Background: an optimization exercise with open tools, aiming at small area, a short achievable clock period and few clock cycles. Do not read the settings as production practice. RTL that was checked went through simulation tests only; none was proved equivalent to the original. Some runs may be left out. An edit can pass the tests and still lose a function that they never use. Only the layout flow was run in run 8; the RTL was not checked for function there.

`flow/design.v`:
```
`default_nettype none
module xtea_core(
                 input wire           clk,
                 input wire           reset_n,
                 input wire           encdec,
                 input wire           next,
                 output wire          ready,
                 input wire [5 : 0]   rounds,
                 input wire [127 : 0] key,
                 input wire [63 : 0]  block,
                 output wire [63 : 0] result
                );
  enum {CTRL_IDLE = 2'h0, CTRL_INIT = 2'h1, CTRL_ROUNDS0 = 2'h2, CTRL_ROUNDS1 = 2'h3} core_ctrl_reg, core_ctrl_new;
  localparam DELTA        = 32'h9e3779b9;
  localparam NUM_ROUNDS   = 32;
  logic [31 : 0] v0_reg;
  logic [31 : 0] v0_new;
  logic          v0_we;
  logic [31 : 0] v1_reg;
  logic [31 : 0] v1_new;
  logic          v1_we;
  logic [31 : 0] sum_reg;
  logic [31 : 0] sum_new;
  logic          sum_we;
  logic          ready_reg;
  logic          ready_new;
  logic          ready_we;
  logic [5 : 0]  round_ctr_reg;
  logic [5 : 0]  round_ctr_new;
  logic          round_ctr_rst;
  logic          round_ctr_inc;
  logic          round_ctr_we;
  logic          core_ctrl_we;
  logic init_state;
  logic update_v0;
  logic update_v1;
  logic update_sum;
  assign ready  = ready_reg;
  assign result = {v0_reg, v1_reg};
  always_ff @ (posedge clk or negedge reset_n)
    begin: reg_update
      if (!reset_n)
        begin
          ready_reg     <= 1'h1;
          v0_reg        <= 32'h0;
          v1_reg        <= 32'h0;
          sum_reg       <= 32'h0;
          round_ctr_reg <= NUM_ROUNDS;
          core_ctrl_reg <= CTRL_IDLE;
        end
      else
        begin
          if (ready_we)
            ready_reg <= ready_new;
          if (v0_we)
              v0_reg <= v0_new;
          if (v1_we)
              v1_reg <= v1_new;
          if (sum_we)
            sum_reg <= sum_new;
          if (round_ctr_we)
            round_ctr_reg <= round_ctr_new;
          if (core_ctrl_we)
            core_ctrl_reg <= core_ctrl_new;
        end
    end  
  always_comb 
    begin : xtea_core_dp
      logic [31 : 0] keyw [0 : 3];
      logic [31 : 0] v0_0;
      logic [31 : 0] v0_0_0;
      logic [31 : 0] v0_0_1;
      logic [31 : 0] v0_1;
      logic [31 : 0] v0_delta;
      logic [31 : 0] v1_0;
      logic [31 : 0] v1_0_0;
      logic [31 : 0] v1_0_1;
      logic [31 : 0] v1_1;
      logic [31 : 0] v1_delta;
      v0_new  = 32'h0;
      v0_we   = 1'h0;
      v1_new  = 32'h0;
      v1_we   = 1'h0;
      sum_new = 32'h0;
      sum_we  = 1'h0;
      keyw[0] = key[127 : 096];
      keyw[1] = key[095 : 064];
      keyw[2] = key[063 : 032];
      keyw[3] = key[031 : 000];
      if (init_state)
        begin
          v0_new = block[63 : 32];
          v1_new = block[31 : 0];
          v0_we   = 1'h1;
          v1_we   = 1'h1;
          sum_we  = 1'h1;
          if (encdec)
            sum_new = 32'h0;
          else
            sum_new = DELTA * NUM_ROUNDS;
        end
      v0_0_0 = {v1_reg[27 : 0], 4'h0};
      v0_0_1 = {5'h0, v1_reg[31 : 5]};
      v0_0 = ((v0_0_0 ^ v0_0_1) + v1_reg);
      v0_1 = (sum_reg + keyw[sum_reg[1 : 0]]);
      v0_delta =  v0_0 ^ v0_1;
      if (update_v0)
        begin
          v0_we = 1'h1;
          if (encdec)
            v0_new = v0_reg + v0_delta;
          else
            v0_new = v0_reg - v0_delta;;
        end
      v1_0_0 = {v0_reg[27 : 0], 4'h0};
      v1_0_1 = {5'h0, v0_reg[31 : 5]};
      v1_0 = ((v1_0_0 ^ v1_0_1) + v0_reg);
      v1_1 = (sum_reg + keyw[sum_reg[12 : 11]]);
      v1_delta =  v1_0 ^ v1_1;
      if (update_v1)
        begin
          v1_we = 1'h1;
          if (encdec)
            v1_new = v1_reg + v1_delta;
          else
            v1_new = v1_reg - v1_delta;
        end
      if (update_sum)
        begin
          sum_we  = 1'h1;
          if (encdec)
            sum_new = sum_reg + DELTA;
          else
            sum_new = sum_reg - DELTA;
        end
    end  
  always_comb
    begin : round_ctr
      round_ctr_new = 6'h0;
      round_ctr_we  = 1'h0;
      if (round_ctr_rst)
        round_ctr_we  = 1'h1;
      if (round_ctr_inc)
        begin
          round_ctr_new = round_ctr_reg + 1'h1;
          round_ctr_we  = 1'h1;
        end
    end  
  always_comb
    begin : xtea_core_ctrl
      init_state    = 1'h0;
      update_v0     = 1'h0;
      update_v1     = 1'h0;
      update_sum    = 1'h0;
      ready_new     = 1'h0;
      ready_we      = 1'h0;
      round_ctr_rst = 1'h0;
      round_ctr_inc = 1'h0;
      core_ctrl_new = CTRL_IDLE;
      core_ctrl_we  = 1'h0;
      case (core_ctrl_reg)
        CTRL_IDLE:
          begin
            if (next)
              begin
                ready_new     = 1'h0;
                ready_we      = 1'h1;
                core_ctrl_new = CTRL_INIT;
                core_ctrl_we  = 1'h1;
              end
          end
        CTRL_INIT:
          begin
            round_ctr_rst = 1'h1;
            init_state    = 1'h1;
            core_ctrl_new = CTRL_ROUNDS0;
            core_ctrl_we  = 1'h1;
          end
        CTRL_ROUNDS0:
          begin
            update_sum         = 1'h1;
            if (encdec)
              update_v0        = 1'h1;
            else
              update_v1        = 1'h1;
            core_ctrl_new = CTRL_ROUNDS1;
            core_ctrl_we  = 1'b1;
          end
        CTRL_ROUNDS1:
          begin
            if (encdec)
              update_v1 = 1'h1;
            else
              update_v0 = 1'h1;
            if (round_ctr_reg == (rounds - 1))
              begin
                ready_new     = 1'h1;
                ready_we      = 1'h1;
                core_ctrl_new = CTRL_IDLE;
                core_ctrl_we  = 1'b1;
              end
            else
              begin
                round_ctr_inc = 1'h1;
                core_ctrl_new = CTRL_ROUNDS0;
                core_ctrl_we  = 1'b1;
              end
          end
        default:
          begin
          end
      endcase  
    end  
endmodule  
`default_nettype none
module xtea(
            input wire               clk,
            input wire               reset_n,
            input wire               cs,
            input wire               we,
            input wire      [7 : 0]  address,
            input wire      [31 : 0] write_data,
            output wire     [31 : 0] read_data
           );
  localparam ADDR_CTRL         = 8'h08;
  localparam CTRL_NEXT_BIT     = 1;
  localparam STATUS_READY_BIT  = 0;
  localparam ADDR_CONFIG       = 8'h0a;
  localparam CONFIG_ENCDEC_BIT = 0;
  localparam ADDR_ROUNDS       = 8'h0c;
  localparam ADDR_KEY0         = 8'h10;
  localparam ADDR_KEY3         = 8'h13;
  localparam ADDR_BLOCK0       = 8'h20;
  localparam ADDR_BLOCK1       = 8'h21;
  localparam ADDR_RESULT0      = 8'h30;
  localparam ADDR_RESULT1      = 8'h31;
  localparam CORE_NAME0        = 32'h78746561;  
  localparam CORE_NAME1        = 32'h2d313238;  
  localparam CORE_VERSION      = 32'h302e3630;  
  localparam NUM_ROUNDS        = 32;
  logic next;
  logic next_new;
  logic encdec;
  logic config_we;
  logic [31 : 0] block_reg [0 : 1];
  logic          block_we;
  logic [31 : 0] key_reg [0 : 3];
  logic          key_we;
  logic [5 : 0]  rounds;
  logic          rounds_we;
  logic [31 : 0]   tmp_read_data;
  wire           ready;
  wire [127 : 0] key;
  wire [63 : 0]  block;
  wire [63 : 0]  result;
  assign read_data = tmp_read_data;
  assign key = {key_reg[0], key_reg[1], key_reg[2], key_reg[3]};
  assign block  = {block_reg[0], block_reg[1]};
  xtea_core core(.*);
  enum {ADDR_NAME0 = 4'h0, ADDR_NAME1 = 4'h1, ADDR_VERSION = 4'h2, ADDR_STATUS = 4'h9} address_reg;
  always_ff @ (posedge clk or negedge reset_n)
    begin : reg_update
      integer i;
      if (reset_n == 0) 
        begin
          for (i = 0 ; i < 2 ; i++)
            block_reg[i] <= 32'h0;
          for (i = 0 ; i < 4 ; i++)
            key_reg[i] <= 32'h0;
          rounds <= NUM_ROUNDS;
          next   <= 1'h0;
          encdec <= 1'h0;
        end
      else
        begin
          next <= next_new;
          if (config_we)
            begin
              encdec <= write_data[CONFIG_ENCDEC_BIT];
            end
          if (rounds_we)
            rounds <= write_data[5 : 0];
          if (key_we)
            key_reg[address[1 : 0]] <= write_data;
          if (block_we)
            block_reg[address[0]] <= write_data;
        end
    end  
  always_comb
    begin : api
      rounds_we     = 1'h0;
      next_new      = 1'h0;
      config_we     = 1'h0;
      key_we        = 1'h0;
      block_we      = 1'h0;
      tmp_read_data = 32'h0;
      if (cs)
        begin
          if (we)
            begin
              if (ready)
                begin
                  if (address == ADDR_CTRL)
                    next_new = write_data[CTRL_NEXT_BIT];
                  if (address == ADDR_CONFIG)
                    config_we = 1'h1;
                  if (address == ADDR_ROUNDS)
                    config_we = 1'h1;
                  if ((address >= ADDR_KEY0) && (address <= ADDR_KEY3))
                    key_we = 1'h1;
                  if ((address >= ADDR_BLOCK0) && (address <= ADDR_BLOCK1))
                    block_we = 1'h1;
                end
            end
          else
            begin
              case (address)
                ADDR_NAME0:   tmp_read_data = CORE_NAME0;
                ADDR_NAME1:   tmp_read_data = CORE_NAME1;
                ADDR_VERSION: tmp_read_data = CORE_VERSION;
                ADDR_STATUS:  tmp_read_data = {31'h0, ready};
                default:
                  begin
                  end
              endcase  
              if ((address >= ADDR_RESULT0) && (address <= ADDR_RESULT1))
                tmp_read_data = result[(1 - (address - ADDR_RESULT0)) * 32 +: 32];
            end
        end
    end  
endmodule  
```
`flow/run.sh`:
```
#!/bin/bash
# synth_recipe.tcl (not shown) runs the flow's synth.tcl, then flattens the netlist and writes it again
# the make line also repeats each setting of config.mk as NAME=value (left out here)
make -C /OpenROAD-flow-scripts/flow DESIGN_CONFIG=/design/flow/config.mk WORK_HOME=/design/flow/orfs CLKGATE_MAP_FILE= SYNTH_SCRIPT=/design/flow/synth_recipe.tcl finish
```
`flow/config.mk`:
```
export PLATFORM = sky130hd
export DESIGN_NAME = xtea
export DESIGN_NICKNAME = xtea
export VERILOG_FILES = /design/flow/design.v
export SDC_FILE = /design/flow/constraint.sdc
export NUM_CORES = 4
export LEC_CHECK = 0
export CAP_MARGIN = 20
export CORE_MARGIN = 2
export CORE_UTILIZATION = 40
export SLEW_MARGIN = 20
```
`flow/constraint.sdc`:
```
create_clock -name core_clock -period 7.5 [get_ports {clk}]
set_input_delay 1.5000 -clock core_clock [delete_from_list [all_inputs] [get_ports {clk}]]
set_output_delay 1.5000 -clock core_clock [all_outputs]
set_load 0.01 [all_outputs]
```
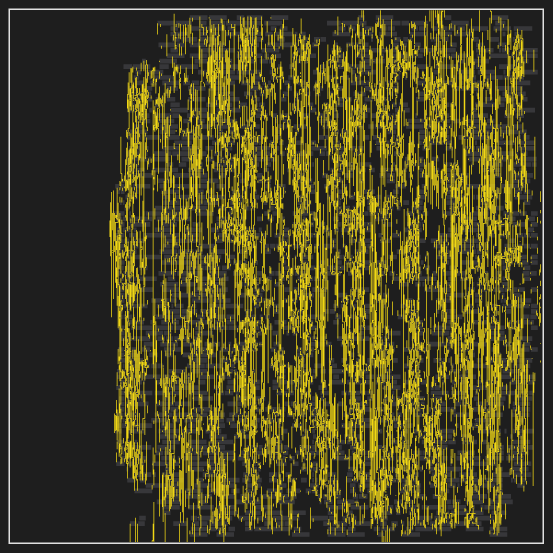
Figure 1: run 1, signal wires on met2.
(2 px per um)
wire length on this layer: 40.7 mm
main direction: vertical
nets with wire on the layer: 2785
share of all routed wire: 45%
longest straight run: 132 um

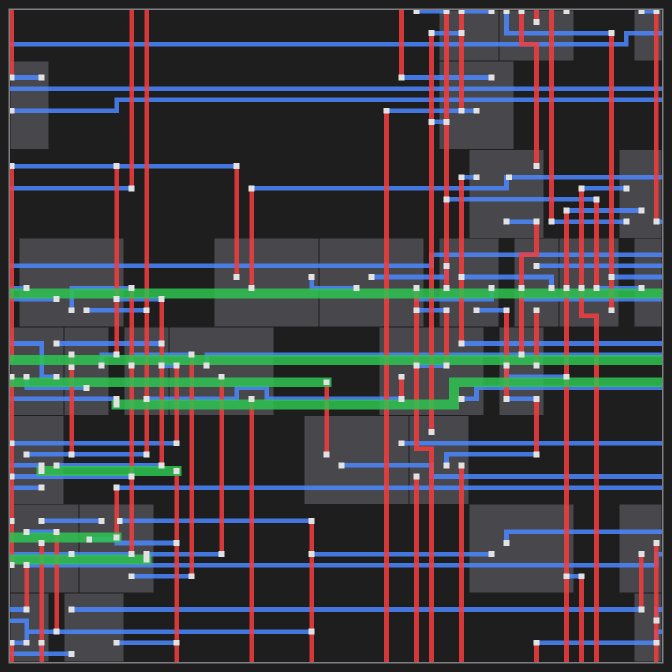
Figure 2: run 1, close-up of the layout.
Window x 123 to 143, y 123 to 143 um. Cells in gray, sequential cells in the stronger gray; small squares are vias.
[met1] blue
[met2] red
[met3] green
cells with their middle in the window: 25
sequential cells in the window: 0
most frequent: xnor2_1 (4), nand2_1 (4)

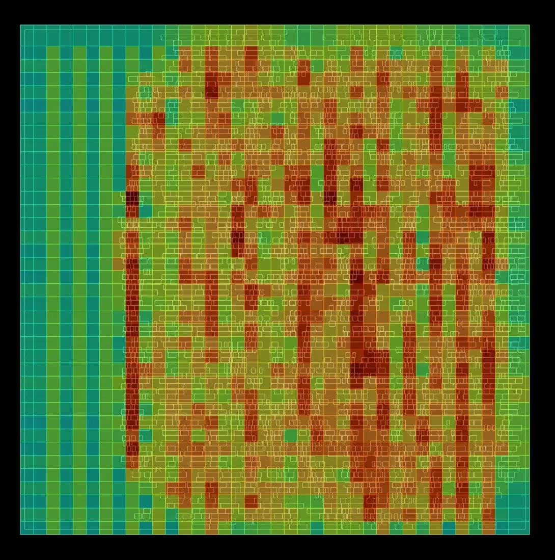
Figure 3: run 1, track usage over the die.
final core area utilization: 45.0%
grt met3 use: 2.84%
grt peak-use layer: met2
met1 Use GR: 35.6%

==> results.cfg, run 1 <==
[outcome]
outcome = no timing/DRC/antenna violations

[worst_setup_path]
worst_path_max_delay_cell = xnor3_1
critPathMaxFanout = 11
cp_top_family = compound AO/OA/AOI/OAI gates
max_stage_delay_ns = 0.57
worstPathRequired_ns = 7.91
reg2reg_to = core.v0_reg[31]$_DFFE_PN0P_
timing.critical_path.cells = mux4_2, ha_1, o21a_1, o21ai_0, o21ai_1, a31o_2, a21oi_1, xnor3_1, nor3_1, nor3b_4, a21oi_1, xnor2_1, ha_1, a21o_1, a21oi_1, o21ai_0, a21o_1, a21oi_1, o41ai_2, a31oi_1, a21oi_1, xnor3_1, xnor2_1, a21oi_1
cp.depth = 24
cp-end-kind = flip-flop
crit_type = reg2reg
rrSetupSlack_ns = 0.41
cp-start-kind = flip-flop
cp.arrival_ns = 7.50
cpMostUsedCell = a21oi_1

[yosys]
synth-simple-area-share_pct = 12.2
synth_area_um2 = 27500
synth_compound_area_share_pct = 18.7
yosysWarnings = 5
synthXorXnorAreaFrac_pct = 11.1
synth_nets = 3198
synthAdderAreaFrac_pct = 11.6
synth_top_area_cell = dfrtp_1
netlist_top_cells_count = 297 x dfrtp_1, 278 x a21oi_1, 243 x ha_1, 220 x mux2_2, 192 x xnor2_1
ys_ff_latch = 299
async_flop_share_pct = 100
synth_edf_count = 0
synth_top_family_by_area = compound AO/OA/AOI/OAI gates
yosysSeqAreaShare_pct = 27.2
yosys-mux-area-fraction_pct = 16.7
syn_inst = 2904
synth_top_flop_cell = dfrtp_1

[timing]
holdWs_ns = 0.486
finalMaxSlewViolations = 0
tightest_slew_ns = 1.03
setup_viol = 0
slew_headroom_pct = 31.1
period_share_pct = 94.5
period_needed_ns = 7.09

[final_layout]
multi_input_area_share_pct = 63.5
buffers = 126
n_clock_buffer = 51
final-seq-area_um2 = 7500
multi_input_area_um2 = 19500
seq_share_pct = 24.4
multi_input_cells = 2428
diodes = 1
clk_share_pct = 3.78
seq_cells = 299
fillers = 6436
drive_above_1_share_pct = 15.6
inv_count = 72

[global_routing]
antenna_found_initial = 4
grt_usage_pct = 25.2
grt_max_degree = 155
grt_pass1_vias = 23289
overflow = 0
grt_pass1_wl_um = 138000

[job]
max_cap_violations = 0

[worst_hold_path]
min_path_cells = 2
min_path_type = reg2reg
min_from = core.round_ctr_reg[5]$_DFFE_PN1P_
hold_end = core.round_ctr_reg[5]$_DFFE_PN1P_

[placement]
place_area_um2 = 29400
dp_slack_ns = 0.171
hpwl_um = 70200
gp_congestion = 0.946
numPortBuffers = 75

[detailed_routing]
drt_drc_violations_left = 0
dr_total_vias = 23558
vias_per_cell = 6.09
routed_wl_um = 90600
ant_nets = 0
firstDrtPassIters = 8

[cts]
cts_tree = yes
cts.sinks = 299
cts_buffers = 34
cts_hold_buffers = 0
htreeDepth = 2
clk_pin_slew_ns = 0.06
clk_path_buf_depth = 3

[floorplanning]
die_h_um = 266
n_tap_cell = 882
rows = 96
Testbench counts for the RTL of run 1, summed over its fixed seeds: cycles 37,184.
==> run 1: stage by stage <==
| step | instances | util, % | TNS [ns] |
|---|---|---|---|
| after floorplan | 2904 | - | 0 |
| after global placement | 3804 | 43.1 | 0 |
| after detailed placement | 3804 | 43.1 | 0 |
| after CTS | 3865 | 44.8 | 0 |
| after global routing | 3868 | 45.0 | -0.0756 |
| final | 3869 | 45.0 | 0 |
==> run 1: layer usage <==
metal | vias to the layer above | global-route usage, % | wire length (um)
li1 | 10943 | - | -
met4 | 0 | 7.53 | 2540
met3 | 143 | 2.84 | 5990
met5 | - | 0 | 0
met1 | 11709 | 35.6 | 41400
met2 | 763 | 40.4 | 40700
==> run 1: layout by cell type, fill, tap and decap left out, types with 41 or more instances in the layout <==
master / n
a21o_1: 90
a21oi_1: 276
and3_1: 41
buf_4: 44
clkdlybuf4s50_1: 73
dfrtp_1: 292
ha_1: 242
inv_1: 72
mux2_2: 220
mux2i_1: 69
mux4_2: 64
nand2_1: 179
nand3_1: 62
nor2_1: 175
o21ai_0: 149
xnor2_1: 190
xor2_1: 137
Figure 4. Clock wiring as the flow saved it (run 1).
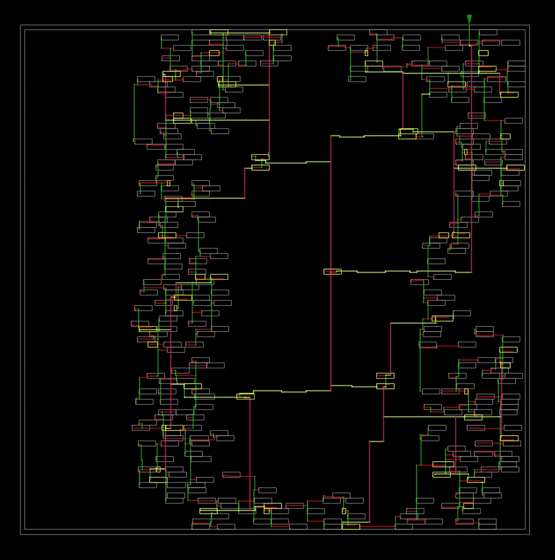

==> inputs of run 2 (changes only) <==
==> flow/design.v (replaced) <==
`default_nettype none
module xtea_core(
                 input wire           clk,
                 input wire           reset_n,
                 input wire           encdec,    
                 input wire           start,     
                 input wire           mode_we,   
                 input wire           mode_new,  
                 output wire          busy,
                 output wire          ready,
                 input wire [127 : 0] key,       
                 input wire [63 : 0]  block,     
                 output wire [63 : 0] result     
                );
  localparam [31 : 0] DELTA    = 32'h9e3779b9;
  localparam [31 : 0] DEC_INIT = 32'hc6ef3720;  
  logic          busy_reg;
  logic [5 : 0]  hr_reg;         
  logic [31 : 0] sum_reg;        
  logic [31 : 0] a_reg;          
  logic [31 : 0] b_reg;          
  logic          last;
  logic          step;
  logic          sum_step;
  logic          fin_dec;
  logic [31 : 0] self_w;
  logic [31 : 0] other_w;
  logic [31 : 0] keyw;
  logic [31 : 0] rk;
  logic [31 : 0] f;
  logic [32 : 0] sum33;
  logic [31 : 0] new_w;
  assign busy   = busy_reg;
  assign last   = (hr_reg == 6'h3f);
  assign ready  = !busy_reg || last;
  assign result = {a_reg, b_reg};
  assign step     = busy_reg || start;
  assign sum_step = step && !hr_reg[0];
  assign fin_dec  = last && !encdec;
  assign self_w  = busy_reg ? a_reg : (encdec ? block[63 : 32] : block[31 : 0]);
  assign other_w = busy_reg ? b_reg : (encdec ? block[31 : 0]  : block[63 : 32]);
  always_comb
    begin
      logic [1 : 0] sel;
      sel = (hr_reg[0] ^ encdec) ? sum_reg[1 : 0] : sum_reg[12 : 11];
      case (sel)
        2'd0: keyw = key[127 : 96];
        2'd1: keyw = key[95 : 64];
        2'd2: keyw = key[63 : 32];
        default: keyw = key[31 : 0];
      endcase
    end
  assign rk    = (sum_reg + keyw) ^ {32{!encdec}};
  assign f     = ({other_w[27 : 0], 4'h0} ^ {5'h0, other_w[31 : 5]}) + other_w;
  assign sum33 = {self_w, 1'b1} + {f ^ rk, !encdec};
  assign new_w = sum33[32 : 1];
  always_ff @ (posedge clk or negedge reset_n)
    begin : ctrl_update
      if (!reset_n)
        begin
          busy_reg <= 1'b0;
          hr_reg   <= 6'h0;
        end
      else
        begin
          if (step)
            hr_reg <= hr_reg + 6'h1;
          if (start)
            busy_reg <= 1'b1;
          else if (last)
            busy_reg <= 1'b0;
        end
    end
  always_ff @ (posedge clk)
    begin : dp_update
      if (step)
        begin
          a_reg <= fin_dec ? new_w : other_w;
          if (!fin_dec)
            b_reg <= new_w;
        end
      if (mode_we)
        sum_reg <= mode_new ? 32'h0 : DEC_INIT;
      else if (last)
        sum_reg <= encdec ? 32'h0 : DEC_INIT;
      else if (sum_step)
        sum_reg <= encdec ? sum_reg + DELTA : sum_reg - DELTA;
    end
endmodule  
`default_nettype none
module xtea(
            input wire               clk,
            input wire               reset_n,
            input wire               cs,
            input wire               we,
            input wire      [7 : 0]  address,
            input wire      [31 : 0] write_data,
            output wire     [31 : 0] read_data
           );
  localparam ADDR_CTRL    = 8'h08;
  localparam ADDR_CONFIG  = 8'h0a;
  localparam ADDR_ROUNDS  = 8'h0c;
  localparam ADDR_KEY0    = 8'h10;
  localparam ADDR_BLOCK0  = 8'h20;
  localparam CORE_NAME0   = 32'h78746561;  
  localparam CORE_NAME1   = 32'h2d313238;  
  localparam CORE_VERSION = 32'h302e3630;  
  logic [31 : 0] key_reg [0 : 3];
  logic [31 : 0] block_reg [0 : 1];
  logic          encdec_reg;
  logic          wr;
  logic          start;
  logic          mode_we;
  logic          busy;
  logic          ready;
  logic [63 : 0] result;
  logic [31 : 0] const_data;
  assign wr      = cs && we && !busy;
  assign start   = wr && (address == ADDR_CTRL) && write_data[1];
  assign mode_we = wr && ((address == ADDR_CONFIG) || (address == ADDR_ROUNDS));
  xtea_core core(
                 .clk(clk),
                 .reset_n(reset_n),
                 .encdec(encdec_reg),
                 .start(start),
                 .mode_we(mode_we),
                 .mode_new(write_data[0]),
                 .busy(busy),
                 .ready(ready),
                 .key({key_reg[0], key_reg[1], key_reg[2], key_reg[3]}),
                 .block({block_reg[0], block_reg[1]}),
                 .result(result)
                );
  always_ff @ (posedge clk)
    begin : reg_update
      if (mode_we)
        encdec_reg <= write_data[0];
      if (wr && (address[7 : 2] == ADDR_KEY0[7 : 2]))
        key_reg[address[1 : 0]] <= write_data;
      if (wr && (address[7 : 1] == ADDR_BLOCK0[7 : 1]))
        block_reg[address[0]] <= write_data;
    end
  always_comb
    begin : const_mux
      if (address[3])
        const_data = {31'h0, ready};
      else if (address[1])
        const_data = CORE_VERSION;
      else if (address[0])
        const_data = CORE_NAME1;
      else
        const_data = CORE_NAME0;
    end
  assign read_data = address[5] ? (address[0] ? result[31 : 0] : result[63 : 32]) :
                     const_data;
endmodule  
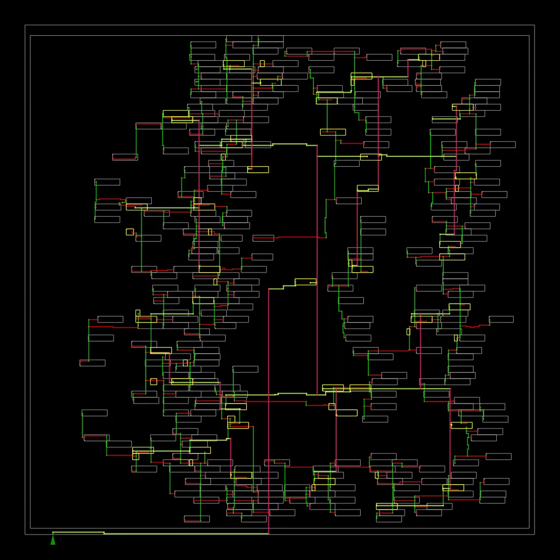
Figure 5: run 2, clock wiring as the flow saved it.
CTS buffer count: 34
Clock Skew: 0.0252 ns
worst skew pair latency: 0.53 ns
Clock Sinks: 296

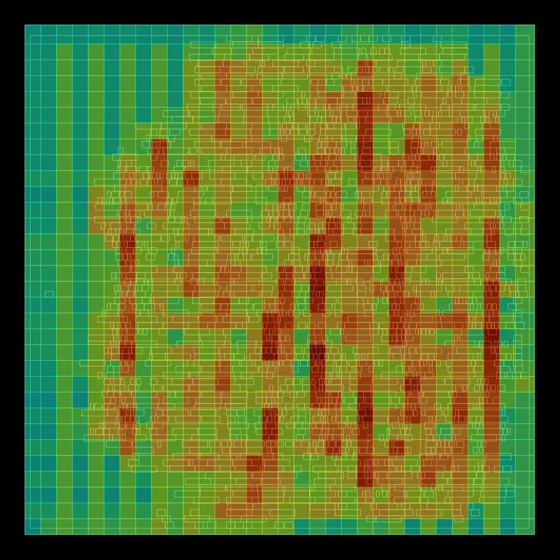
Figure 6: run 2, track usage over the die.
final core area utilization: 46.9%
All-Layer GR Usage: 20.7%
grt met2 use: 32.1%
met1 Use GR: 30.1%

==> run 2 against run 1 <==
Against the previous run: still clean on timing, DRC and antenna; routed wire length is 42% lower; flip-flop and latch count is 3 lower; setup slack worse by 0.025 ns; core utilization is 1.9 points higher; via count is 42% lower; largest cell class unchanged; register-to-register slack worse by 0.02 ns.
==> results.cfg, run 2 <==
[outcome]
outcome = no timing/DRC/antenna violations

[floorplanning]
die_w_um = 222
die_h_um = 222
n_tap_cell = 607
ioPinCount = 76
fp.dieArea_um2 = 49400
rows = 79
start_util_pct = 40.7
core-area_um2 = 46800

[final_layout]
final-seq-area_um2 = 8860
fillers = 4297
final_cell_mix = 289 x edfxtp_1, 157 x a21oi_1, 156 x xnor2_1
area_delta_synth_final_pct = 15.1
nets = 1976
final_common_cell = edfxtp_1
largest_reg_flops = 128
buffers = 122
multi_input_area_share_pct = 44.8
diodes = 2
buffer_area_share_pct = 5.12
clk_share_pct = 5.14
drive_above_1_share_pct = 9.37
largest_class = multi-input gates
final_cell_area_um2 = 21900
multi_input_area_um2 = 9830
n_clock_buffer = 44
multi_input_cells = 1286
final_cells = 2434
seq_share_pct = 40.4
seq_cells = 296
inv_count = 60

[timing]
holdWs_ns = 0.466
worst_slack_ns = 0.388
period_share_pct = 94.8
max_freq_ghz = 0.141
setup_viol = 0
period_needed_ns = 7.11
rsz0062_at_grt = no
slew_headroom_pct = 29.1
tightest_slew_ns = 1.06
tns_ns = 0
finalMaxSlewViolations = 0
hold_viol = 0

[placement]
hpwl_um = 38000
gp_congestion = 0.932
place_area_um2 = 20700
post-place-cells = 2369
dp_slack_ns = 0.209
numPortBuffers = 75

[yosys]
synthTopCellsByArea = edfxtp_1 46%, ha_1 8.4%, xnor2_1 7.2%, mux2i_1 4.4%, a21oi_1 4.2%
yosysWarnings = 2
ys_types = 70
synth_edf_count = 289
synth.most_common_cell = edfxtp_1
synth_nets = 1875
syn_inst = 1699
ys_ff_latch = 296
yosysSeqAreaShare_pct = 46.5
avgSynthCellArea_um2 = 11.2
synth.top_cell.area_share_pct = 45.6
async_flop_share_pct = 2.36
netlist_top_cells_count = 289 x edfxtp_1, 159 x a21oi_1, 156 x xnor2_1, 148 x nand2_1, 128 x ha_1
synth_area_um2 = 19000
synth_top_area_cell = edfxtp_1
synth_top_flop_cell = edfxtp_1

[worst_hold_path]
min_path_type = reg2reg
min_from = core.hr_reg[5]$_DFFE_PN0N_

[worst_setup_path]
cp-end-kind = flip-flop
crit_type = reg2reg
cp.arrival_ns = 7.39
cp-start-kind = flip-flop
worst_path_max_delay_cell = mux4_2
cpMostUsedCell = a21o_1
max_stage_delay_ns = 0.53
crit_buf_inv = 0
r2r_start = encdec_reg$_DFFE_PP_
critPathMaxFanout = 3
worstPathRequired_ns = 7.78
startpoint = encdec_reg$_DFFE_PP_
cp_top_family = compound AO/OA/AOI/OAI gates

[detailed_routing]
met2_length_um = 23000
drtIter0Drc = 1152
firstDrtPassIters = 5
drt_drc_violations_left = 0
routed_wl_um = 52200
dr_total_vias = 13780
routedLengthMet1_um = 24600
met3_length_um = 3330
vias_per_cell = 5.66
top_layer = met5
wire_per_inst_um = 21.4
ant_nets = 0

[cts]
cts_setup_buffers = 0
htreeDepth = 2
cts_resized = 0
cts_hold_buffers = 0
cts-root-buf = clkbuf_16
clk_pin_slew_ns = 0.06
clk_path_buf_depth = 3
cts_tree = yes

[global_routing]
grt_pass1_wl_um = 78000
antenna_found_initial = 8
grt_util_met3_pct = 3.36
grt_pass1_vias = 13221
busiest_layer = met2
grt_max_degree = 92
overflow = 0

[job]
max_cap_violations = 0
Testbench counts for the RTL of run 2, summed over its fixed seeds: cycles 35,136.
==> run 2: cell count changes after synthesis, moves of 32 or more <==
cell	previous run	this run
dfrtp_1	297	7
o21ai_0	151	107
xor2_1	137	57
nor2_1	176	87
xnor2_1	192	156
a21oi_1	278	159
a211oi_1	37	4
edfxtp_1	0	289
ha_1	243	128
nand3_1	64	18
mux4_2	64	32
mux2_2	220	9
==> run 2: cell families (layout without fill, tap and decap cells) <==
group	count (synthesis)	count (layout)	share of synthesized area, %
AO/OA/AOI/OAI	462	462	15.2
XOR/XNOR	216	216	10.1
adder cells (fa/ha/maj)	132	132	8.83
buffers and inverters	117	243	2.33
flip-flops	296	296	46.5
multiplexers	124	124	8.68
other	0	2	0
AND/OR/NAND/NOR	352	352	8.40
==> run 2: final timing paths <==
path	end	slack [ns]	cells past startpoint
worst min-delay path	core.hr_reg[5]$_DFFE_PN0N_	0.47	1
worst max register to register	core.a_reg[31]$_DFFE_PN_	0.39	27
min in group asynchronous	core.hr_reg[4]$_DFFE_PN0N_	1.33	1
worst min register to register	core.hr_reg[5]$_DFFE_PN0N_	0.47	1
worst max-delay path	core.a_reg[31]$_DFFE_PN_	0.39	27
max in group asynchronous	core.busy_reg$_DFFE_PN0P_	5.76	1
Figure 7. Close-up of the layout (run 2).
Window x 101 to 121, y 101 to 121 um. Cells in gray, sequential cells in the stronger gray; small squares are vias.
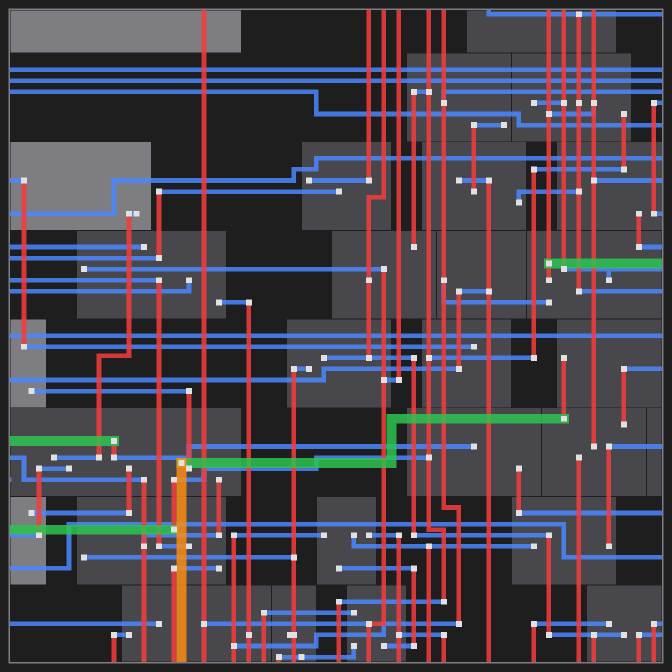

==> inputs of run 3 (changes only) <==
--- a/flow/design.v
+++ b/flow/design.v
@@ -13,36 +13,34 @@
                  output wire [63 : 0] result     
                 );
-  localparam [31 : 0] DELTA    = 32'h9e3779b9;
-  localparam [31 : 0] DEC_INIT = 32'hc6ef3720;  
+  localparam [31 : 0] DELTA        = 32'h9e3779b9;
+  localparam [31 : 0] DEC_INIT     = ~32'hc6ef3720;  
+  localparam [1 : 0]  DEC_INIT_SEL = 2'd2;           
   logic          busy_reg;
   logic [5 : 0]  hr_reg;         
   logic [31 : 0] sum_reg;        
+  logic [1 : 0]  sel_reg;        
+  logic          swap_reg;       
   logic [31 : 0] a_reg;          
   logic [31 : 0] b_reg;          
   logic          last;
   logic          step;
-  logic          sum_step;
-  logic          fin_dec;
+  logic [31 : 0] sum_inc;
+  logic [1 : 0]  sel_next;
   logic [31 : 0] self_w;
   logic [31 : 0] other_w;
   logic [31 : 0] keyw;
-  logic [31 : 0] rk;
+  logic [32 : 0] rk33;
   logic [31 : 0] f;
-  logic [32 : 0] sum33;
-  logic [31 : 0] new_w;
+  logic [32 : 0] new33;
   assign busy   = busy_reg;
   assign last   = (hr_reg == 6'h3f);
   assign ready  = !busy_reg || last;
-  assign result = {a_reg, b_reg};
-  assign step     = busy_reg || start;
-  assign sum_step = step && !hr_reg[0];
-  assign fin_dec  = last && !encdec;
+  assign result = swap_reg ? {b_reg, a_reg} : {a_reg, b_reg};
+  assign step = busy_reg || start;
   assign self_w  = busy_reg ? a_reg : (encdec ? block[63 : 32] : block[31 : 0]);
   assign other_w = busy_reg ? b_reg : (encdec ? block[31 : 0]  : block[63 : 32]);
   always_comb
     begin
-      logic [1 : 0] sel;
-      sel = (hr_reg[0] ^ encdec) ? sum_reg[1 : 0] : sum_reg[12 : 11];
-      case (sel)
+      case (sel_reg)
         2'd0: keyw = key[127 : 96];
         2'd1: keyw = key[95 : 64];
@@ -51,8 +49,15 @@
       endcase
     end
-  assign rk    = (sum_reg + keyw) ^ {32{!encdec}};
+  assign rk33  = {sum_reg, 1'b1} + {keyw ^ {32{!encdec}}, !encdec};
   assign f     = ({other_w[27 : 0], 4'h0} ^ {5'h0, other_w[31 : 5]}) + other_w;
-  assign sum33 = {self_w, 1'b1} + {f ^ rk, !encdec};
-  assign new_w = sum33[32 : 1];
+  assign new33 = {self_w, 1'b1} + {f ^ rk33[32 : 1], !encdec};
+  assign sum_inc = sum_reg + DELTA;
+  always_comb
+    begin
+      if (!hr_reg[0])
+        sel_next = encdec ? sum_inc[12 : 11] : ~sum_inc[1 : 0];
+      else
+        sel_next = encdec ? sum_reg[1 : 0] : ~sum_reg[12 : 11];
+    end
   always_ff @ (posedge clk or negedge reset_n)
     begin : ctrl_update
@@ -76,14 +81,25 @@
       if (step)
         begin
-          a_reg <= fin_dec ? new_w : other_w;
-          if (!fin_dec)
-            b_reg <= new_w;
+          a_reg <= other_w;
+          b_reg <= new33[32 : 1];
         end
+      if (start)
+        swap_reg <= !encdec;
       if (mode_we)
-        sum_reg <= mode_new ? 32'h0 : DEC_INIT;
+        begin
+          sum_reg <= mode_new ? 32'h0 : DEC_INIT;
+          sel_reg <= mode_new ? 2'd0 : DEC_INIT_SEL;
+        end
       else if (last)
-        sum_reg <= encdec ? 32'h0 : DEC_INIT;
-      else if (sum_step)
-        sum_reg <= encdec ? sum_reg + DELTA : sum_reg - DELTA;
+        begin
+          sum_reg <= encdec ? 32'h0 : DEC_INIT;
+          sel_reg <= encdec ? 2'd0 : DEC_INIT_SEL;
+        end
+      else if (step)
+        begin
+          if (!hr_reg[0])
+            sum_reg <= sum_inc;
+          sel_reg <= sel_next;
+        end
     end
 endmodule  
--- a/flow/config.mk
+++ b/flow/config.mk
@@ -9,3 +9,4 @@
 export CORE_MARGIN = 2
 export CORE_UTILIZATION = 40
+export SETUP_SLACK_MARGIN = 1.5
 export SLEW_MARGIN = 20
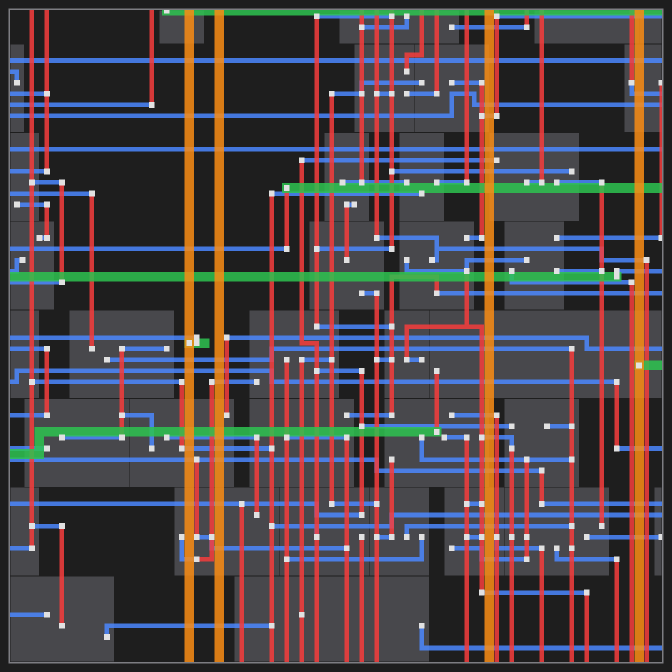
Figure 8: run 3, close-up of the layout.
Window x 98 to 118, y 98 to 118 um. Cells in gray, sequential cells in the stronger gray; small squares are vias.
[met1] blue
[met4] orange
[met2] red
[met3] green
sequential cells in the window: 0
cells with their middle in the window: 25
most frequent: xnor2_1 (4)

==> run 3 against run 2 <==
Against the previous run: still clean; clock skew decreased by 0.0084 ns; via count decreased by 8.8%; worst hold slack improved by 0.0047 ns; critical endpoint is now core.b_reg[31]$_DFFE_PP_; largest cell class is now sequential cells; highest routed layer is now met4.
==> results.cfg, run 3 <==
[outcome]
outcome = no timing/DRC/antenna violations

[final_layout]
multi_input_area_um2 = 8780
final-seq-area_um2 = 8950
nets = 1805
inv_count = 40
fin_util_pct = 47.9
multi_input_cells = 1141
final_cell_area_um2 = 21100
clk_share_pct = 4.98
fillers = 3998
buffers = 145
seq_share_pct = 42.3
drive_above_1_share_pct = 13.0
buffer_area_share_pct = 6.89

[global_routing]
grt_usage_pct = 20.4
busiest_layer = met1
grt_pass1_vias = 12242
use_met1_pct = 30.8
use_met2_pct = 30.7
antenna_found_initial = 1

[yosys]
synthXorXnorAreaFrac_pct = 10.5
synthTopCellsByArea = edfxtp_1 49%, xnor2_1 7.9%, ha_1 6.8%, mux2i_1 4.3%, mux4_2 4.2%
synth_nets = 1677
synth.top_cell.area_share_pct = 49.2
synth_compound_area_share_pct = 13.3
synth_top_flop_cell = edfxtp_1
yosysSeqAreaShare_pct = 50.2
syn_inst = 1534
avgSynthCellArea_um2 = 11.6
yosysWarnings = 2
ys_types = 70
synth.most_common_cell = edfxtp_1
netlist_top_cells_count = 292 x edfxtp_1, 160 x xnor2_1, 147 x nand2_1, 114 x a21oi_1, 107 x o21ai_0
yosys-mux-area-fraction_pct = 8.62

[worst_setup_path]
cp-end-kind = flip-flop
r2r_start = encdec_reg$_DFFE_PP_
cp_top_family = compound AO/OA/AOI/OAI gates
crit_buf_inv = 4
reg2reg_to = core.b_reg[31]$_DFFE_PP_
r2r_cells = 28
rrSetupSlack_ns = 1.70

[timing]
rsz0062_at_grt = no
period_share_pct = 77.4
finalMaxSlewViolations = 0
slew_headroom_pct = 46.2
worst_slack_ns = 1.70
holdWs_ns = 0.471
period_needed_ns = 5.80

[detailed_routing]
firstDrtPassIters = 6
drtIter0Drc = 1214
met3_length_um = 3160
ant_nets = 0

[placement]
place_area_um2 = 19400
numPortBuffers = 75
gp_congestion = 0.901
hpwl_um = 34200

[floorplanning]
ioPinCount = 76
core-area_um2 = 44100
n_tap_cell = 592

[worst_hold_path]
min_path_type = reg2reg
min_from = core.hr_reg[4]$_DFFE_PN0P_

[job]
max_cap_violations = 0

[cts]
clk_pin_slew_ns = 0.06
cts_resized = 27
cts_buffers = 35
clk_path_buf_depth = 3
Testbench counts for the RTL of run 3, summed over its fixed seeds: cycles 35,136.
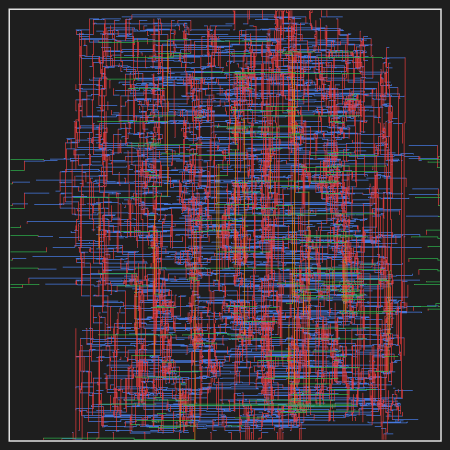
Figure 9: run 3, wiring by layer.
(2 px per um)
[met1] blue | wire length: 23.0 mm
[met4] orange | wire length: 1150 um
[met2] red | wire length: 20.9 mm
[met3] green | wire length: 3160 um

==> run 3: changes by cell type in the layout (fill, tap and decap cells not counted), sizes merged, moves of 5 or more <==
cell,before,now
buf,48,68
a21boi,1,6
a21o,82,53
nor3,13,18
inv,62,43
a31oi,9,17
mux2i,83,78
clkinv,9,15
ha,128,97
xor2,57,51
nor2b,23,8
mux2,9,0
a21oi,159,114
==> run 3: worst max path at each step <==
stage | start | to | slack, ns | depth (start not counted)
global route | encdec_reg$_DFFE_PP_ | core.b_reg[31]$_DFFE_PP_ | 1.44 | 24
global placement | core.sel_reg[0]$_SDFFCE_PP0P_ | core.b_reg[31]$_DFFE_PP_ | 1.07 | 23
detailed placement | encdec_reg$_DFFE_PP_ | core.b_reg[31]$_DFFE_PP_ | 0.98 | 20
floorplan | encdec_reg$_DFFE_PP_ | core.b_reg[31]$_DFFE_PP_ | 1.67 | 28
finish | encdec_reg$_DFFE_PP_ | core.b_reg[31]$_DFFE_PP_ | 1.70 | 28
CTS | core.sel_reg[1]$_DFFE_PP_ | core.b_reg[28]$_DFFE_PP_ | 1.50 | 23
Figure 10. Signal wires on met2 (run 3).
(3 px per um)
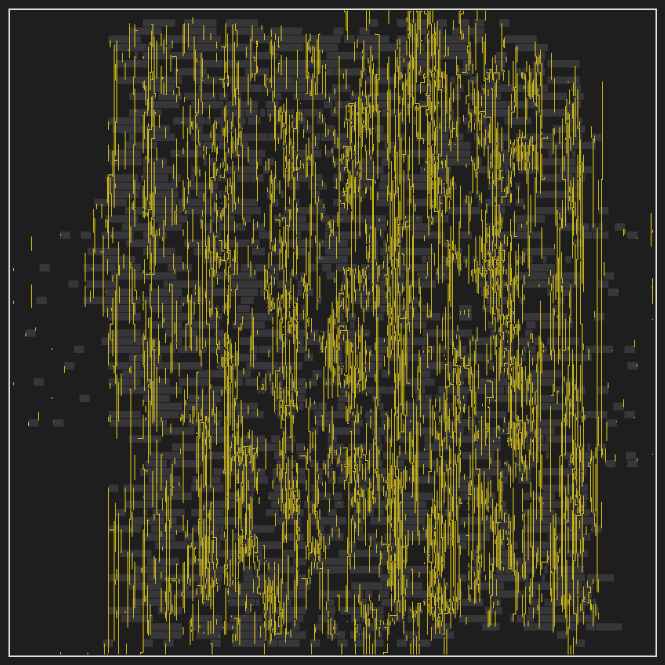

==> inputs of run 4 (changes only) <==
--- a/flow/config.mk
+++ b/flow/config.mk
@@ -9,4 +9,4 @@
 export CORE_MARGIN = 2
 export CORE_UTILIZATION = 40
-export SETUP_SLACK_MARGIN = 1.5
+export SETUP_SLACK_MARGIN = 2.5
 export SLEW_MARGIN = 20
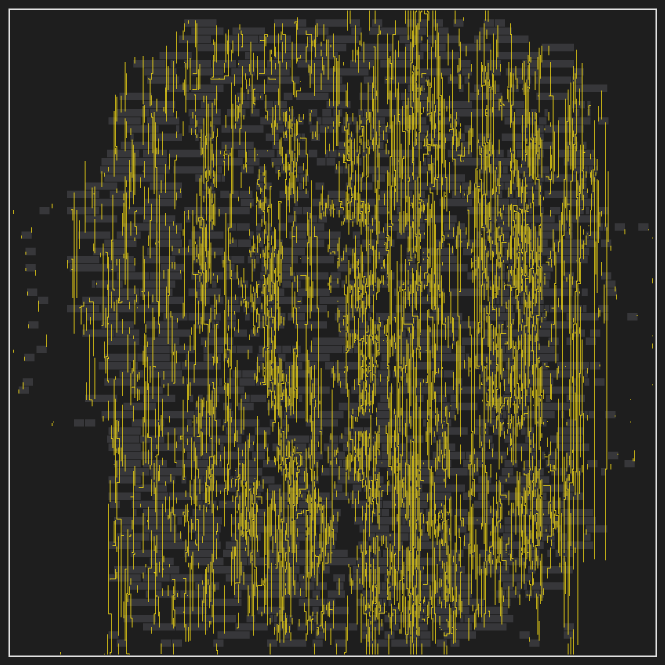
Figure 11: run 4, signal wires on met2.
(3 px per um)
longest straight run: 127 um
share of all routed wire: 45%
main direction: vertical
nets with wire on the layer: 1585
drt total wl: 50100 um
via count: 13048
grt met2 use: 32.8%

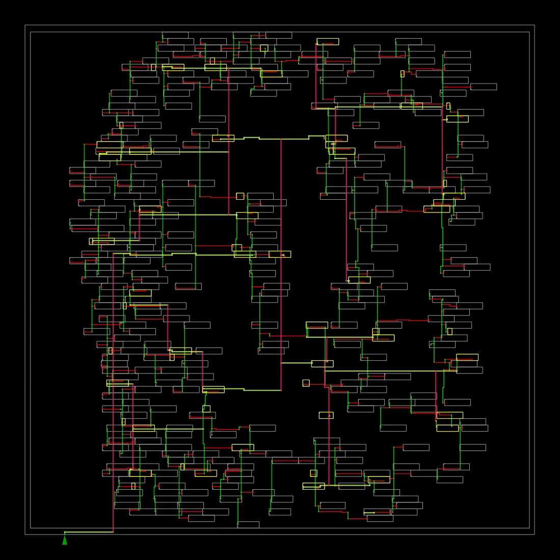
Figure 12: run 4, clock wiring as the flow saved it.
Clock Skew: 0.0181 ns
number of clock-tree buffers in the layout: 41
FFs & Latches: 299
Clock Sinks: 299

==> run 4 against run 3 <==
Against the previous run: still clean on timing, DRC and antenna; synthesized cell count did not move; register-to-register slack improved by 0.14 ns; setup slack gained 0.14 ns; clock skew increased by 0.0012 ns; first-iteration DRC count shrank 21%; routed wire length grew 4.2%; highest routed layer unchanged.
==> results.cfg, run 4 <==
[floorplanning]
core-area_um2 = 44100
die_h_um = 215
start_util_pct = 40.4
die_w_um = 215
ioPinCount = 76
rows = 77
fp.dieArea_um2 = 46300

[placement]
hpwl_um = 34700
dp_slack_ns = 1.16
post-place-cells = 2179
numPortBuffers = 75
gp_congestion = 0.898
place_area_um2 = 19500

[cts]
cts_setup_buffers = 82
cts_buffers = 34
cts_resized = 101
htreeDepth = 2
cts_hold_buffers = 0
clk_pin_slew_ns = 0.06
cts-root-buf = clkbuf_16
cts_tree = yes

[yosys]
netlist_top_cells_count = 292 x edfxtp_1, 160 x xnor2_1, 147 x nand2_1, 114 x a21oi_1, 107 x o21ai_0
avgSynthCellArea_um2 = 11.6
async_flop_share_pct = 2.34
synth_compound_area_share_pct = 13.3
synth_top_family_by_area = compound AO/OA/AOI/OAI gates
yosysWarnings = 2
synth.most_common_cell = edfxtp_1
ys_types = 70
ys_ff_latch = 299
yosysSeqAreaShare_pct = 50.2
synth_edf_count = 292
synth_nets = 1677
synth_top_flop_cell = edfxtp_1
synthXorXnorAreaFrac_pct = 10.5
syn_inst = 1534
synthTopCellsByArea = edfxtp_1 49%, xnor2_1 7.9%, ha_1 6.8%, mux2i_1 4.3%, mux4_2 4.2%
synth_area_um2 = 17800
yosys-mux-area-fraction_pct = 8.62
synth_top_area_cell = edfxtp_1
synth-simple-area-share_pct = 8.38
synthAdderAreaFrac_pct = 7.03
synth.top_cell.area_share_pct = 49.2

[worst_setup_path]
crit_buf_inv = 5
cp.arrival_ns = 5.93
cp-end-kind = flip-flop
cpMostUsedCell = buf_6
cp-start-kind = flip-flop
rrSetupSlack_ns = 1.84
max_stage_delay_ns = 0.54
cp_top_family = compound AO/OA/AOI/OAI gates
crit_type = reg2reg
worst_path_max_delay_cell = mux4_2
worstPathRequired_ns = 7.76
critPathMaxFanout = 4

[detailed_routing]
top_layer = met4
met2_length_um = 22600
firstDrtPassIters = 5
met3_length_um = 2670
routedLengthMet1_um = 23800
ant_nets = 0
wire_per_inst_um = 21.3
drt_drc_violations_left = 0
vias_per_cell = 5.54

[final_layout]
nets = 1881
multi_input_area_um2 = 9390
fillers = 3906
final_cell_area_um2 = 22400
final_cell_mix = 292 x edfxtp_1, 145 x nand2_1, 138 x xnor2_1
diodes = 0
final_cells = 2355
area_delta_synth_final_pct = 25.7
fin_util_pct = 50.8
final-seq-area_um2 = 8950
largest_reg_flops = 128
final_common_cell = edfxtp_1

[timing]
worst_slack_ns = 1.84
finalMaxSlewViolations = 0
tns_ns = 0
max_freq_ghz = 0.177
rsz0062_at_grt = yes
tightest_slew_ns = 0.658
setup_viol = 0
holdWs_ns = 0.476
slew_headroom_pct = 55.8
period_share_pct = 75.5
period_needed_ns = 5.66
hold_viol = 0

[global_routing]
grt_pass1_wl_um = 74600
antenna_found_initial = 1
grt_pass1_vias = 12648
use_met1_pct = 31.0
busiest_layer = met2
grt_max_degree = 48
grt_usage_pct = 20.9
grt_util_met3_pct = 2.24

[worst_hold_path]
min_path_type = reg2reg

[outcome]
outcome = no timing/DRC/antenna violations

[job]
max_cap_violations = 0
==> run 4: cell counts after synthesis <==
Identical to the previous run, type by type.
==> run 4: final cells by class <==
| class | instances | share of cell area (%) |
|---|---|---|
| clock buffer | 41 | 3.91 |
| clock inverter | 20 | 0.943 |
| inverter | 40 | 0.686 |
| multi-input combinational | 1141 | 41.9 |
| sequential | 299 | 39.9 |
| tap | 592 | 3.30 |
| timing repair buffer | 221 | 9.34 |
| timing repair inverter | 1 | 0.0335 |
==> run 4: path summary, 6_finish.rpt <==
path | from | endpoint | depth (start not counted)
min in group asynchronous | reset_n | core.busy_reg$_DFFE_PN0P_ | 1
worst max-delay path | core.sel_reg[0]$_SDFFCE_PP0P_ | core.b_reg[28]$_DFFE_PP_ | 27
worst min register to register | core.hr_reg[4]$_DFFE_PN0P_ | core.hr_reg[4]$_DFFE_PN0P_ | 1
worst min-delay path | core.hr_reg[4]$_DFFE_PN0P_ | core.hr_reg[4]$_DFFE_PN0P_ | 1
worst max register to register | core.sel_reg[0]$_SDFFCE_PP0P_ | core.b_reg[28]$_DFFE_PP_ | 27
max in group asynchronous | reset_n | core.busy_reg$_DFFE_PN0P_ | 1
Figure 13. Wiring by layer (run 4).
(2 px per um)
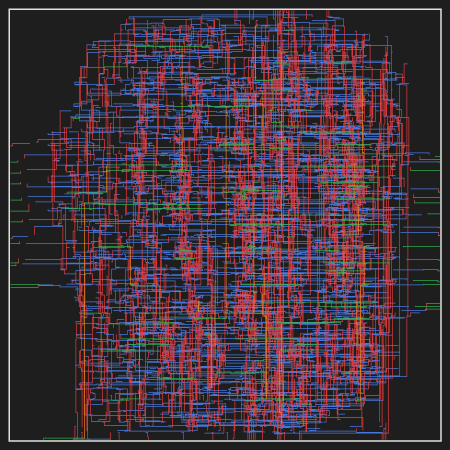

==> inputs of run 5 (changes only) <==
--- a/flow/config.mk
+++ b/flow/config.mk
@@ -9,4 +9,3 @@
 export CORE_MARGIN = 2
 export CORE_UTILIZATION = 40
-export SETUP_SLACK_MARGIN = 2.5
 export SLEW_MARGIN = 20
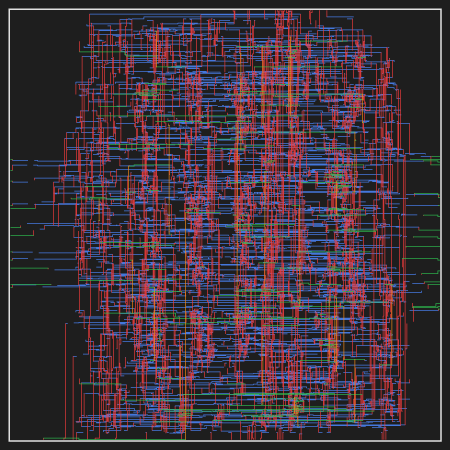
Figure 14: run 5, wiring by layer.
(2 px per um)
[met4] orange | wire length: 971 um
[met3] green | wire length: 2880 um
[met2] red | wire length: 20000 um
[met1] blue | wire length: 22.7 mm

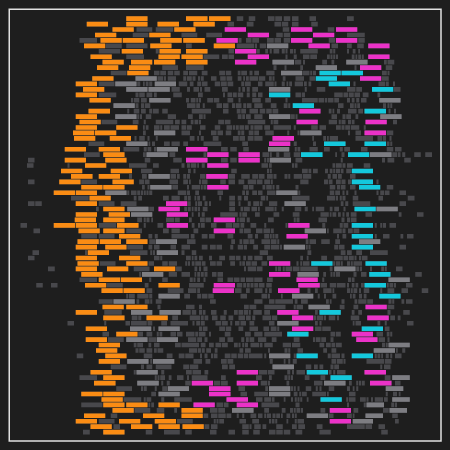
Figure 15: run 5, register map, names as in the netlist.
(2 px per um) Other sequential cells in the stronger gray, the rest of the logic in the fainter gray.
[key_reg] orange | sequential cells: 128 | where: a column on the left
[core.b_reg] cyan | sequential cells: 32 | where: a column on the right
[block_reg] magenta | sequential cells: 64
not colored: 75
final core area utilization: 46.5%
Seq area share: 43.6%
FF+latch area: 8950 um^2

==> run 5 against run 4 <==
Against the previous run: still clean on timing, DRC and antenna; non-clock buffer count fell by 119; flip-flop and latch count did not move; final area fell by 8.5%; sequential share of layout area rose by 3.7 points; critical path depth fell by 3; clock-buffer cell count fell by 2; fmax fell by 14%; first-iteration DRC count rose by 12%; setup slack got worse by 0.90 ns.
==> results.cfg, run 5 <==
[yosys]
yosysWarnings = 2
synth.most_common_cell = edfxtp_1
netlist_top_cells_count = 292 x edfxtp_1, 160 x xnor2_1, 147 x nand2_1, 114 x a21oi_1, 107 x o21ai_0
synth_top_flop_cell = edfxtp_1
synth_top_area_cell = edfxtp_1
synth_edf_count = 292
synth_nets = 1677

[detailed_routing]
dr_total_vias = 12352
firstDrtPassIters = 5
drt_drc_violations_left = 0
routed_wl_um = 46500
ant_nets = 0

[global_routing]
grt_max_degree = 85
overflow = 0
antenna_found_initial = 1
grt_pass1_wl_um = 71100

[placement]
numPortBuffers = 75
hpwl_um = 34000
place_area_um2 = 19400

[worst_setup_path]
r2r_start = core.busy_reg$_DFFE_PN0P_
cp.arrival_ns = 6.83
r2r_cells = 24
timing.critical_path.cells = o21ai_0, xnor2_1, ha_1, a21o_1, a221o_1, a41oi_1, nand3b_1, nand2_1, a21o_1, a21o_1, a21o_1, a21oi_1, xnor2_1, ha_1, a21oi_1, nor3_1, nor4_1, nor4_1, a2111oi_0, o21ai_1, a21oi_1, o2bb2ai_1, o21ai_0, xnor3_1
max_stage_delay_ns = 0.93
critPathMaxFanout = 84
rrSetupSlack_ns = 0.94
cp.depth = 24
crit_buf_inv = 0
worst_path_max_delay_cell = dfrtp_4
cpMostUsedCell = a21o_1
cp_top_family = compound AO/OA/AOI/OAI gates

[timing]
hold_viol = 0
period_share_pct = 87.4
setup_viol = 0
tightest_slew_ns = 0.997
slew_headroom_pct = 33.6
period_needed_ns = 6.56
worst_slack_ns = 0.942

[cts]
insertion_delay_ns = 0.54
cts_hold_buffers = 0
clk_path_buf_depth = 3
cts_buffers = 35
cts-root-buf = clkbuf_16
clk_pin_slew_ns = 0.06
cts.sinks = 299

[floorplanning]
start_util_pct = 40.4
rows = 77
die_w_um = 215
core-area_um2 = 44100
die_h_um = 215
fp.dieArea_um2 = 46300

[final_layout]
drive_above_1_share_pct = 8.33
largest_reg_flops = 128
nets = 1762
final_cell_mix = 292 x edfxtp_1, 159 x xnor2_1, 147 x nand2_1
final_cell_area_um2 = 20500

[worst_hold_path]
min_path_cells = 1
min_path_type = reg2reg

[outcome]
outcome = no timing/DRC/antenna violations
-- run 5: cell counts after synthesis --
No cell type changed its count.
-- run 5: logic make-up (layout without fill, tap and decap cells) --
kind of cell	count (synthesis)	count (layout)	synth area share (%)
compound gates	381	381	13.3
xor+xnor	212	212	10.5
fa+ha+maj	99	99	7.03
buf+inv	94	204	2.02
flops	299	299	50.2
mux	111	111	8.62
other cells	0	2	0
simple gates	338	338	8.38
-- run 5: area by class of cell --
cell class,instances,area (um^2)
Clock buffer,39,891
Fill cell,4037,23600
Multi-Input combinational cell,1141,8570
Sequential cell,299,8950
Antenna cell,2,5.00
Timing Repair Buffer,102,978
Tap cell,592,741
Inverter,40,150
Clock inverter,23,238
-- run 5: per-layer routing --
layer	vias to the layer above	global-route usage [%]	part of all wire, %
met5	-	0	0
met4	0	4.97	2.1
met3	64	3.47	6.2
met2	380	29.8	43
met1	6013	30.0	49
li1	5895	-	-
Figure 16. Track usage over the die (run 5).
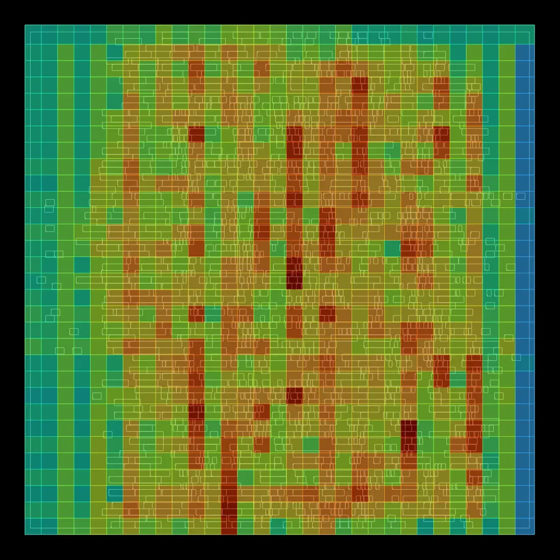

==> inputs of run 6 (changes only) <==
--- a/flow/config.mk
+++ b/flow/config.mk
@@ -9,3 +9,6 @@
 export CORE_MARGIN = 2
 export CORE_UTILIZATION = 40
+export CTS_BUF_LIST = sky130_fd_sc_hd__clkbuf_8
+export CTS_CLUSTER_SIZE = 30
+export SETUP_SLACK_MARGIN = 1.5
 export SLEW_MARGIN = 20
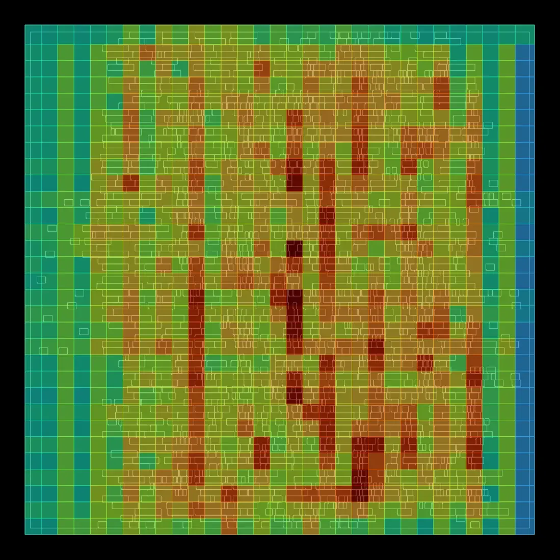
Figure 17: run 6, track usage over the die.
met1 Use GR: 30.7%
final core area utilization: 48.0%

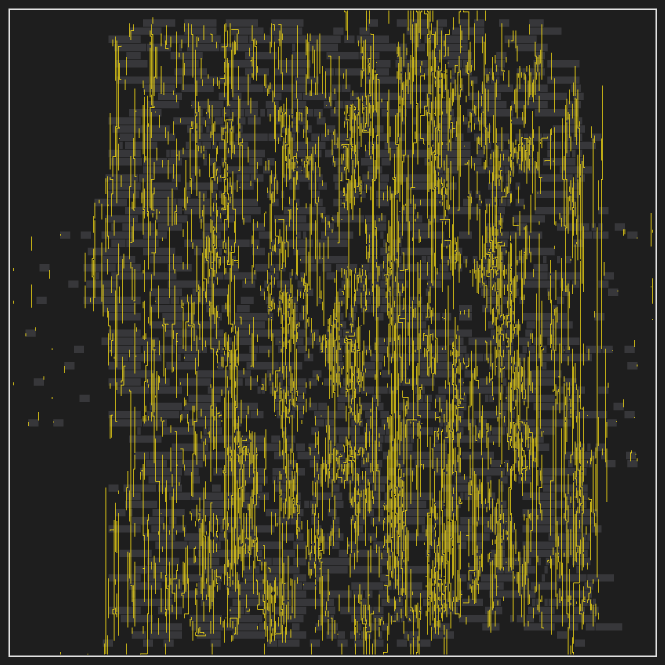
Figure 18: run 6, signal wires on met2.
(3 px per um)
longest straight run: 117 um
nets with wire on the layer: 1522
wire length on this layer: 20.9 mm
via count: 12708
drt total wl: 48500 um
grt met2 use: 30.3%

==> run 6 against run 5 <==
Against the previous run: synthesized area did not move; clock-buffer cell count rose by 15; die area is the same; register-to-register slack better by 0.73 ns; critical path type unchanged.
==> results.cfg, run 6 <==
[outcome]
outcome = no timing/DRC/antenna violations

[detailed_routing]
firstDrtPassIters = 5
wire_per_inst_um = 20.9
top_layer = met4
routedLengthMet1_um = 23000
ant_nets = 0
met3_length_um = 3340
met2_length_um = 20900
drt_drc_violations_left = 0
vias_per_cell = 5.48
drtIter0Drc = 1261

[floorplanning]
die_w_um = 215
die_h_um = 215
rows = 77
core-area_um2 = 44100
fp.dieArea_um2 = 46300
start_util_pct = 40.4
ioPinCount = 76

[global_routing]
grt_pass1_vias = 12422
busiest_layer = met1
grt_pass1_wl_um = 73200
grt_max_degree = 51
grt_util_met3_pct = 3.47
overflow = 0
grt_usage_pct = 20.5
antenna_found_initial = 1

[worst_setup_path]
critPathMaxFanout = 8
cp-end-kind = flip-flop
rrSetupSlack_ns = 1.67
cp_top_family = compound AO/OA/AOI/OAI gates
endpoint = core.b_reg[31]$_DFFE_PP_
max_stage_delay_ns = 0.50
cp.depth = 27
cpMostUsedCell = a21o_1
r2r_start = encdec_reg$_DFFE_PP_
worstPathRequired_ns = 7.85
crit_buf_inv = 3
worst_path_max_delay_cell = edfxtp_1
startpoint = encdec_reg$_DFFE_PP_
r2r_cells = 27
crit_type = reg2reg
reg2reg_to = core.b_reg[31]$_DFFE_PP_
cp-start-kind = flip-flop
cp.arrival_ns = 6.18

[cts]
insertion_delay_ns = 0.62
cts-root-buf = clkbuf_8
clk_path_buf_depth = 3
clk_pin_slew_ns = 0.07
cts.sinks = 299
htreeDepth = 2
cts_buffers = 51
cts_hold_buffers = 0
cts_tree = yes

[job]
max_cap_violations = 0

[timing]
period_share_pct = 77.8
tns_ns = 0
rsz0062_at_grt = no
finalMaxSlewViolations = 0
holdWs_ns = 0.472
clock_skew_ns = 0.0329
period_needed_ns = 5.83
tightest_slew_ns = 0.831
max_freq_ghz = 0.171
setup_viol = 0
hold_viol = 0
worst_slack_ns = 1.67
slew_headroom_pct = 44.5

[yosys]
synth_edf_count = 292
netlist_top_cells_count = 292 x edfxtp_1, 160 x xnor2_1, 147 x nand2_1, 114 x a21oi_1, 107 x o21ai_0
synth_top_flop_cell = edfxtp_1
synth.top_cell.area_share_pct = 49.2
synth_nets = 1677
synth.most_common_cell = edfxtp_1
syn_inst = 1534
yosysSeqAreaShare_pct = 50.2
avgSynthCellArea_um2 = 11.6
synthTopCellsByArea = edfxtp_1 49%, xnor2_1 7.9%, ha_1 6.8%, mux2i_1 4.3%, mux4_2 4.2%
synth_top_area_cell = edfxtp_1
synth_area_um2 = 17800
ys_ff_latch = 299
async_flop_share_pct = 2.34
yosysWarnings = 2
ys_types = 70

[final_layout]
area_delta_synth_final_pct = 18.8
final_common_cell = edfxtp_1
final_cell_area_um2 = 21200
nets = 1826
drive_above_1_share_pct = 14.2
final_cells = 2317
largest_reg_flops = 128
final_cell_mix = 292 x edfxtp_1, 156 x xnor2_1, 147 x nand2_1

[placement]
gp_congestion = 0.901
hpwl_um = 34200
post-place-cells = 2175
numPortBuffers = 75
place_area_um2 = 19400
dp_slack_ns = 0.975

[worst_hold_path]
hold_end = core.hr_reg[4]$_DFFE_PN0P_
min_from = core.hr_reg[4]$_DFFE_PN0P_
min_path_cells = 1
min_path_type = reg2reg
==> run 6: kinds of logic (layout without fill, tap and decap cells) <==
logic type,Yosys count,after routing,synth area share [%]
AOI/OAI and AO/OA,381,381,13.3
buffers and inverters,94,283,2.02
and+or+nand+nor,338,338,8.38
other,0,2,0
muxes,111,111,8.62
DFF,299,299,50.2
adders and majority gates,99,99,7.03
xor gates and xnor gates,212,212,10.5
==> run 6: repair_timing <==
item                                    in CTS  in global routing
setup buffers                               14                 30
cloned                                       1                  1
resized for setup                           27                 44
endpoints found under the hold margin        0                  0
pin swaps                                    0                 17
endpoints found under the setup margin      11                 11
==> run 6: area by class of cell <==
class                      count  area, um^2
tap                          592         741
fill                        4016       22900
multi-input combinational   1141        8790
antenna                        2        5.00
clock inverter                39         308
timing repair buffer         150        1490
inverter                      40         150
clock buffer                  54         743
sequential                   299        8950
Figure 19. Register map, names as in the netlist (run 6).
(2 px per um) Other sequential cells in the stronger gray, the rest of the logic in the fainter gray.
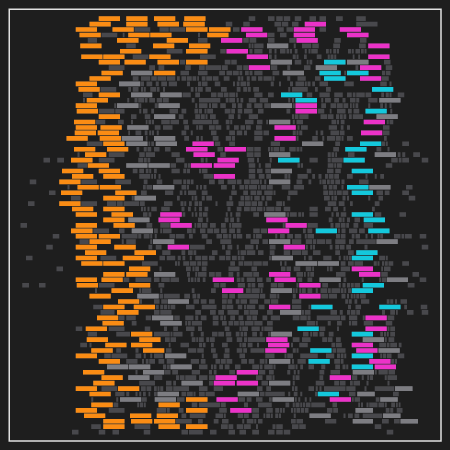

==> inputs of run 7 (changes only) <==
--- a/flow/config.mk
+++ b/flow/config.mk
@@ -9,6 +9,6 @@
 export CORE_MARGIN = 2
 export CORE_UTILIZATION = 40
-export CTS_BUF_LIST = sky130_fd_sc_hd__clkbuf_8
-export CTS_CLUSTER_SIZE = 30
+export CTS_BUF_LIST = sky130_fd_sc_hd__clkbuf_4
+export CTS_CLUSTER_SIZE = 20
 export SETUP_SLACK_MARGIN = 1.5
 export SLEW_MARGIN = 20
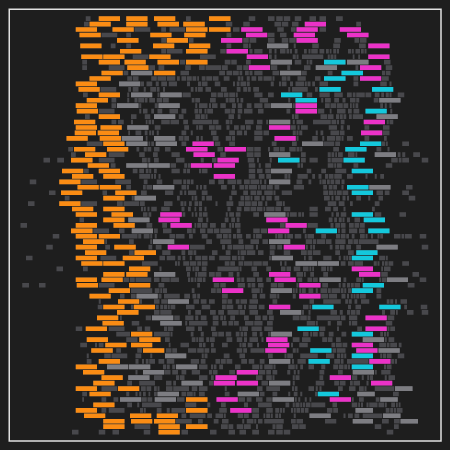
Figure 20: run 7, register map, names as in the netlist.
(2 px per um) Other sequential cells in the stronger gray, the rest of the logic in the fainter gray.
[core.b_reg] cyan | sequential cells: 32 | where: a column on the right
[key_reg] orange | sequential cells: 128 | where: a column on the left
[block_reg] magenta | sequential cells: 64

==> run 7 against run 6 <==
Against the previous run: highest routed layer unchanged; critical path type unchanged; register-to-register slack lost 0.02 ns; routed wire length grew 1.8%; clock-buffer cell count grew 57; first-iteration DRC count shrank 1.0%.
==> results.cfg, run 7 <==
[timing]
rsz0062_at_grt = no
period_share_pct = 78.0
period_needed_ns = 5.85
tightest_slew_ns = 0.810
setup_viol = 0
slew_headroom_pct = 45.6
tns_ns = 0
hold_viol = 0
max_freq_ghz = 0.171
finalMaxSlewViolations = 0
worst_slack_ns = 1.65
clock_skew_ns = 0.0495

[global_routing]
antenna_found_initial = 2
overflow = 0
grt_pass1_vias = 12699
grt_max_degree = 51
grt_usage_pct = 20.9
grt_pass1_wl_um = 73500

[yosys]
syn_inst = 1534
synth_area_um2 = 17800
async_flop_share_pct = 2.34
synth.top_cell.area_share_pct = 49.2
synth_nets = 1677
netlist_top_cells_count = 292 x edfxtp_1, 160 x xnor2_1, 147 x nand2_1, 114 x a21oi_1, 107 x o21ai_0
synthTopCellsByArea = edfxtp_1 49%, xnor2_1 7.9%, ha_1 6.8%, mux2i_1 4.3%, mux4_2 4.2%
yosysSeqAreaShare_pct = 50.2
yosysWarnings = 2
ys_types = 70
synth_top_flop_cell = edfxtp_1
synth_edf_count = 292
avgSynthCellArea_um2 = 11.6
ys_ff_latch = 299
synth_top_area_cell = edfxtp_1
synth.most_common_cell = edfxtp_1

[detailed_routing]
met2_length_um = 21800
drtIter0Drc = 1248
routedLengthMet1_um = 23100
dr_total_vias = 13006
routed_wl_um = 49300
firstDrtPassIters = 8
drt_drc_violations_left = 0
top_layer = met4
vias_per_cell = 5.51
ant_nets = 0
wire_per_inst_um = 20.9
met3_length_um = 3220

[worst_setup_path]
cp.arrival_ns = 6.36
crit_buf_inv = 3
crit_type = reg2reg
cp.depth = 29
max_stage_delay_ns = 0.44
r2r_start = encdec_reg$_DFFE_PP_
critPathMaxFanout = 4
r2r_cells = 29
cp-start-kind = flip-flop
cp_top_family = compound AO/OA/AOI/OAI gates
cp-end-kind = flip-flop
startpoint = encdec_reg$_DFFE_PP_
worst_path_max_delay_cell = nor4_1
endpoint = core.b_reg[31]$_DFFE_PP_
reg2reg_to = core.b_reg[31]$_DFFE_PP_
cpMostUsedCell = a21oi_2
worstPathRequired_ns = 8.01
rrSetupSlack_ns = 1.65

[final_layout]
drive_above_1_share_pct = 17.2
multi_input_area_um2 = 8820
final-seq-area_um2 = 8950
final_cell_mix = 292 x edfxtp_1, 154 x xnor2_1, 147 x nand2_1
area_delta_synth_final_pct = 19.3
final_common_cell = edfxtp_1
fillers = 4032
largest_reg_flops = 128
nets = 1857

[floorplanning]
core-area_um2 = 44100
die_w_um = 215
start_util_pct = 40.4
die_h_um = 215
rows = 77
fp.dieArea_um2 = 46300
ioPinCount = 76

[worst_hold_path]
min_path_cells = 1
hold_end = core.hr_reg[4]$_DFFE_PN0P_
min_path_type = reg2reg
min_from = core.hr_reg[4]$_DFFE_PN0P_

[cts]
cts_buffers = 80
clk_pin_slew_ns = 0.08
cts_setup_buffers = 15
cts.sinks = 299
insertion_delay_ns = 0.80
cts_hold_buffers = 0
cts-root-buf = clkbuf_4
htreeDepth = 3
cts_tree = yes
clk_path_buf_depth = 3
cts_resized = 29

[placement]
numPortBuffers = 75
hpwl_um = 34200
gp_congestion = 0.901
dp_slack_ns = 0.975

[outcome]
outcome = no timing/DRC/antenna violations

[job]
max_cap_violations = 0
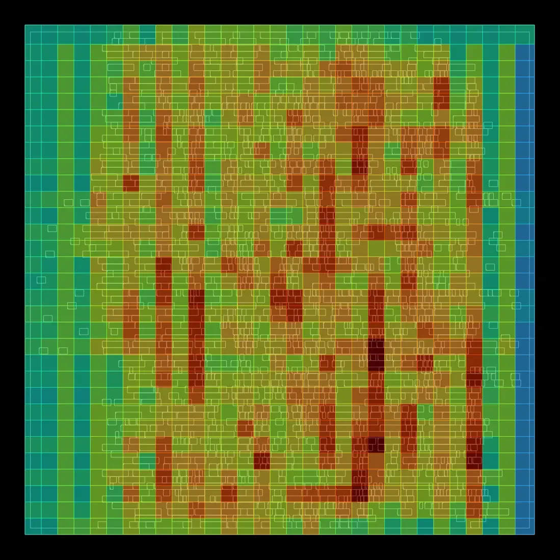
Figure 21: run 7, track usage over the die.
final core area utilization: 48.2%
grt met3 use: 3.92%
grt met2 use: 31.1%

## run 7: layout make-up
class / instances / share of cell area, %
Antenna cell: 2 / 0.0235
Tap cell: 592 / 3.48
Sequential cell: 299 / 42.1
Clock inverter: 24 / 0.977
Timing Repair Buffer: 152 / 7.36
Inverter: 40 / 0.706
Clock buffer: 111 / 3.92
Multi-Input combinational cell: 1141 / 41.5
## run 7: cell families after synthesis
kind of cell	Yosys count	share of synthesized area, %
buf+inv	94	2.02
mux	111	8.62
flops	299	50.2
fa+ha+maj	99	7.03
xor+xnor	212	10.5
simple gates	338	8.38
compound gates	381	13.3
## run 7: metal layers
layer	up-vias	track usage, %
met4	0	7.79
met1	6342	30.2
li1	6135	-
met3	84	3.92
met2	445	31.1
met5	-	0
## run 7: stage by stage
step	hold slack [ns]	std cells	cell area, um^2
6_report	0.473	2361	21300
5_1_grt	0.499	2360	21300
4_1_cts	0.479	2326	20700
3_5_place_dp	0.467	2175	19400
3_3_place_gp	0.461	2175	19400
2_1_floorplan	0.442	1534	17800
Figure 22. Wiring by layer (run 7).
(2 px per um)
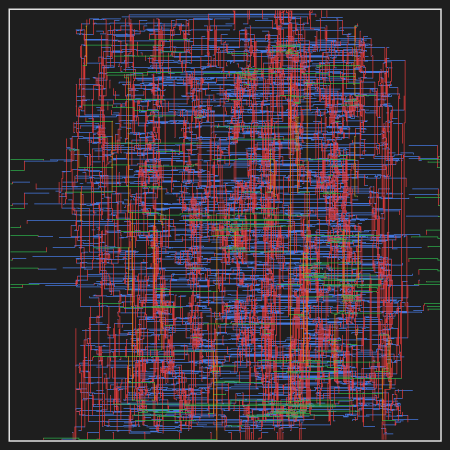

==> inputs of run 8 (changes only) <==
--- a/flow/design.v
+++ b/flow/design.v
@@ -11,4 +11,5 @@
                  input wire [127 : 0] key,       
                  input wire [63 : 0]  block,     
+                 output wire          swap,      
                  output wire [63 : 0] result     
                 );
@@ -36,5 +37,6 @@
   assign last   = (hr_reg == 6'h3f);
   assign ready  = !busy_reg || last;
-  assign result = swap_reg ? {b_reg, a_reg} : {a_reg, b_reg};
+  assign swap   = swap_reg;
+  assign result = {a_reg, b_reg};
   assign step = busy_reg || start;
   assign self_w  = busy_reg ? a_reg : (encdec ? block[63 : 32] : block[31 : 0]);
@@ -130,4 +132,6 @@
   logic          busy;
   logic          ready;
+  logic          swap;
+  logic          rd_b;
   logic [63 : 0] result;
   logic [31 : 0] const_data;
@@ -146,4 +150,5 @@
                  .key({key_reg[0], key_reg[1], key_reg[2], key_reg[3]}),
                  .block({block_reg[0], block_reg[1]}),
+                 .swap(swap),
                  .result(result)
                 );
@@ -168,5 +173,6 @@
         const_data = CORE_NAME0;
     end
-  assign read_data = address[5] ? (address[0] ? result[31 : 0] : result[63 : 32]) :
+  assign rd_b      = address[0] ^ swap;
+  assign read_data = address[5] ? (rd_b ? result[31 : 0] : result[63 : 32]) :
                      const_data;
 endmodule  
--- a/flow/config.mk
+++ b/flow/config.mk
@@ -9,6 +9,4 @@
 export CORE_MARGIN = 2
 export CORE_UTILIZATION = 40
-export CTS_BUF_LIST = sky130_fd_sc_hd__clkbuf_4
-export CTS_CLUSTER_SIZE = 20
 export SETUP_SLACK_MARGIN = 1.5
 export SLEW_MARGIN = 20
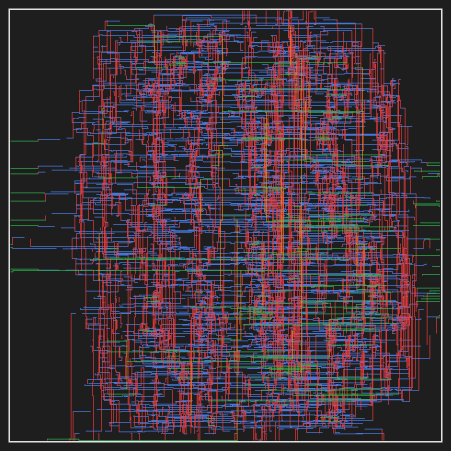
Figure 23: run 8, wiring by layer.
(2 px per um)
[met2] red | wire length: 20.8 mm
[met3] green | wire length: 3480 um
[met1] blue | wire length: 22.5 mm
[met4] orange | wire length: 1060 um

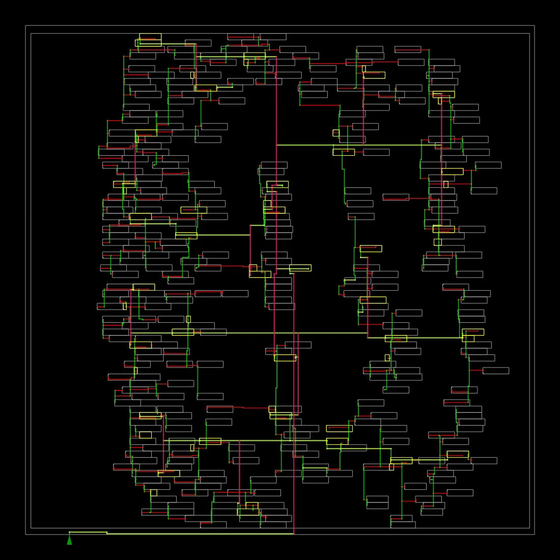
Figure 24: run 8, clock wiring as the flow saved it.
CTS buffer count: 31
Clock Skew: 0.0151 ns

==> run 8 against run 7 <==
Against the previous run: synthesized area grew 0.39%; register-to-register slack improved by 0.08 ns; largest cell class is now multi-input gates; final area up 0.83%; clock skew decreased by 0.034 ns.
==> results.cfg, run 8 <==
[floorplanning]
n_tap_cell = 592
die_w_um = 216
ioPinCount = 76
rows = 77
fp.dieArea_um2 = 46500
core-area_um2 = 44200
start_util_pct = 40.5
die_h_um = 216

[detailed_routing]
ant_nets = 0
met2_length_um = 20800
firstDrtPassIters = 5
drt_drc_violations_left = 0
wire_per_inst_um = 20.8
routed_wl_um = 47800
met3_length_um = 3480
dr_total_vias = 12664
drtIter0Drc = 1172
top_layer = met4
routedLengthMet1_um = 22500
vias_per_cell = 5.51

[global_routing]
antenna_found_initial = 1
grt_usage_pct = 19.9
grt_max_degree = 49
grt_util_met3_pct = 2.78
grt_pass1_vias = 12133
use_met2_pct = 30.4
use_met1_pct = 29.9
busiest_layer = met2
grt_pass1_wl_um = 71600
overflow = 0

[yosys]
synth.most_common_cell = edfxtp_1
synth.top_cell.area_share_pct = 49.0
synth_top_family_by_area = compound AO/OA/AOI/OAI gates
yosys-mux-area-fraction_pct = 8.51
yosysSeqAreaShare_pct = 50.0
synthAdderAreaFrac_pct = 7.00
avgSynthCellArea_um2 = 11.5
ys_ff_latch = 299
syn_inst = 1551
ys_types = 69
synth_nets = 1694
synthTopCellsByArea = edfxtp_1 49%, xnor2_1 7.8%, ha_1 6.8%, mux2i_1 4.4%, mux4_2 4.2%
netlist_top_cells_count = 292 x edfxtp_1, 159 x xnor2_1, 146 x nand2_1, 98 x o21ai_0, 97 x ha_1
synth_top_area_cell = edfxtp_1
synth-simple-area-share_pct = 8.69
yosysWarnings = 2
synth_compound_area_share_pct = 13.3
synthXorXnorAreaFrac_pct = 10.4
synth_area_um2 = 17900
synth_top_flop_cell = edfxtp_1
async_flop_share_pct = 2.34

[final_layout]
seq_cells = 299
final-seq-area_um2 = 8950
largest_reg_flops = 128
buffer_area_share_pct = 6.78
seq_share_pct = 41.7
final_cell_mix = 292 x edfxtp_1, 148 x xnor2_1, 145 x nand2_1
multi_input_area_share_pct = 42.2
area_delta_synth_final_pct = 19.8
fin_util_pct = 48.5
fillers = 3904
multi_input_area_um2 = 9050
final_cell_area_um2 = 21400
clk_share_pct = 4.86
largest_class = multi-input gates
final_cells = 2298
multi_input_cells = 1150
inv_count = 54
n_clock_buffer = 40
final_common_cell = edfxtp_1
drive_above_1_share_pct = 14.9
buffers = 146

[timing]
setup_viol = 0
hold_viol = 0
rsz0062_at_grt = no
finalMaxSlewViolations = 0
tns_ns = 0
period_needed_ns = 5.77
slew_headroom_pct = 44.4
tightest_slew_ns = 0.832
holdWs_ns = 0.482
max_freq_ghz = 0.173
worst_slack_ns = 1.73

[worst_setup_path]
worstPathRequired_ns = 7.81
cp_top_family = compound AO/OA/AOI/OAI gates
cp-end-kind = flip-flop
max_stage_delay_ns = 0.45
crit_buf_inv = 4
critPathMaxFanout = 16
cpMostUsedCell = a21o_1
worst_path_max_delay_cell = nor3_1
timing.critical_path.cells = buf_12, bufbuf_16, mux2i_1, o21ai_1, buf_4, ha_1, a21oi_2, nand2_1, o31ai_4, o221ai_2, o31a_1, a21o_1, a21oi_1, xnor2_1, ha_1, nand4_1, nor3_1, a2111oi_4, buf_4, o31ai_1, a21o_1, a21o_1, a21oi_1, xnor2_1
cp.arrival_ns = 6.08
crit_type = reg2reg

[placement]
numPortBuffers = 75
hpwl_um = 33900
place_area_um2 = 19500
dp_slack_ns = 0.971
post-place-cells = 2196
gp_congestion = 0.898

[worst_hold_path]
min_path_type = reg2reg

[cts]
htreeDepth = 1
cts.sinks = 299
cts-root-buf = clkbuf_16
cts_tree = yes
clk_pin_slew_ns = 0.06
clk_path_buf_depth = 3
cts_hold_buffers = 0
insertion_delay_ns = 0.57

[outcome]
outcome = no timing/DRC/antenna violations

[job]
max_cap_violations = 0
-- run 8: worst paths after layout --
check | slack, ns | to | startpoint | cells after the start
setup / recovery | 1.73 | core.b_reg[29]$_DFFE_PP_ | encdec_reg$_DFFE_PP_ | 24
hold / removal | 0.48 | core.hr_reg[5]$_DFFE_PN0P_ | core.hr_reg[5]$_DFFE_PN0P_ | 1
setup reg to reg | 1.73 | core.b_reg[29]$_DFFE_PP_ | encdec_reg$_DFFE_PP_ | 24
hold reg to reg | 0.48 | core.hr_reg[5]$_DFFE_PN0P_ | core.hr_reg[5]$_DFFE_PN0P_ | 1
max in group asynchronous | 6.02 | core.busy_reg$_DFFE_PN0P_ | reset_n | 1
min in group asynchronous | 1.20 | core.busy_reg$_DFFE_PN0P_ | reset_n | 1
-- run 8: kinds of logic (layout without fill, tap and decap cells) --
logic type      Yosys count  after routing
mux                     111            111
buf+inv                 102            257
simple gates            350            350
xor+xnor                210            210
fa+ha+maj                99             99
compound gates          380            380
flops                   299            299
-- run 8: repair_timing --
item                                   in CTS  in global routing
resized for setup                          27                 83
setup buffers                              10                 31
pin swaps                                   3                 35
endpoints found under the hold margin       0                  0
setup endpoints to repair                   8                  7
cloned                                      2                  1
Figure 25. Signal wires on met2 (run 8).
(3 px per um)
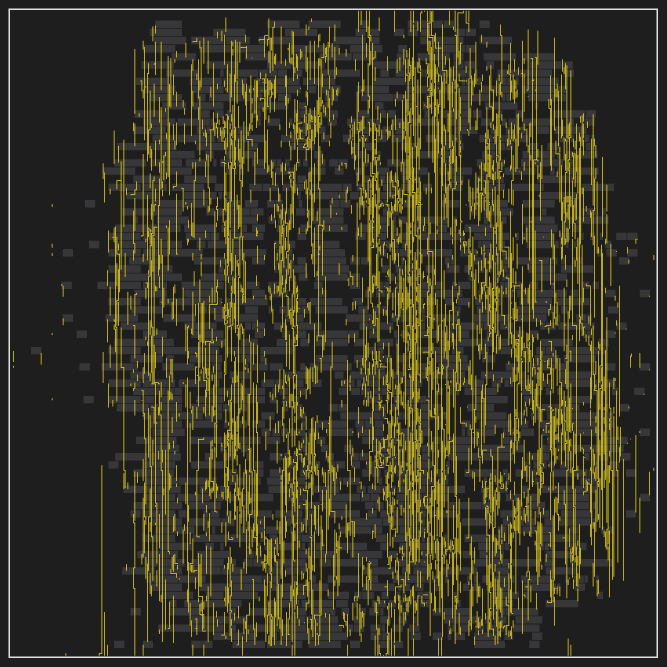

==> inputs of run 9 (changes only) <==
--- a/flow/design.v
+++ b/flow/design.v
@@ -16,9 +16,10 @@
   localparam [31 : 0] DELTA        = 32'h9e3779b9;
   localparam [31 : 0] DEC_INIT     = ~32'hc6ef3720;  
-  localparam [1 : 0]  DEC_INIT_SEL = 2'd2;           
+  localparam [1 : 0]  DEC_INIT_SEL = 2'd2;          
   logic          busy_reg;
   logic [5 : 0]  hr_reg;         
   logic [31 : 0] sum_reg;        
   logic [1 : 0]  sel_reg;        
+  logic [31 : 0] rk_reg;         
   logic          swap_reg;       
   logic [31 : 0] a_reg;          
@@ -26,20 +27,16 @@
   logic          last;
   logic          step;
-  logic [31 : 0] sum_inc;
+  logic [31 : 0] sum_next;
+  logic [32 : 0] rk33;
   logic [1 : 0]  sel_next;
-  logic [31 : 0] self_w;
-  logic [31 : 0] other_w;
   logic [31 : 0] keyw;
-  logic [32 : 0] rk33;
   logic [31 : 0] f;
   logic [32 : 0] new33;
   assign busy   = busy_reg;
-  assign last   = (hr_reg == 6'h3f);
+  assign last   = busy_reg && (hr_reg == 6'h0);
   assign ready  = !busy_reg || last;
   assign swap   = swap_reg;
   assign result = {a_reg, b_reg};
   assign step = busy_reg || start;
-  assign self_w  = busy_reg ? a_reg : (encdec ? block[63 : 32] : block[31 : 0]);
-  assign other_w = busy_reg ? b_reg : (encdec ? block[31 : 0]  : block[63 : 32]);
   always_comb
     begin
@@ -52,11 +49,11 @@
     end
   assign rk33  = {sum_reg, 1'b1} + {keyw ^ {32{!encdec}}, !encdec};
-  assign f     = ({other_w[27 : 0], 4'h0} ^ {5'h0, other_w[31 : 5]}) + other_w;
-  assign new33 = {self_w, 1'b1} + {f ^ rk33[32 : 1], !encdec};
-  assign sum_inc = sum_reg + DELTA;
+  assign f     = ({b_reg[27 : 0], 4'h0} ^ {5'h0, b_reg[31 : 5]}) + b_reg;
+  assign new33 = {a_reg, 1'b1} + {f ^ rk_reg, !encdec};
+  assign sum_next = sum_reg + DELTA;
   always_comb
     begin
       if (!hr_reg[0])
-        sel_next = encdec ? sum_inc[12 : 11] : ~sum_inc[1 : 0];
+        sel_next = encdec ? sum_next[12 : 11] : ~sum_next[1 : 0];
       else
         sel_next = encdec ? sum_reg[1 : 0] : ~sum_reg[12 : 11];
@@ -71,5 +68,5 @@
       else
         begin
-          if (step)
+          if (step && !last)
             hr_reg <= hr_reg + 6'h1;
           if (start)
@@ -81,11 +78,16 @@
   always_ff @ (posedge clk)
     begin : dp_update
-      if (step)
+      rk_reg <= rk33[32 : 1];
+      if (start)
         begin
-          a_reg <= other_w;
+          swap_reg <= !encdec;
+          a_reg    <= encdec ? block[63 : 32] : block[31 : 0];
+          b_reg    <= encdec ? block[31 : 0]  : block[63 : 32];
+        end
+      else if (busy_reg)
+        begin
+          a_reg <= b_reg;
           b_reg <= new33[32 : 1];
         end
-      if (start)
-        swap_reg <= !encdec;
       if (mode_we)
         begin
@@ -101,5 +103,5 @@
         begin
           if (!hr_reg[0])
-            sum_reg <= sum_inc;
+            sum_reg <= sum_next;
           sel_reg <= sel_next;
         end
==> flow/flow/run.sh (new file) <==
#!/bin/bash
# Standard layout, but the port buffers inserted during placement use
# buf_2 cells (the default choice is a slow delay buffer).
set -euo pipefail
cat >> config.mk <<'EOC'
export BUFFER_PORTS_ARGS = -buffer_cell sky130_fd_sc_hd__buf_2
EOC
bash standard.sh > standard.log 2>&1
==> flow/standard.sh (new file) <==
#!/bin/bash
# synth_recipe.tcl (not shown) runs the flow's synth.tcl, then flattens the netlist and writes it again
# the make line also repeats each setting of config.mk as NAME=value (left out here)
make -C /OpenROAD-flow-scripts/flow DESIGN_CONFIG=/design/flow/config.mk WORK_HOME=/design/flow/orfs CLKGATE_MAP_FILE= SYNTH_SCRIPT=/design/flow/synth_recipe.tcl "${@:-finish}"
--- a/flow/config.mk
+++ b/flow/config.mk
@@ -9,4 +9,5 @@
 export CORE_MARGIN = 2
 export CORE_UTILIZATION = 40
-export SETUP_SLACK_MARGIN = 1.5
+export SETUP_SLACK_MARGIN = 2.5
 export SLEW_MARGIN = 20
+export BUFFER_PORTS_ARGS = -buffer_cell sky130_fd_sc_hd__buf_2
removed: flow/run.sh
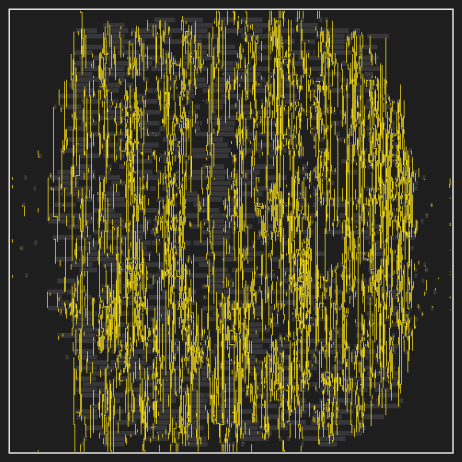
Figure 26: run 9, signal wires on met2.
(2 px per um)
wire length on this layer: 23.0 mm
nets with wire on the layer: 1571
main direction: vertical
drt total wl: 51000 um
grt met2 use: 32.2%
via count: 13227

==> run 9 against run 8 <==
Against the previous run: still clean; core utilization decreased by 2.4 points; synthesized area increased by 5.4%; worst hold slack got worse by 0.0045 ns; final cell count increased by 2.5%; synthesized cell count increased by 5.4%; critical path depth decreased by 6; die area increased by 5.3%; critical path type unchanged; largest cell class is now sequential cells; highest routed layer is now met5.
==> results.cfg, run 9 <==
[outcome]
outcome = no timing/DRC/antenna violations

[final_layout]
final_cell_area_um2 = 21500
drive_above_1_share_pct = 14.0
largest_class = sequential cells
multi_input_area_um2 = 9120
n_clock_buffer = 47
diodes = 0
final_cells = 2355
multi_input_cells = 1211
final-seq-area_um2 = 9580
buffers = 108
multi_input_area_share_pct = 42.5
inv_count = 33
fillers = 4232
final_cell_mix = 292 x edfxtp_1, 144 x nand2_1, 133 x xnor2_1
clk_share_pct = 5.79
seq_cells = 331
final_common_cell = edfxtp_1
area_delta_synth_final_pct = 13.9
seq_share_pct = 44.6
nets = 1870
largest_reg_flops = 128

[yosys]
synth_edf_count = 292
syn_inst = 1634
avgSynthCellArea_um2 = 11.5
async_flop_share_pct = 2.11
synth_nets = 1783
yosysWarnings = 2
netlist_top_cells_count = 292 x edfxtp_1, 144 x nand2_1, 136 x xnor2_1, 127 x a21oi_1, 126 x o21ai_0
synth_area_um2 = 18900
synth_top_area_cell = edfxtp_1
ys_ff_latch = 331
ys_types = 64
synth.top_cell.area_share_pct = 46.5
synth.most_common_cell = edfxtp_1

[worst_setup_path]
startpoint = core.b_reg[2]$_DFFE_PP_
cp.depth = 18
worst_path_max_delay_cell = edfxtp_1
crit_buf_inv = 0
rrSetupSlack_ns = 2.62
critPathMaxFanout = 7
cp.arrival_ns = 5.11
r2r_cells = 18
endpoint = core.b_reg[31]$_DFFE_PP_
crit_type = reg2reg
max_stage_delay_ns = 0.46
cpMostUsedCell = a21oi_1
timing.critical_path.cells = xor2_1, ha_1, a211o_1, a211o_1, nand4_1, o21ai_0, a21oi_1, xnor2_1, ha_1, nand4_1, a2111oi_4, o31ai_2, or2_2, o21ai_2, o2111ai_1, a21oi_1, xnor2_1, a21oi_1
cp-start-kind = flip-flop
r2r_start = core.b_reg[2]$_DFFE_PP_

[cts]
cts_resized = 6
cts-root-buf = clkbuf_16
cts_buffers = 36
htreeDepth = 2
cts_setup_buffers = 10
insertion_delay_ns = 0.53
clk_pin_slew_ns = 0.06
clk_path_buf_depth = 3

[floorplanning]
die_h_um = 221
start_util_pct = 40.5
core-area_um2 = 46600
ioPinCount = 76
rows = 79
fp.dieArea_um2 = 48900
n_tap_cell = 607

[timing]
period_needed_ns = 4.88
clock_skew_ns = 0.0152
holdWs_ns = 0.477
tightest_slew_ns = 1.02
tns_ns = 0
setup_viol = 0
max_freq_ghz = 0.205
rsz0062_at_grt = yes
finalMaxSlewViolations = 0
period_share_pct = 65.0

[global_routing]
grt_pass1_vias = 12970
grt_util_met3_pct = 3.11
grt_pass1_wl_um = 77900
use_met1_pct = 30.4
antenna_found_initial = 3
busiest_layer = met2

[placement]
numPortBuffers = 75
hpwl_um = 38000
gp_congestion = 0.907
post-place-cells = 2274
place_area_um2 = 20000

[detailed_routing]
firstDrtPassIters = 6
routedLengthMet1_um = 24200
ant_nets = 0
drt_drc_violations_left = 0
wire_per_inst_um = 21.7
met2_length_um = 23000
top_layer = met5
vias_per_cell = 5.62
met3_length_um = 2870

[job]
max_cap_violations = 0

[worst_hold_path]
min_from = core.hr_reg[5]$_DFFE_PN0P_
min_path_cells = 1
hold_end = core.hr_reg[5]$_DFFE_PN0P_
Testbench counts for the RTL of run 9, summed over its fixed seeds: cycles 35,648.
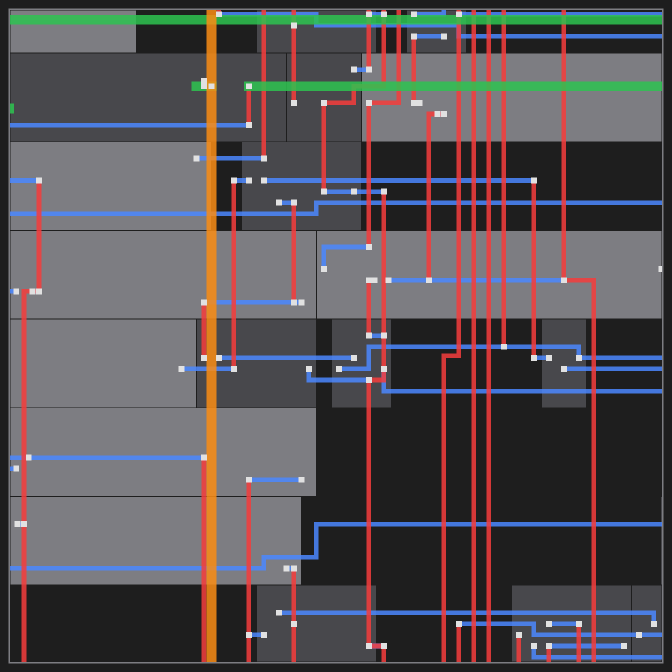
Figure 27: run 9, close-up of the layout.
Window x 101 to 121, y 101 to 121 um. Cells in gray, sequential cells in the stronger gray; small squares are vias.
[met1] blue
[met4] orange
[met3] green
[met2] red
netlist names of flops here include: block_reg (5), core.a_reg (2)
sequential cells in the window: 7
most frequent: edfxtp_1 (7), mux2i_1 (4), o21ai_0 (2)
cells with their middle in the window: 16

run 9: cell types whose count changed after synthesis, sizes merged, moves of 7 or more:
| cell | before | now |
|---|---|---|
| clkbuf | 35 | 46 |
| nor2b | 13 | 22 |
| xnor2 | 159 | 136 |
| dfxtp | 0 | 32 |
| or3 | 3 | 12 |
| inv | 54 | 33 |
| xor2 | 50 | 68 |
| o21ai | 119 | 126 |
| a21o | 56 | 46 |
| and3 | 13 | 5 |
| a21oi | 96 | 127 |
| nor2 | 96 | 89 |
run 9: kinds of logic (layout without fill, tap and decap cells):
group                    count (synthesis)  in the layout  share of synthesized area (%)
XOR/XNOR                               204            204                           9.47
buffers and inverters                   92            206                           1.84
multiplexers                           110            110                           8.05
AND/OR/NAND/NOR                        367            367                           8.90
AO/OA/AOI/OAI                          425            425                           13.9
flip-flops                             331            331                           50.8
adder cells (fa/ha/maj)                105            105                           7.05
run 9: per-stage QoR:
stage	setup slack (ns)	util, %
global route	2.35	46.1
global placement	2.25	42.9
finish	2.62	46.1
CTS	2.46	45.8
detailed placement	2.21	42.9
floorplan	2.50	-
Figure 28. Clock wiring as the flow saved it (run 9).
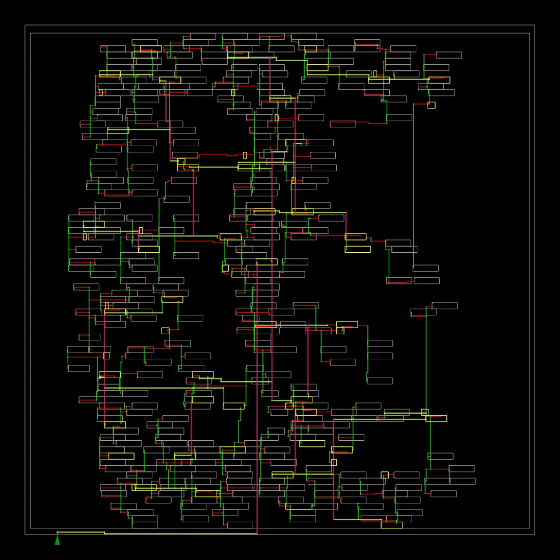

==> inputs of run 10 (changes only) <==
==> flow/flow/run.sh (replaced) <==
#!/bin/bash
# Standard layout, but the port buffers inserted during placement use
# buf_4 cells (the default choice is a slow delay buffer).
set -euo pipefail
cat >> config.mk <<'EOC'
export BUFFER_PORTS_ARGS = -buffer_cell sky130_fd_sc_hd__buf_4
EOC
bash standard.sh > standard.log 2>&1
--- a/flow/config.mk
+++ b/flow/config.mk
@@ -6,4 +6,5 @@
 export NUM_CORES = 4
 export LEC_CHECK = 0
+export ABC_AREA = 1
 export CAP_MARGIN = 20
 export CORE_MARGIN = 2
@@ -11,3 +12,3 @@
 export SETUP_SLACK_MARGIN = 2.5
 export SLEW_MARGIN = 20
-export BUFFER_PORTS_ARGS = -buffer_cell sky130_fd_sc_hd__buf_2
+export BUFFER_PORTS_ARGS = -buffer_cell sky130_fd_sc_hd__buf_4
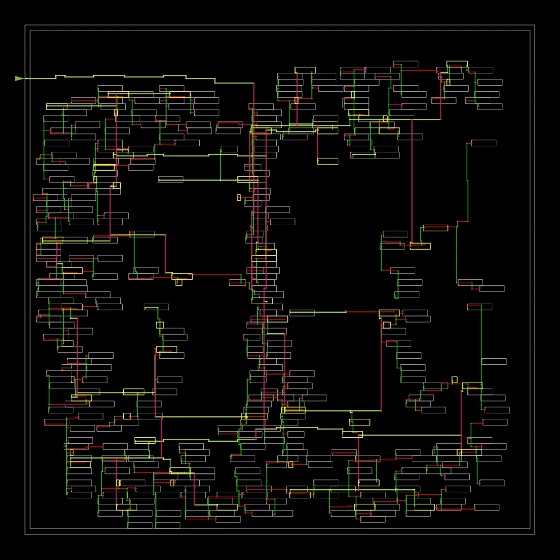
Figure 29: run 10, clock wiring as the flow saved it.
Clock Sinks: 331
Clock Skew: 0.0261 ns
worst skew pair latency: 0.56 ns

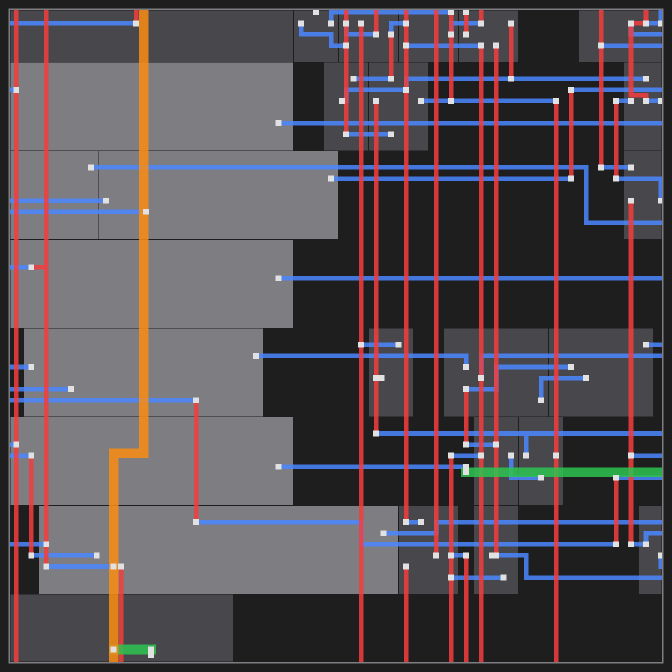
Figure 30: run 10, close-up of the layout.
Window x 104 to 124, y 104 to 124 um. Cells in gray, sequential cells in the stronger gray; small squares are vias.
[met4] orange
[met2] red
[met1] blue
[met3] green
cells with their middle in the window: 24
netlist names of flops here include: block_reg (4), core.rk_reg (2)
most frequent: edfxtp_1 (4), inv_1 (3), nand2_1 (3)
sequential cells in the window: 6

==> run 10 against run 9 <==
Against the previous run: largest cell class is now multi-input gates; register-to-register slack improved by 0.43 ns; flip-flop and latch count did not move; worst hold slack better by 0.0012 ns; core utilization is 0.59 points lower; still clean on timing, DRC and antenna; final area is 6.0% higher; global-route usage is 3.2 points higher; routed wire length up 23%; synthesized cell count up 42%; critical path depth decreased by 9.
==> results.cfg, run 10 <==
[outcome]
outcome = no timing/DRC/antenna violations

[final_layout]
final_cell_area_um2 = 22800
final_cell_mix = 577 x nand2_1, 292 x edfxtp_1, 230 x nor2_1
area_delta_synth_final_pct = 13.0
drive_above_1_share_pct = 8.52
final_common_cell = nand2_1
n_clock_buffer = 51
seq_share_pct = 42.1
clk_share_pct = 5.23
largest_class = multi-input gates
multi_input_cells = 1737

[timing]
max_freq_ghz = 0.211
slew_headroom_pct = 37.8
setup_viol = 0
rsz0062_at_grt = no
hold_viol = 0

[detailed_routing]
routedLengthMet1_um = 28400
met3_length_um = 3440
drt_drc_violations_left = 0
drtIter0Drc = 1507
top_layer = met4
routed_wl_um = 62600
ant_nets = 0
firstDrtPassIters = 5

[worst_hold_path]
min_path_type = reg2reg

[cts]
htreeDepth = 2
clk_pin_slew_ns = 0.06
cts_buffers = 37
cts_hold_buffers = 0

[yosys]
avgSynthCellArea_um2 = 8.65
synthTopCellsByArea = edfxtp_1 44%, nand2_1 11%, ha_1 6.4%, xor2_1 5.8%, nor2_1 4.4%
yosysWarnings = 2
synth_compound_area_share_pct = 12.3
ys_ff_latch = 331
ys_types = 51
async_flop_share_pct = 2.11
netlist_top_cells_count = 579 x nand2_1, 292 x edfxtp_1, 236 x nor2_1, 184 x inv_1, 170 x a21oi_1
yosys-mux-area-fraction_pct = 0.796
synth.top_cell.area_share_pct = 43.6
yosysSeqAreaShare_pct = 47.6
synthXorXnorAreaFrac_pct = 7.27
synth_area_um2 = 20100
synth_top_area_cell = edfxtp_1
synth_nets = 2476
synth_top_family_by_area = simple AND/OR/NAND/NOR gates
synth_top_flop_cell = edfxtp_1

[global_routing]
grt_pass1_wl_um = 95300
use_met1_pct = 32.8
overflow = 0
grt_pass1_vias = 16091

[floorplanning]
die_w_um = 228
rows = 82
core-area_um2 = 50000
ioPinCount = 76

[worst_setup_path]
rrSetupSlack_ns = 3.05
timing.critical_path.cells = buf_4, or2_2, nand2_1, buf_4, inv_1, o21ai_0, a21oi_1, o21ai_0, buf_4
cp.arrival_ns = 3.25
critPathMaxFanout = 32
crit_buf_inv = 4
max_stage_delay_ns = 0.29
crit_type = in2out
cp-start-kind = input port
cpMostUsedCell = buf_4

[placement]
hpwl_um = 48500
[run 10: cell types whose count changed in the layout (fill, tap and decap cells not counted), sizes merged, moves of 33 or more]
cell	previous run	this run
nor2	89	239
mux2i	77	16
o21ai	126	162
xnor2	136	34
mux4	33	0
inv	38	205
xor2	68	133
nand3	27	120
a21o	46	11
nand2	144	588
a21oi	127	173
[run 10: final timing paths]
path / start / endpoint / cells past startpoint
max reg2reg: core.b_reg[5]$_DFFE_PP_ / core.b_reg[31]$_DFFE_PP_ / 23
min in group asynchronous: reset_n / core.hr_reg[3]$_DFFE_PN0P_ / 1
min reg2reg: core.hr_reg[5]$_DFFE_PN0P_ / core.hr_reg[5]$_DFFE_PN0P_ / 1
max in group asynchronous: reset_n / core.hr_reg[5]$_DFFE_PN0P_ / 1
max: address[0] / read_data[0] / 9
min: core.hr_reg[5]$_DFFE_PN0P_ / core.hr_reg[5]$_DFFE_PN0P_ / 1
Figure 31. Register map, names as in the netlist (run 10).
(2 px per um) Other sequential cells in the stronger gray, the rest of the logic in the fainter gray.
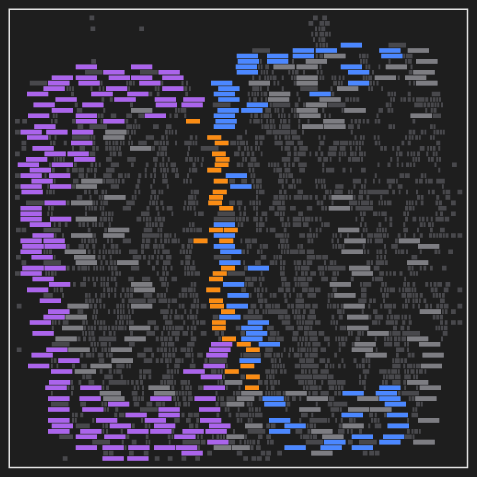

==> inputs of run 11 (changes only) <==
--- a/flow/config.mk
+++ b/flow/config.mk
@@ -6,5 +6,4 @@
 export NUM_CORES = 4
 export LEC_CHECK = 0
-export ABC_AREA = 1
 export CAP_MARGIN = 20
 export CORE_MARGIN = 2
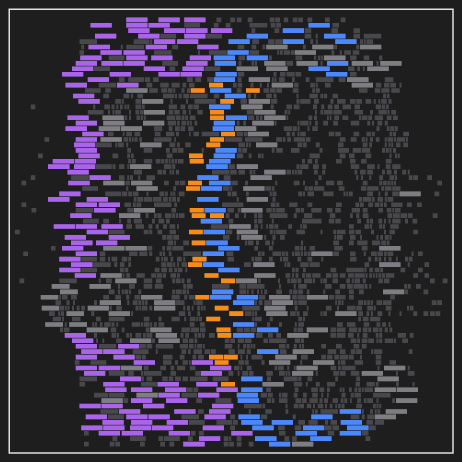
Figure 32: run 11, register map, names as in the netlist.
(2 px per um) Other sequential cells in the stronger gray, the rest of the logic in the fainter gray.
[key_reg] purple | sequential cells: 128
[block_reg] blue | sequential cells: 64
[core.rk_reg] orange | sequential cells: 32
not colored: 107
Seq area share: 44.4%
FF+latch area: 9580 um^2
final core area utilization: 46.4%

==> run 11 against run 10 <==
Against the previous run: still clean on timing, DRC and antenna; non-clock buffer count up 17; die area down 6.2%; global-route usage down 3.5 points; first-iteration DRC count down 23%; clock-buffer cell count down 1; worst hold slack better by 0.0097 ns.
==> results.cfg, run 11 <==
[outcome]
outcome = no timing/DRC/antenna violations

[final_layout]
fillers = 4239
inv_count = 33
final_common_cell = edfxtp_1
largest_class = sequential cells
drive_above_1_share_pct = 14.3
largest_reg_flops = 128
final_cell_mix = 292 x edfxtp_1, 144 x nand2_1, 133 x xnor2_1
area_delta_synth_final_pct = 14.5
buffer_area_share_pct = 3.95
n_clock_buffer = 50
buffers = 112
diodes = 0
seq_cells = 331
clk_share_pct = 5.28
multi_input_area_um2 = 9130
final_cell_area_um2 = 21600
multi_input_area_share_pct = 42.3
multi_input_cells = 1211
final_cells = 2358
nets = 1875

[timing]
worst_slack_ns = 2.64
holdWs_ns = 0.488
hold_viol = 0
tns_ns = 0
period_needed_ns = 4.86
setup_viol = 0
slew_headroom_pct = 31.5
max_freq_ghz = 0.206
period_share_pct = 64.7
tightest_slew_ns = 1.02
finalMaxSlewViolations = 0
rsz0062_at_grt = yes

[worst_setup_path]
startpoint = core.b_reg[2]$_DFFE_PP_
worstPathRequired_ns = 7.74
critPathMaxFanout = 6
rrSetupSlack_ns = 2.64
cp-start-kind = flip-flop
crit_type = reg2reg
r2r_start = core.b_reg[2]$_DFFE_PP_
endpoint = core.b_reg[31]$_DFFE_PP_
cp-end-kind = flip-flop
r2r_cells = 20
cp.arrival_ns = 5.09
reg2reg_to = core.b_reg[31]$_DFFE_PP_

[cts]
clk_pin_slew_ns = 0.06
cts.sinks = 331
htreeDepth = 2
cts_hold_buffers = 0
clk_path_buf_depth = 3
cts-root-buf = clkbuf_16
cts_tree = yes

[global_routing]
grt_usage_pct = 20.4
grt_util_met3_pct = 2.26
busiest_layer = met2
grt_pass1_vias = 12993
use_met2_pct = 31.7
grt_pass1_wl_um = 77200
grt_max_degree = 96
overflow = 0
use_met1_pct = 30.2
antenna_found_initial = 0

[placement]
hpwl_um = 37800
dp_slack_ns = 2.25
gp_congestion = 0.935
post-place-cells = 2275
place_area_um2 = 20200
numPortBuffers = 75

[yosys]
ys_types = 64
synth.top_cell.area_share_pct = 46.5
synth_edf_count = 292
synthAdderAreaFrac_pct = 7.05
avgSynthCellArea_um2 = 11.5
synthTopCellsByArea = edfxtp_1 46%, ha_1 6.8%, xnor2_1 6.3%, mux2i_1 4.0%, mux4_2 3.9%
synth_top_family_by_area = compound AO/OA/AOI/OAI gates
yosysWarnings = 2
netlist_top_cells_count = 292 x edfxtp_1, 144 x nand2_1, 136 x xnor2_1, 127 x a21oi_1, 126 x o21ai_0
synth_compound_area_share_pct = 13.9
synth.most_common_cell = edfxtp_1
syn_inst = 1634
synth_top_area_cell = edfxtp_1
synth_nets = 1783
ys_ff_latch = 331
synthXorXnorAreaFrac_pct = 9.47
synth-simple-area-share_pct = 8.90
async_flop_share_pct = 2.11
synth_area_um2 = 18900
yosysSeqAreaShare_pct = 50.8
synth_top_flop_cell = edfxtp_1
yosys-mux-area-fraction_pct = 8.05

[detailed_routing]
firstDrtPassIters = 5
wire_per_inst_um = 21.5
vias_per_cell = 5.60
drtIter0Drc = 1157
met3_length_um = 2600
routedLengthMet1_um = 24300
dr_total_vias = 13210
met2_length_um = 22500
drt_drc_violations_left = 0
routed_wl_um = 50600
top_layer = met4
ant_nets = 0

[floorplanning]
start_util_pct = 40.5
core-area_um2 = 46600
fp.dieArea_um2 = 48900
rows = 79
die_w_um = 221
n_tap_cell = 607
ioPinCount = 76
die_h_um = 221

[worst_hold_path]
min_path_type = reg2reg
min_from = core.hr_reg[5]$_DFFE_PN0P_
min_path_cells = 1
hold_end = core.hr_reg[5]$_DFFE_PN0P_

[job]
max_cap_violations = 0
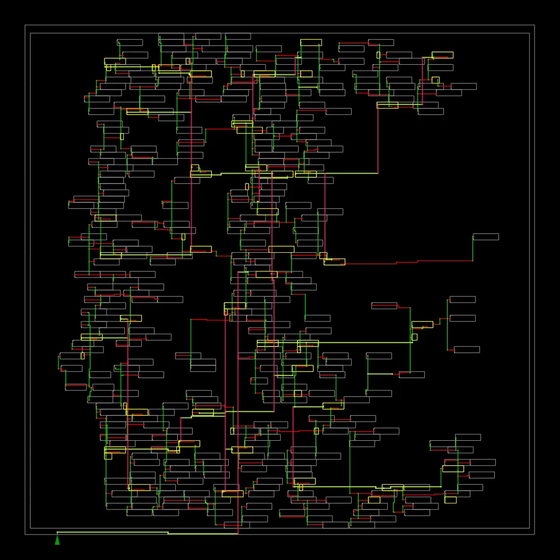
Figure 33: run 11, clock wiring as the flow saved it.
Clock Skew: 0.0201 ns
worst skew pair latency: 0.53 ns
CTS buffer count: 37

run 11: cell types whose count changed in the layout (fill, tap and decap cells not counted), moves of 35 or more:
| cell | change |
|---|---|
| a21oi_1 | -50 |
| xor2_1 | -65 |
| mux2i_1 | +60 |
| inv_1 | -151 |
| xnor2_1 | +99 |
| a21o_1 | +35 |
| nand2_1 | -433 |
| nand3_1 | -90 |
| nor2_1 | -144 |
run 11: critical path, cell delays in order, from the launching register on:
cell and delay, ns:
edfxtp_1 0.48, xor2_1 0.20, ha_2 0.34, a211o_1 0.32, a211o_1 0.24, nand4_1 0.17
o21ai_1 0.12, a31oi_1 0.28, nor3_2 0.11, a21oi_2 0.17, xnor2_2 0.10, ha_2 0.40
nand2_1 0.11, a2111oi_4 0.29, o31ai_2 0.14, or2_2 0.33, o21ai_2 0.18, o2111ai_2 0.17
a21oi_2 0.17, xnor2_1 0.14, a21oi_1 0.08
run 11: repair_timing:
item | 4_1_cts | 5_1_grt
setup buffers | 3 | 16
resized for setup | 4 | 37
endpoints found under the setup margin | 9 | 13
pin swaps | 0 | 10
Figure 34. Track usage over the die (run 11).
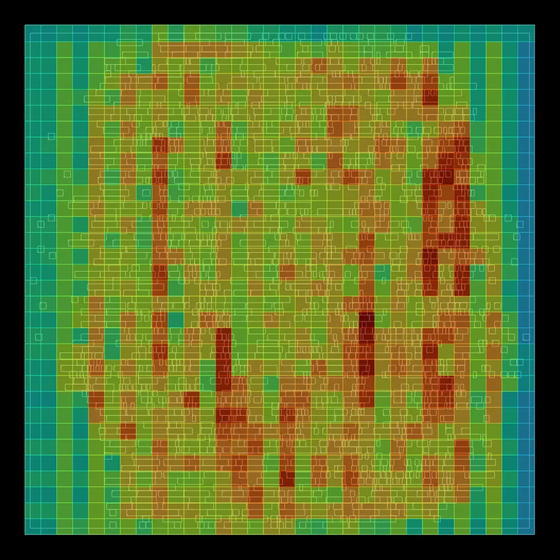

==> inputs of run 12 (changes only) <==
==> flow/flow/run.sh (replaced) <==
#!/bin/bash
# Standard layout, but the port buffers inserted during placement use
# buf_1 cells (the default choice is a slow delay buffer).
set -euo pipefail
cat >> config.mk <<'EOC'
export BUFFER_PORTS_ARGS = -buffer_cell sky130_fd_sc_hd__buf_1
EOC
bash standard.sh > standard.log 2>&1
--- a/flow/config.mk
+++ b/flow/config.mk
@@ -8,6 +8,6 @@
 export CAP_MARGIN = 20
 export CORE_MARGIN = 2
-export CORE_UTILIZATION = 40
+export CORE_UTILIZATION = 65
 export SETUP_SLACK_MARGIN = 2.5
 export SLEW_MARGIN = 20
-export BUFFER_PORTS_ARGS = -buffer_cell sky130_fd_sc_hd__buf_4
+export BUFFER_PORTS_ARGS = -buffer_cell sky130_fd_sc_hd__buf_1
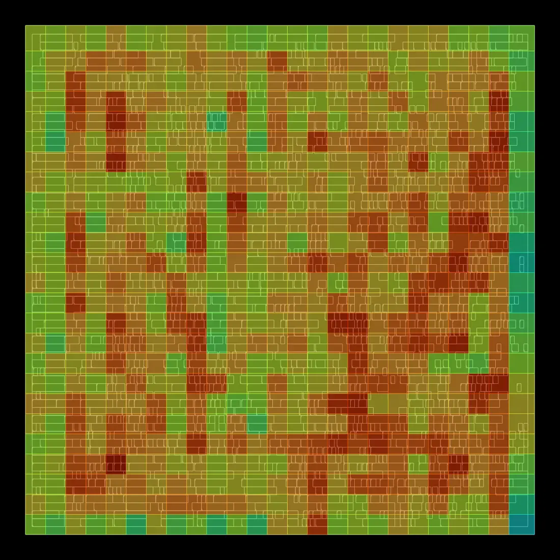
Figure 35: run 12, track usage over the die.
grt met2 use: 49.0%
met1 Use GR: 49.8%
All-Layer GR Usage: 32.7%

==> run 12 against run 11 <==
Against the previous run: final area shrank 2.9%; sequential share of layout area increased by 1.3 points; global-route usage grew 12 points; non-clock buffer count rose by 6; die area shrank 38%; clock skew rose by 0.012 ns; critical path depth fell by 2.
==> results.cfg, run 12 <==
[worst_setup_path]
rrSetupSlack_ns = 2.70
startpoint = core.b_reg[6]$_DFFE_PP_
max_stage_delay_ns = 0.52
r2r_cells = 18
timing.critical_path.cells = buf_4, ha_4, a211o_1, a211o_1, nand4_1, o21ai_0, a21oi_1, xnor2_1, ha_1, nand4_1, a2111oi_4, o31ai_2, or2_2, o21ai_2, o2111ai_2, a21oi_2, xnor2_1, a21oi_1
endpoint = core.b_reg[31]$_DFFE_PP_
worstPathRequired_ns = 7.71
r2r_start = core.b_reg[6]$_DFFE_PP_
worst_path_max_delay_cell = edfxtp_1
reg2reg_to = core.b_reg[31]$_DFFE_PP_
crit_type = reg2reg

[cts]
cts_hold_buffers = 0
cts-root-buf = clkbuf_16
cts_setup_buffers = 9
insertion_delay_ns = 0.53
cts.sinks = 331
cts_tree = yes
clk_pin_slew_ns = 0.06

[detailed_routing]
top_layer = met4
vias_per_cell = 6.35
ant_nets = 0
met2_length_um = 21600
routedLengthMet1_um = 22000
drt_drc_violations_left = 0
met3_length_um = 4590
wire_per_inst_um = 23.0

[final_layout]
final-seq-area_um2 = 9580
largest_class = sequential cells
multi_input_area_share_pct = 43.5
clk_share_pct = 5.01
seq_share_pct = 45.7
multi_input_cells = 1211
drive_above_1_share_pct = 10.0
final_cell_mix = 292 x edfxtp_1, 144 x nand2_1, 135 x xnor2_1
buffer_area_share_pct = 2.90
nets = 1879
inv_count = 33
diodes = 0
area_delta_synth_final_pct = 11.2
multi_input_area_um2 = 9120
buffers = 118
fillers = 1939

[worst_hold_path]
min_from = core.hr_reg[5]$_DFFE_PN0P_
min_path_type = reg2reg
hold_end = core.hr_reg[5]$_DFFE_PN0P_

[floorplanning]
die_w_um = 174
die_h_um = 174
start_util_pct = 65.9
fp.dieArea_um2 = 30400
n_tap_cell = 384
ioPinCount = 76
rows = 62
core-area_um2 = 28600

[timing]
tns_ns = 0
worst_slack_ns = 2.70
holdWs_ns = 0.511
hold_viol = 0
finalMaxSlewViolations = 0
max_freq_ghz = 0.208
setup_viol = 0

[yosys]
synth.top_cell.area_share_pct = 46.5
synthXorXnorAreaFrac_pct = 9.47
synth_top_family_by_area = compound AO/OA/AOI/OAI gates
yosysSeqAreaShare_pct = 50.8
netlist_top_cells_count = 292 x edfxtp_1, 144 x nand2_1, 136 x xnor2_1, 127 x a21oi_1, 126 x o21ai_0
synth_nets = 1783
synth_compound_area_share_pct = 13.9
synth_top_flop_cell = edfxtp_1
synth_top_area_cell = edfxtp_1
syn_inst = 1634
async_flop_share_pct = 2.11
synth_edf_count = 292
synth_area_um2 = 18900

[placement]
gp_congestion = 0.957
dp_slack_ns = 2.25
post-place-cells = 2052
place_area_um2 = 19600

[global_routing]
grt_pass1_wl_um = 76000
grt_max_degree = 97

[outcome]
outcome = no timing/DRC/antenna violations
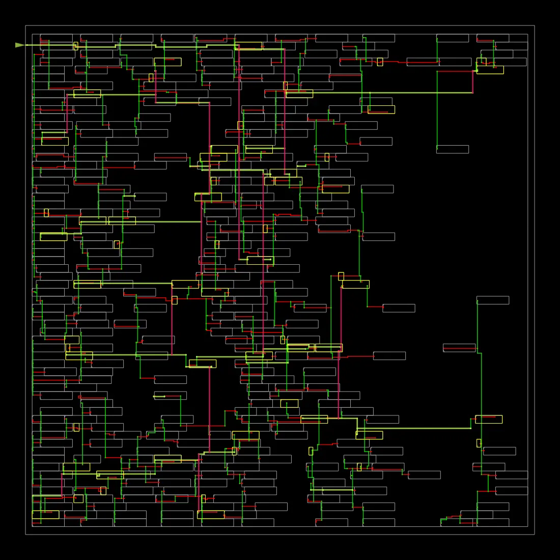
Figure 36: run 12, clock wiring as the flow saved it.
Clock Skew: 0.0319 ns
FFs & Latches: 331

## run 12: cell types whose count changed in the layout (fill, tap and decap cells not counted), moves of 4 or more
cell,change
buf_1,+75
buf_4,-69
clkinv_2,+6
ha_1,+4
ha_2,-5
## run 12: worst max-delay path: cells and delay by family (launching register included)
kind | cells | cell delay [ns]
AO/OA/AOI/OAI | 10 | 2.03
XOR/XNOR | 2 | 0.29
adder cells (fa/ha/maj) | 2 | 0.66
buffers and inverters | 1 | 0.21
flip-flops | 1 | 0.52
AND/OR/NAND/NOR | 3 | 0.79
## run 12: layer usage
| layer | up-vias | GRT usage, % |
|---|---|---|
| met4 | 0 | 7.81 |
| met5 | - | 0 |
| li1 | 6313 | - |
| met1 | 6579 | 49.8 |
| met2 | 616 | 49.0 |
| met3 | 72 | 5.95 |
## run 12: per-stage QoR
stage | utilization, %
after floorplan | -
after global placement | 68.4
after detailed placement | 68.4
after CTS | 72.3
after global routing | 73.2
final | 73.2
Figure 37. Register map, names as in the netlist (run 12).
(3 px per um) Other sequential cells in the stronger gray, the rest of the logic in the fainter gray.
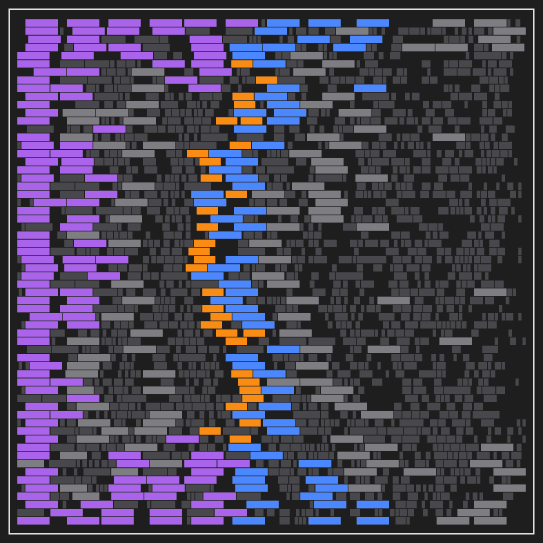

==> inputs of run 13 (changes only) <==
--- a/flow/config.mk
+++ b/flow/config.mk
@@ -9,4 +9,6 @@
 export CORE_MARGIN = 2
 export CORE_UTILIZATION = 65
+export CTS_CLUSTER_DIAMETER = 60
+export CTS_CLUSTER_SIZE = 35
 export SETUP_SLACK_MARGIN = 2.5
 export SLEW_MARGIN = 20
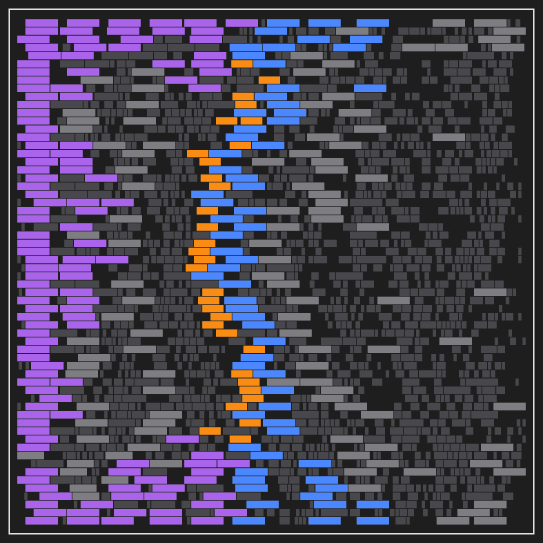
Figure 38: run 13, register map, names as in the netlist.
(3 px per um) Other sequential cells in the stronger gray, the rest of the logic in the fainter gray.
[key_reg] purple | sequential cells: 128
[core.rk_reg] orange | sequential cells: 32
[block_reg] blue | sequential cells: 64 | where: a column down the middle

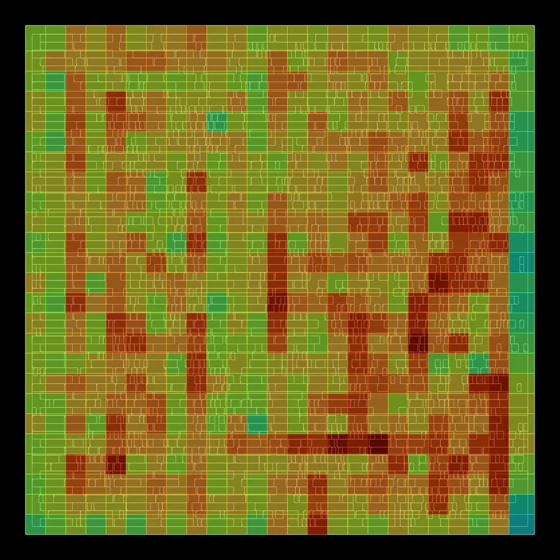
Figure 39: run 13, track usage over the die.
grt peak-use layer: met1
grt met3 use: 6.30%
final core area utilization: 73.2%
All-Layer GR Usage: 32.0%
drt wl/cell: 22.9 um

==> run 13 against run 12 <==
Against the previous run: register-to-register slack hardly changed; still clean; highest routed layer unchanged; clock-buffer cell count fell by 19; setup slack lost 0.0032 ns; global-route usage fell by 0.65 points; worst hold slack worse by 0.0047 ns.
==> results.cfg, run 13 <==
[floorplanning]
ioPinCount = 76
fp.dieArea_um2 = 30400
start_util_pct = 65.9
rows = 62
die_w_um = 174
core-area_um2 = 28600
die_h_um = 174

[worst_hold_path]
min_path_type = reg2reg
hold_end = core.hr_reg[5]$_DFFE_PN0P_
min_from = core.hr_reg[5]$_DFFE_PN0P_
min_path_cells = 1

[timing]
setup_viol = 0
slew_headroom_pct = 29.1
period_share_pct = 64.1
period_needed_ns = 4.81
tightest_slew_ns = 1.06
tns_ns = 0
clock_skew_ns = 0.0275
hold_viol = 0
finalMaxSlewViolations = 0
max_freq_ghz = 0.208
rsz0062_at_grt = yes

[global_routing]
grt_pass1_vias = 13094
grt_max_degree = 97
use_met2_pct = 48.3
antenna_found_initial = 0
use_met1_pct = 48.5
grt_pass1_wl_um = 74600
overflow = 0

[yosys]
yosysSeqAreaShare_pct = 50.8
synth.top_cell.area_share_pct = 46.5
netlist_top_cells_count = 292 x edfxtp_1, 144 x nand2_1, 136 x xnor2_1, 127 x a21oi_1, 126 x o21ai_0
syn_inst = 1634
synth.most_common_cell = edfxtp_1
ys_types = 64
ys_ff_latch = 331
synth_top_area_cell = edfxtp_1
yosysWarnings = 2
synth_nets = 1783
synth_edf_count = 292
synth_top_flop_cell = edfxtp_1
async_flop_share_pct = 2.11
synthTopCellsByArea = edfxtp_1 46%, ha_1 6.8%, xnor2_1 6.3%, mux2i_1 4.0%, mux4_2 3.9%
synth_area_um2 = 18900
avgSynthCellArea_um2 = 11.5

[detailed_routing]
ant_nets = 0
dr_total_vias = 13543
vias_per_cell = 6.37
drtIter0Drc = 1490
firstDrtPassIters = 5
met2_length_um = 21200
top_layer = met4
routed_wl_um = 48700
routedLengthMet1_um = 21700
drt_drc_violations_left = 0
met3_length_um = 4790

[worst_setup_path]
r2r_cells = 18
crit_type = reg2reg
cp.arrival_ns = 5.08
worstPathRequired_ns = 7.77
critPathMaxFanout = 7
cp.depth = 18
worst_path_max_delay_cell = edfxtp_1
endpoint = core.b_reg[31]$_DFFE_PP_
rrSetupSlack_ns = 2.69
r2r_start = core.b_reg[2]$_DFFE_PP_
cp-start-kind = flip-flop
cp_top_family = compound AO/OA/AOI/OAI gates
cp-end-kind = flip-flop
max_stage_delay_ns = 0.46
startpoint = core.b_reg[2]$_DFFE_PP_
timing.critical_path.cells = buf_4, ha_1, o21a_1, a211o_1, nand4_1, o21ai_0, a21oi_1, xnor2_1, ha_1, nand4_1, a2111oi_4, o31ai_2, or2_2, o21ai_2, o2111ai_2, a21oi_2, xnor2_1, a21oi_1
crit_buf_inv = 1
reg2reg_to = core.b_reg[31]$_DFFE_PP_

[final_layout]
final_common_cell = edfxtp_1
area_delta_synth_final_pct = 11.2
final_cells = 2127
final_cell_mix = 292 x edfxtp_1, 144 x nand2_1, 135 x xnor2_1
drive_above_1_share_pct = 10.1
nets = 1872
largest_reg_flops = 128
final_cell_area_um2 = 21000
diodes = 0

[job]
max_cap_violations = 0

[placement]
gp_congestion = 0.957
hpwl_um = 35200
post-place-cells = 2052
place_area_um2 = 19600
numPortBuffers = 75

[cts]
cts-root-buf = clkbuf_16
cts_hold_buffers = 0
cts_resized = 4
cts_buffers = 27
htreeDepth = 1
cts_tree = yes
clk_pin_slew_ns = 0.09
cts_setup_buffers = 9
cts.sinks = 331
clk_path_buf_depth = 3
insertion_delay_ns = 0.57

[outcome]
outcome = no timing/DRC/antenna violations
-- run 13: cell families after synthesis --
family	after synthesis	synth area share [%]
xor gates and xnor gates	204	9.47
and+or+nand+nor	367	8.90
DFF	331	50.8
adders and majority gates	105	7.05
AOI/OAI and AO/OA	425	13.9
muxes	110	8.05
buffers and inverters	92	1.84
-- run 13: metrics by stage --
| stage | worst slack (ns) | hold WS [ns] | utilization [%] |
|---|---|---|---|
| after global placement | 2.37 | 0.465 | 68.4 |
| after CTS | 2.51 | 0.508 | 72.3 |
| final | 2.69 | 0.506 | 73.2 |
| after detailed placement | 2.25 | 0.469 | 68.4 |
| after floorplan | 2.50 | 0.446 | - |
| after global routing | 2.44 | 0.519 | 73.2 |
-- run 13: final cells by class --
class,count,area (um^2)
well taps,384,480
flip-flops and latches,331,9580
clock buffers,27,676
inverters,33,124
repair buffers,119,616
clock inverters,22,365
multi-input cells,1211,9120
fillers,1947,7660

afterwards: timing with drivers on the ports:
No port has a modelled driver above. Below, the same layouts with a new extraction and two added sets of constraints.
Step 1: set_driving_cell puts a clkbuf_16 on clk and a buf_2 on each other input, an assumption about the parent block.
Step 2, shift: input delay + t, output delay - t, t = (earliest + latest rising clock arrival at the registers) / 2. This alone moves slack from input paths to output paths.
Three values: ideal, step 1, step 2; two values: the first two.
| run | shift t [ns] | setup slack, ns | hold WS [ns] | worst register clock-pin slew, ns | worst slew at a driven data input, ns |
|---|---|---|---|---|---|
| run 1 | 0.609 | 0.413 / 0.413 / 0.413 | 0.486 / 0.486 / 0.486 | 0.06 / 0.06 | 0.06 |
| run 2 | 0.578 | 0.388 / 0.388 / 0.388 | 0.466 / 0.466 / 0.466 | 0.07 / 0.07 | 0.07 |
| run 3 | 0.575 | 1.697 / 1.697 / 1.697 | 0.471 / 0.471 / 0.471 | 0.06 / 0.06 | 0.05 |
| run 4 | 0.578 | 1.838 / 1.838 / 1.838 | 0.476 / 0.476 / 0.476 | 0.07 / 0.07 | 0.05 |
| run 5 | 0.582 | 0.942 / 0.942 / 0.942 | 0.474 / 0.474 / 0.474 | 0.06 / 0.06 | 0.05 |
| run 6 | 0.653 | 1.668 / 1.668 / 1.668 | 0.472 / 0.472 / 0.472 | 0.07 / 0.07 | 0.05 |
| run 7 | 0.820 | 1.653 / 1.653 / 1.653 | 0.473 / 0.473 / 0.473 | 0.08 / 0.08 | 0.05 |
| run 8 | 0.613 | 1.732 / 1.732 / 1.732 | 0.482 / 0.482 / 0.482 | 0.07 / 0.07 | 0.05 |
| run 9 | 0.573 | 2.622 / 2.622 / 2.528 | 0.477 / 0.477 / 0.477 | 0.07 / 0.07 | 0.05 |
| run 10 | 0.603 | 2.754 / 2.724 / 2.724 | 0.479 / 0.479 / 0.479 | 0.07 / 0.07 | 0.06 |
| run 11 | 0.571 | 2.645 / 2.645 / 2.645 | 0.488 / 0.488 / 0.488 | 0.07 / 0.07 | 0.05 |
| run 12 | 0.561 | 2.697 / 2.697 / 2.697 | 0.511 / 0.511 / 0.511 | 0.07 / 0.07 | 0.06 |
| run 13 | 0.609 | 2.694 / 2.694 / 2.694 | 0.506 / 0.506 / 0.506 | 0.09 / 0.09 | 0.06 |
After both steps setup and hold are still met in every run listed. For run 9, which loses most, drivers alone change the setup slack by 0.000 ns; drivers and shift together by -0.094 ns.
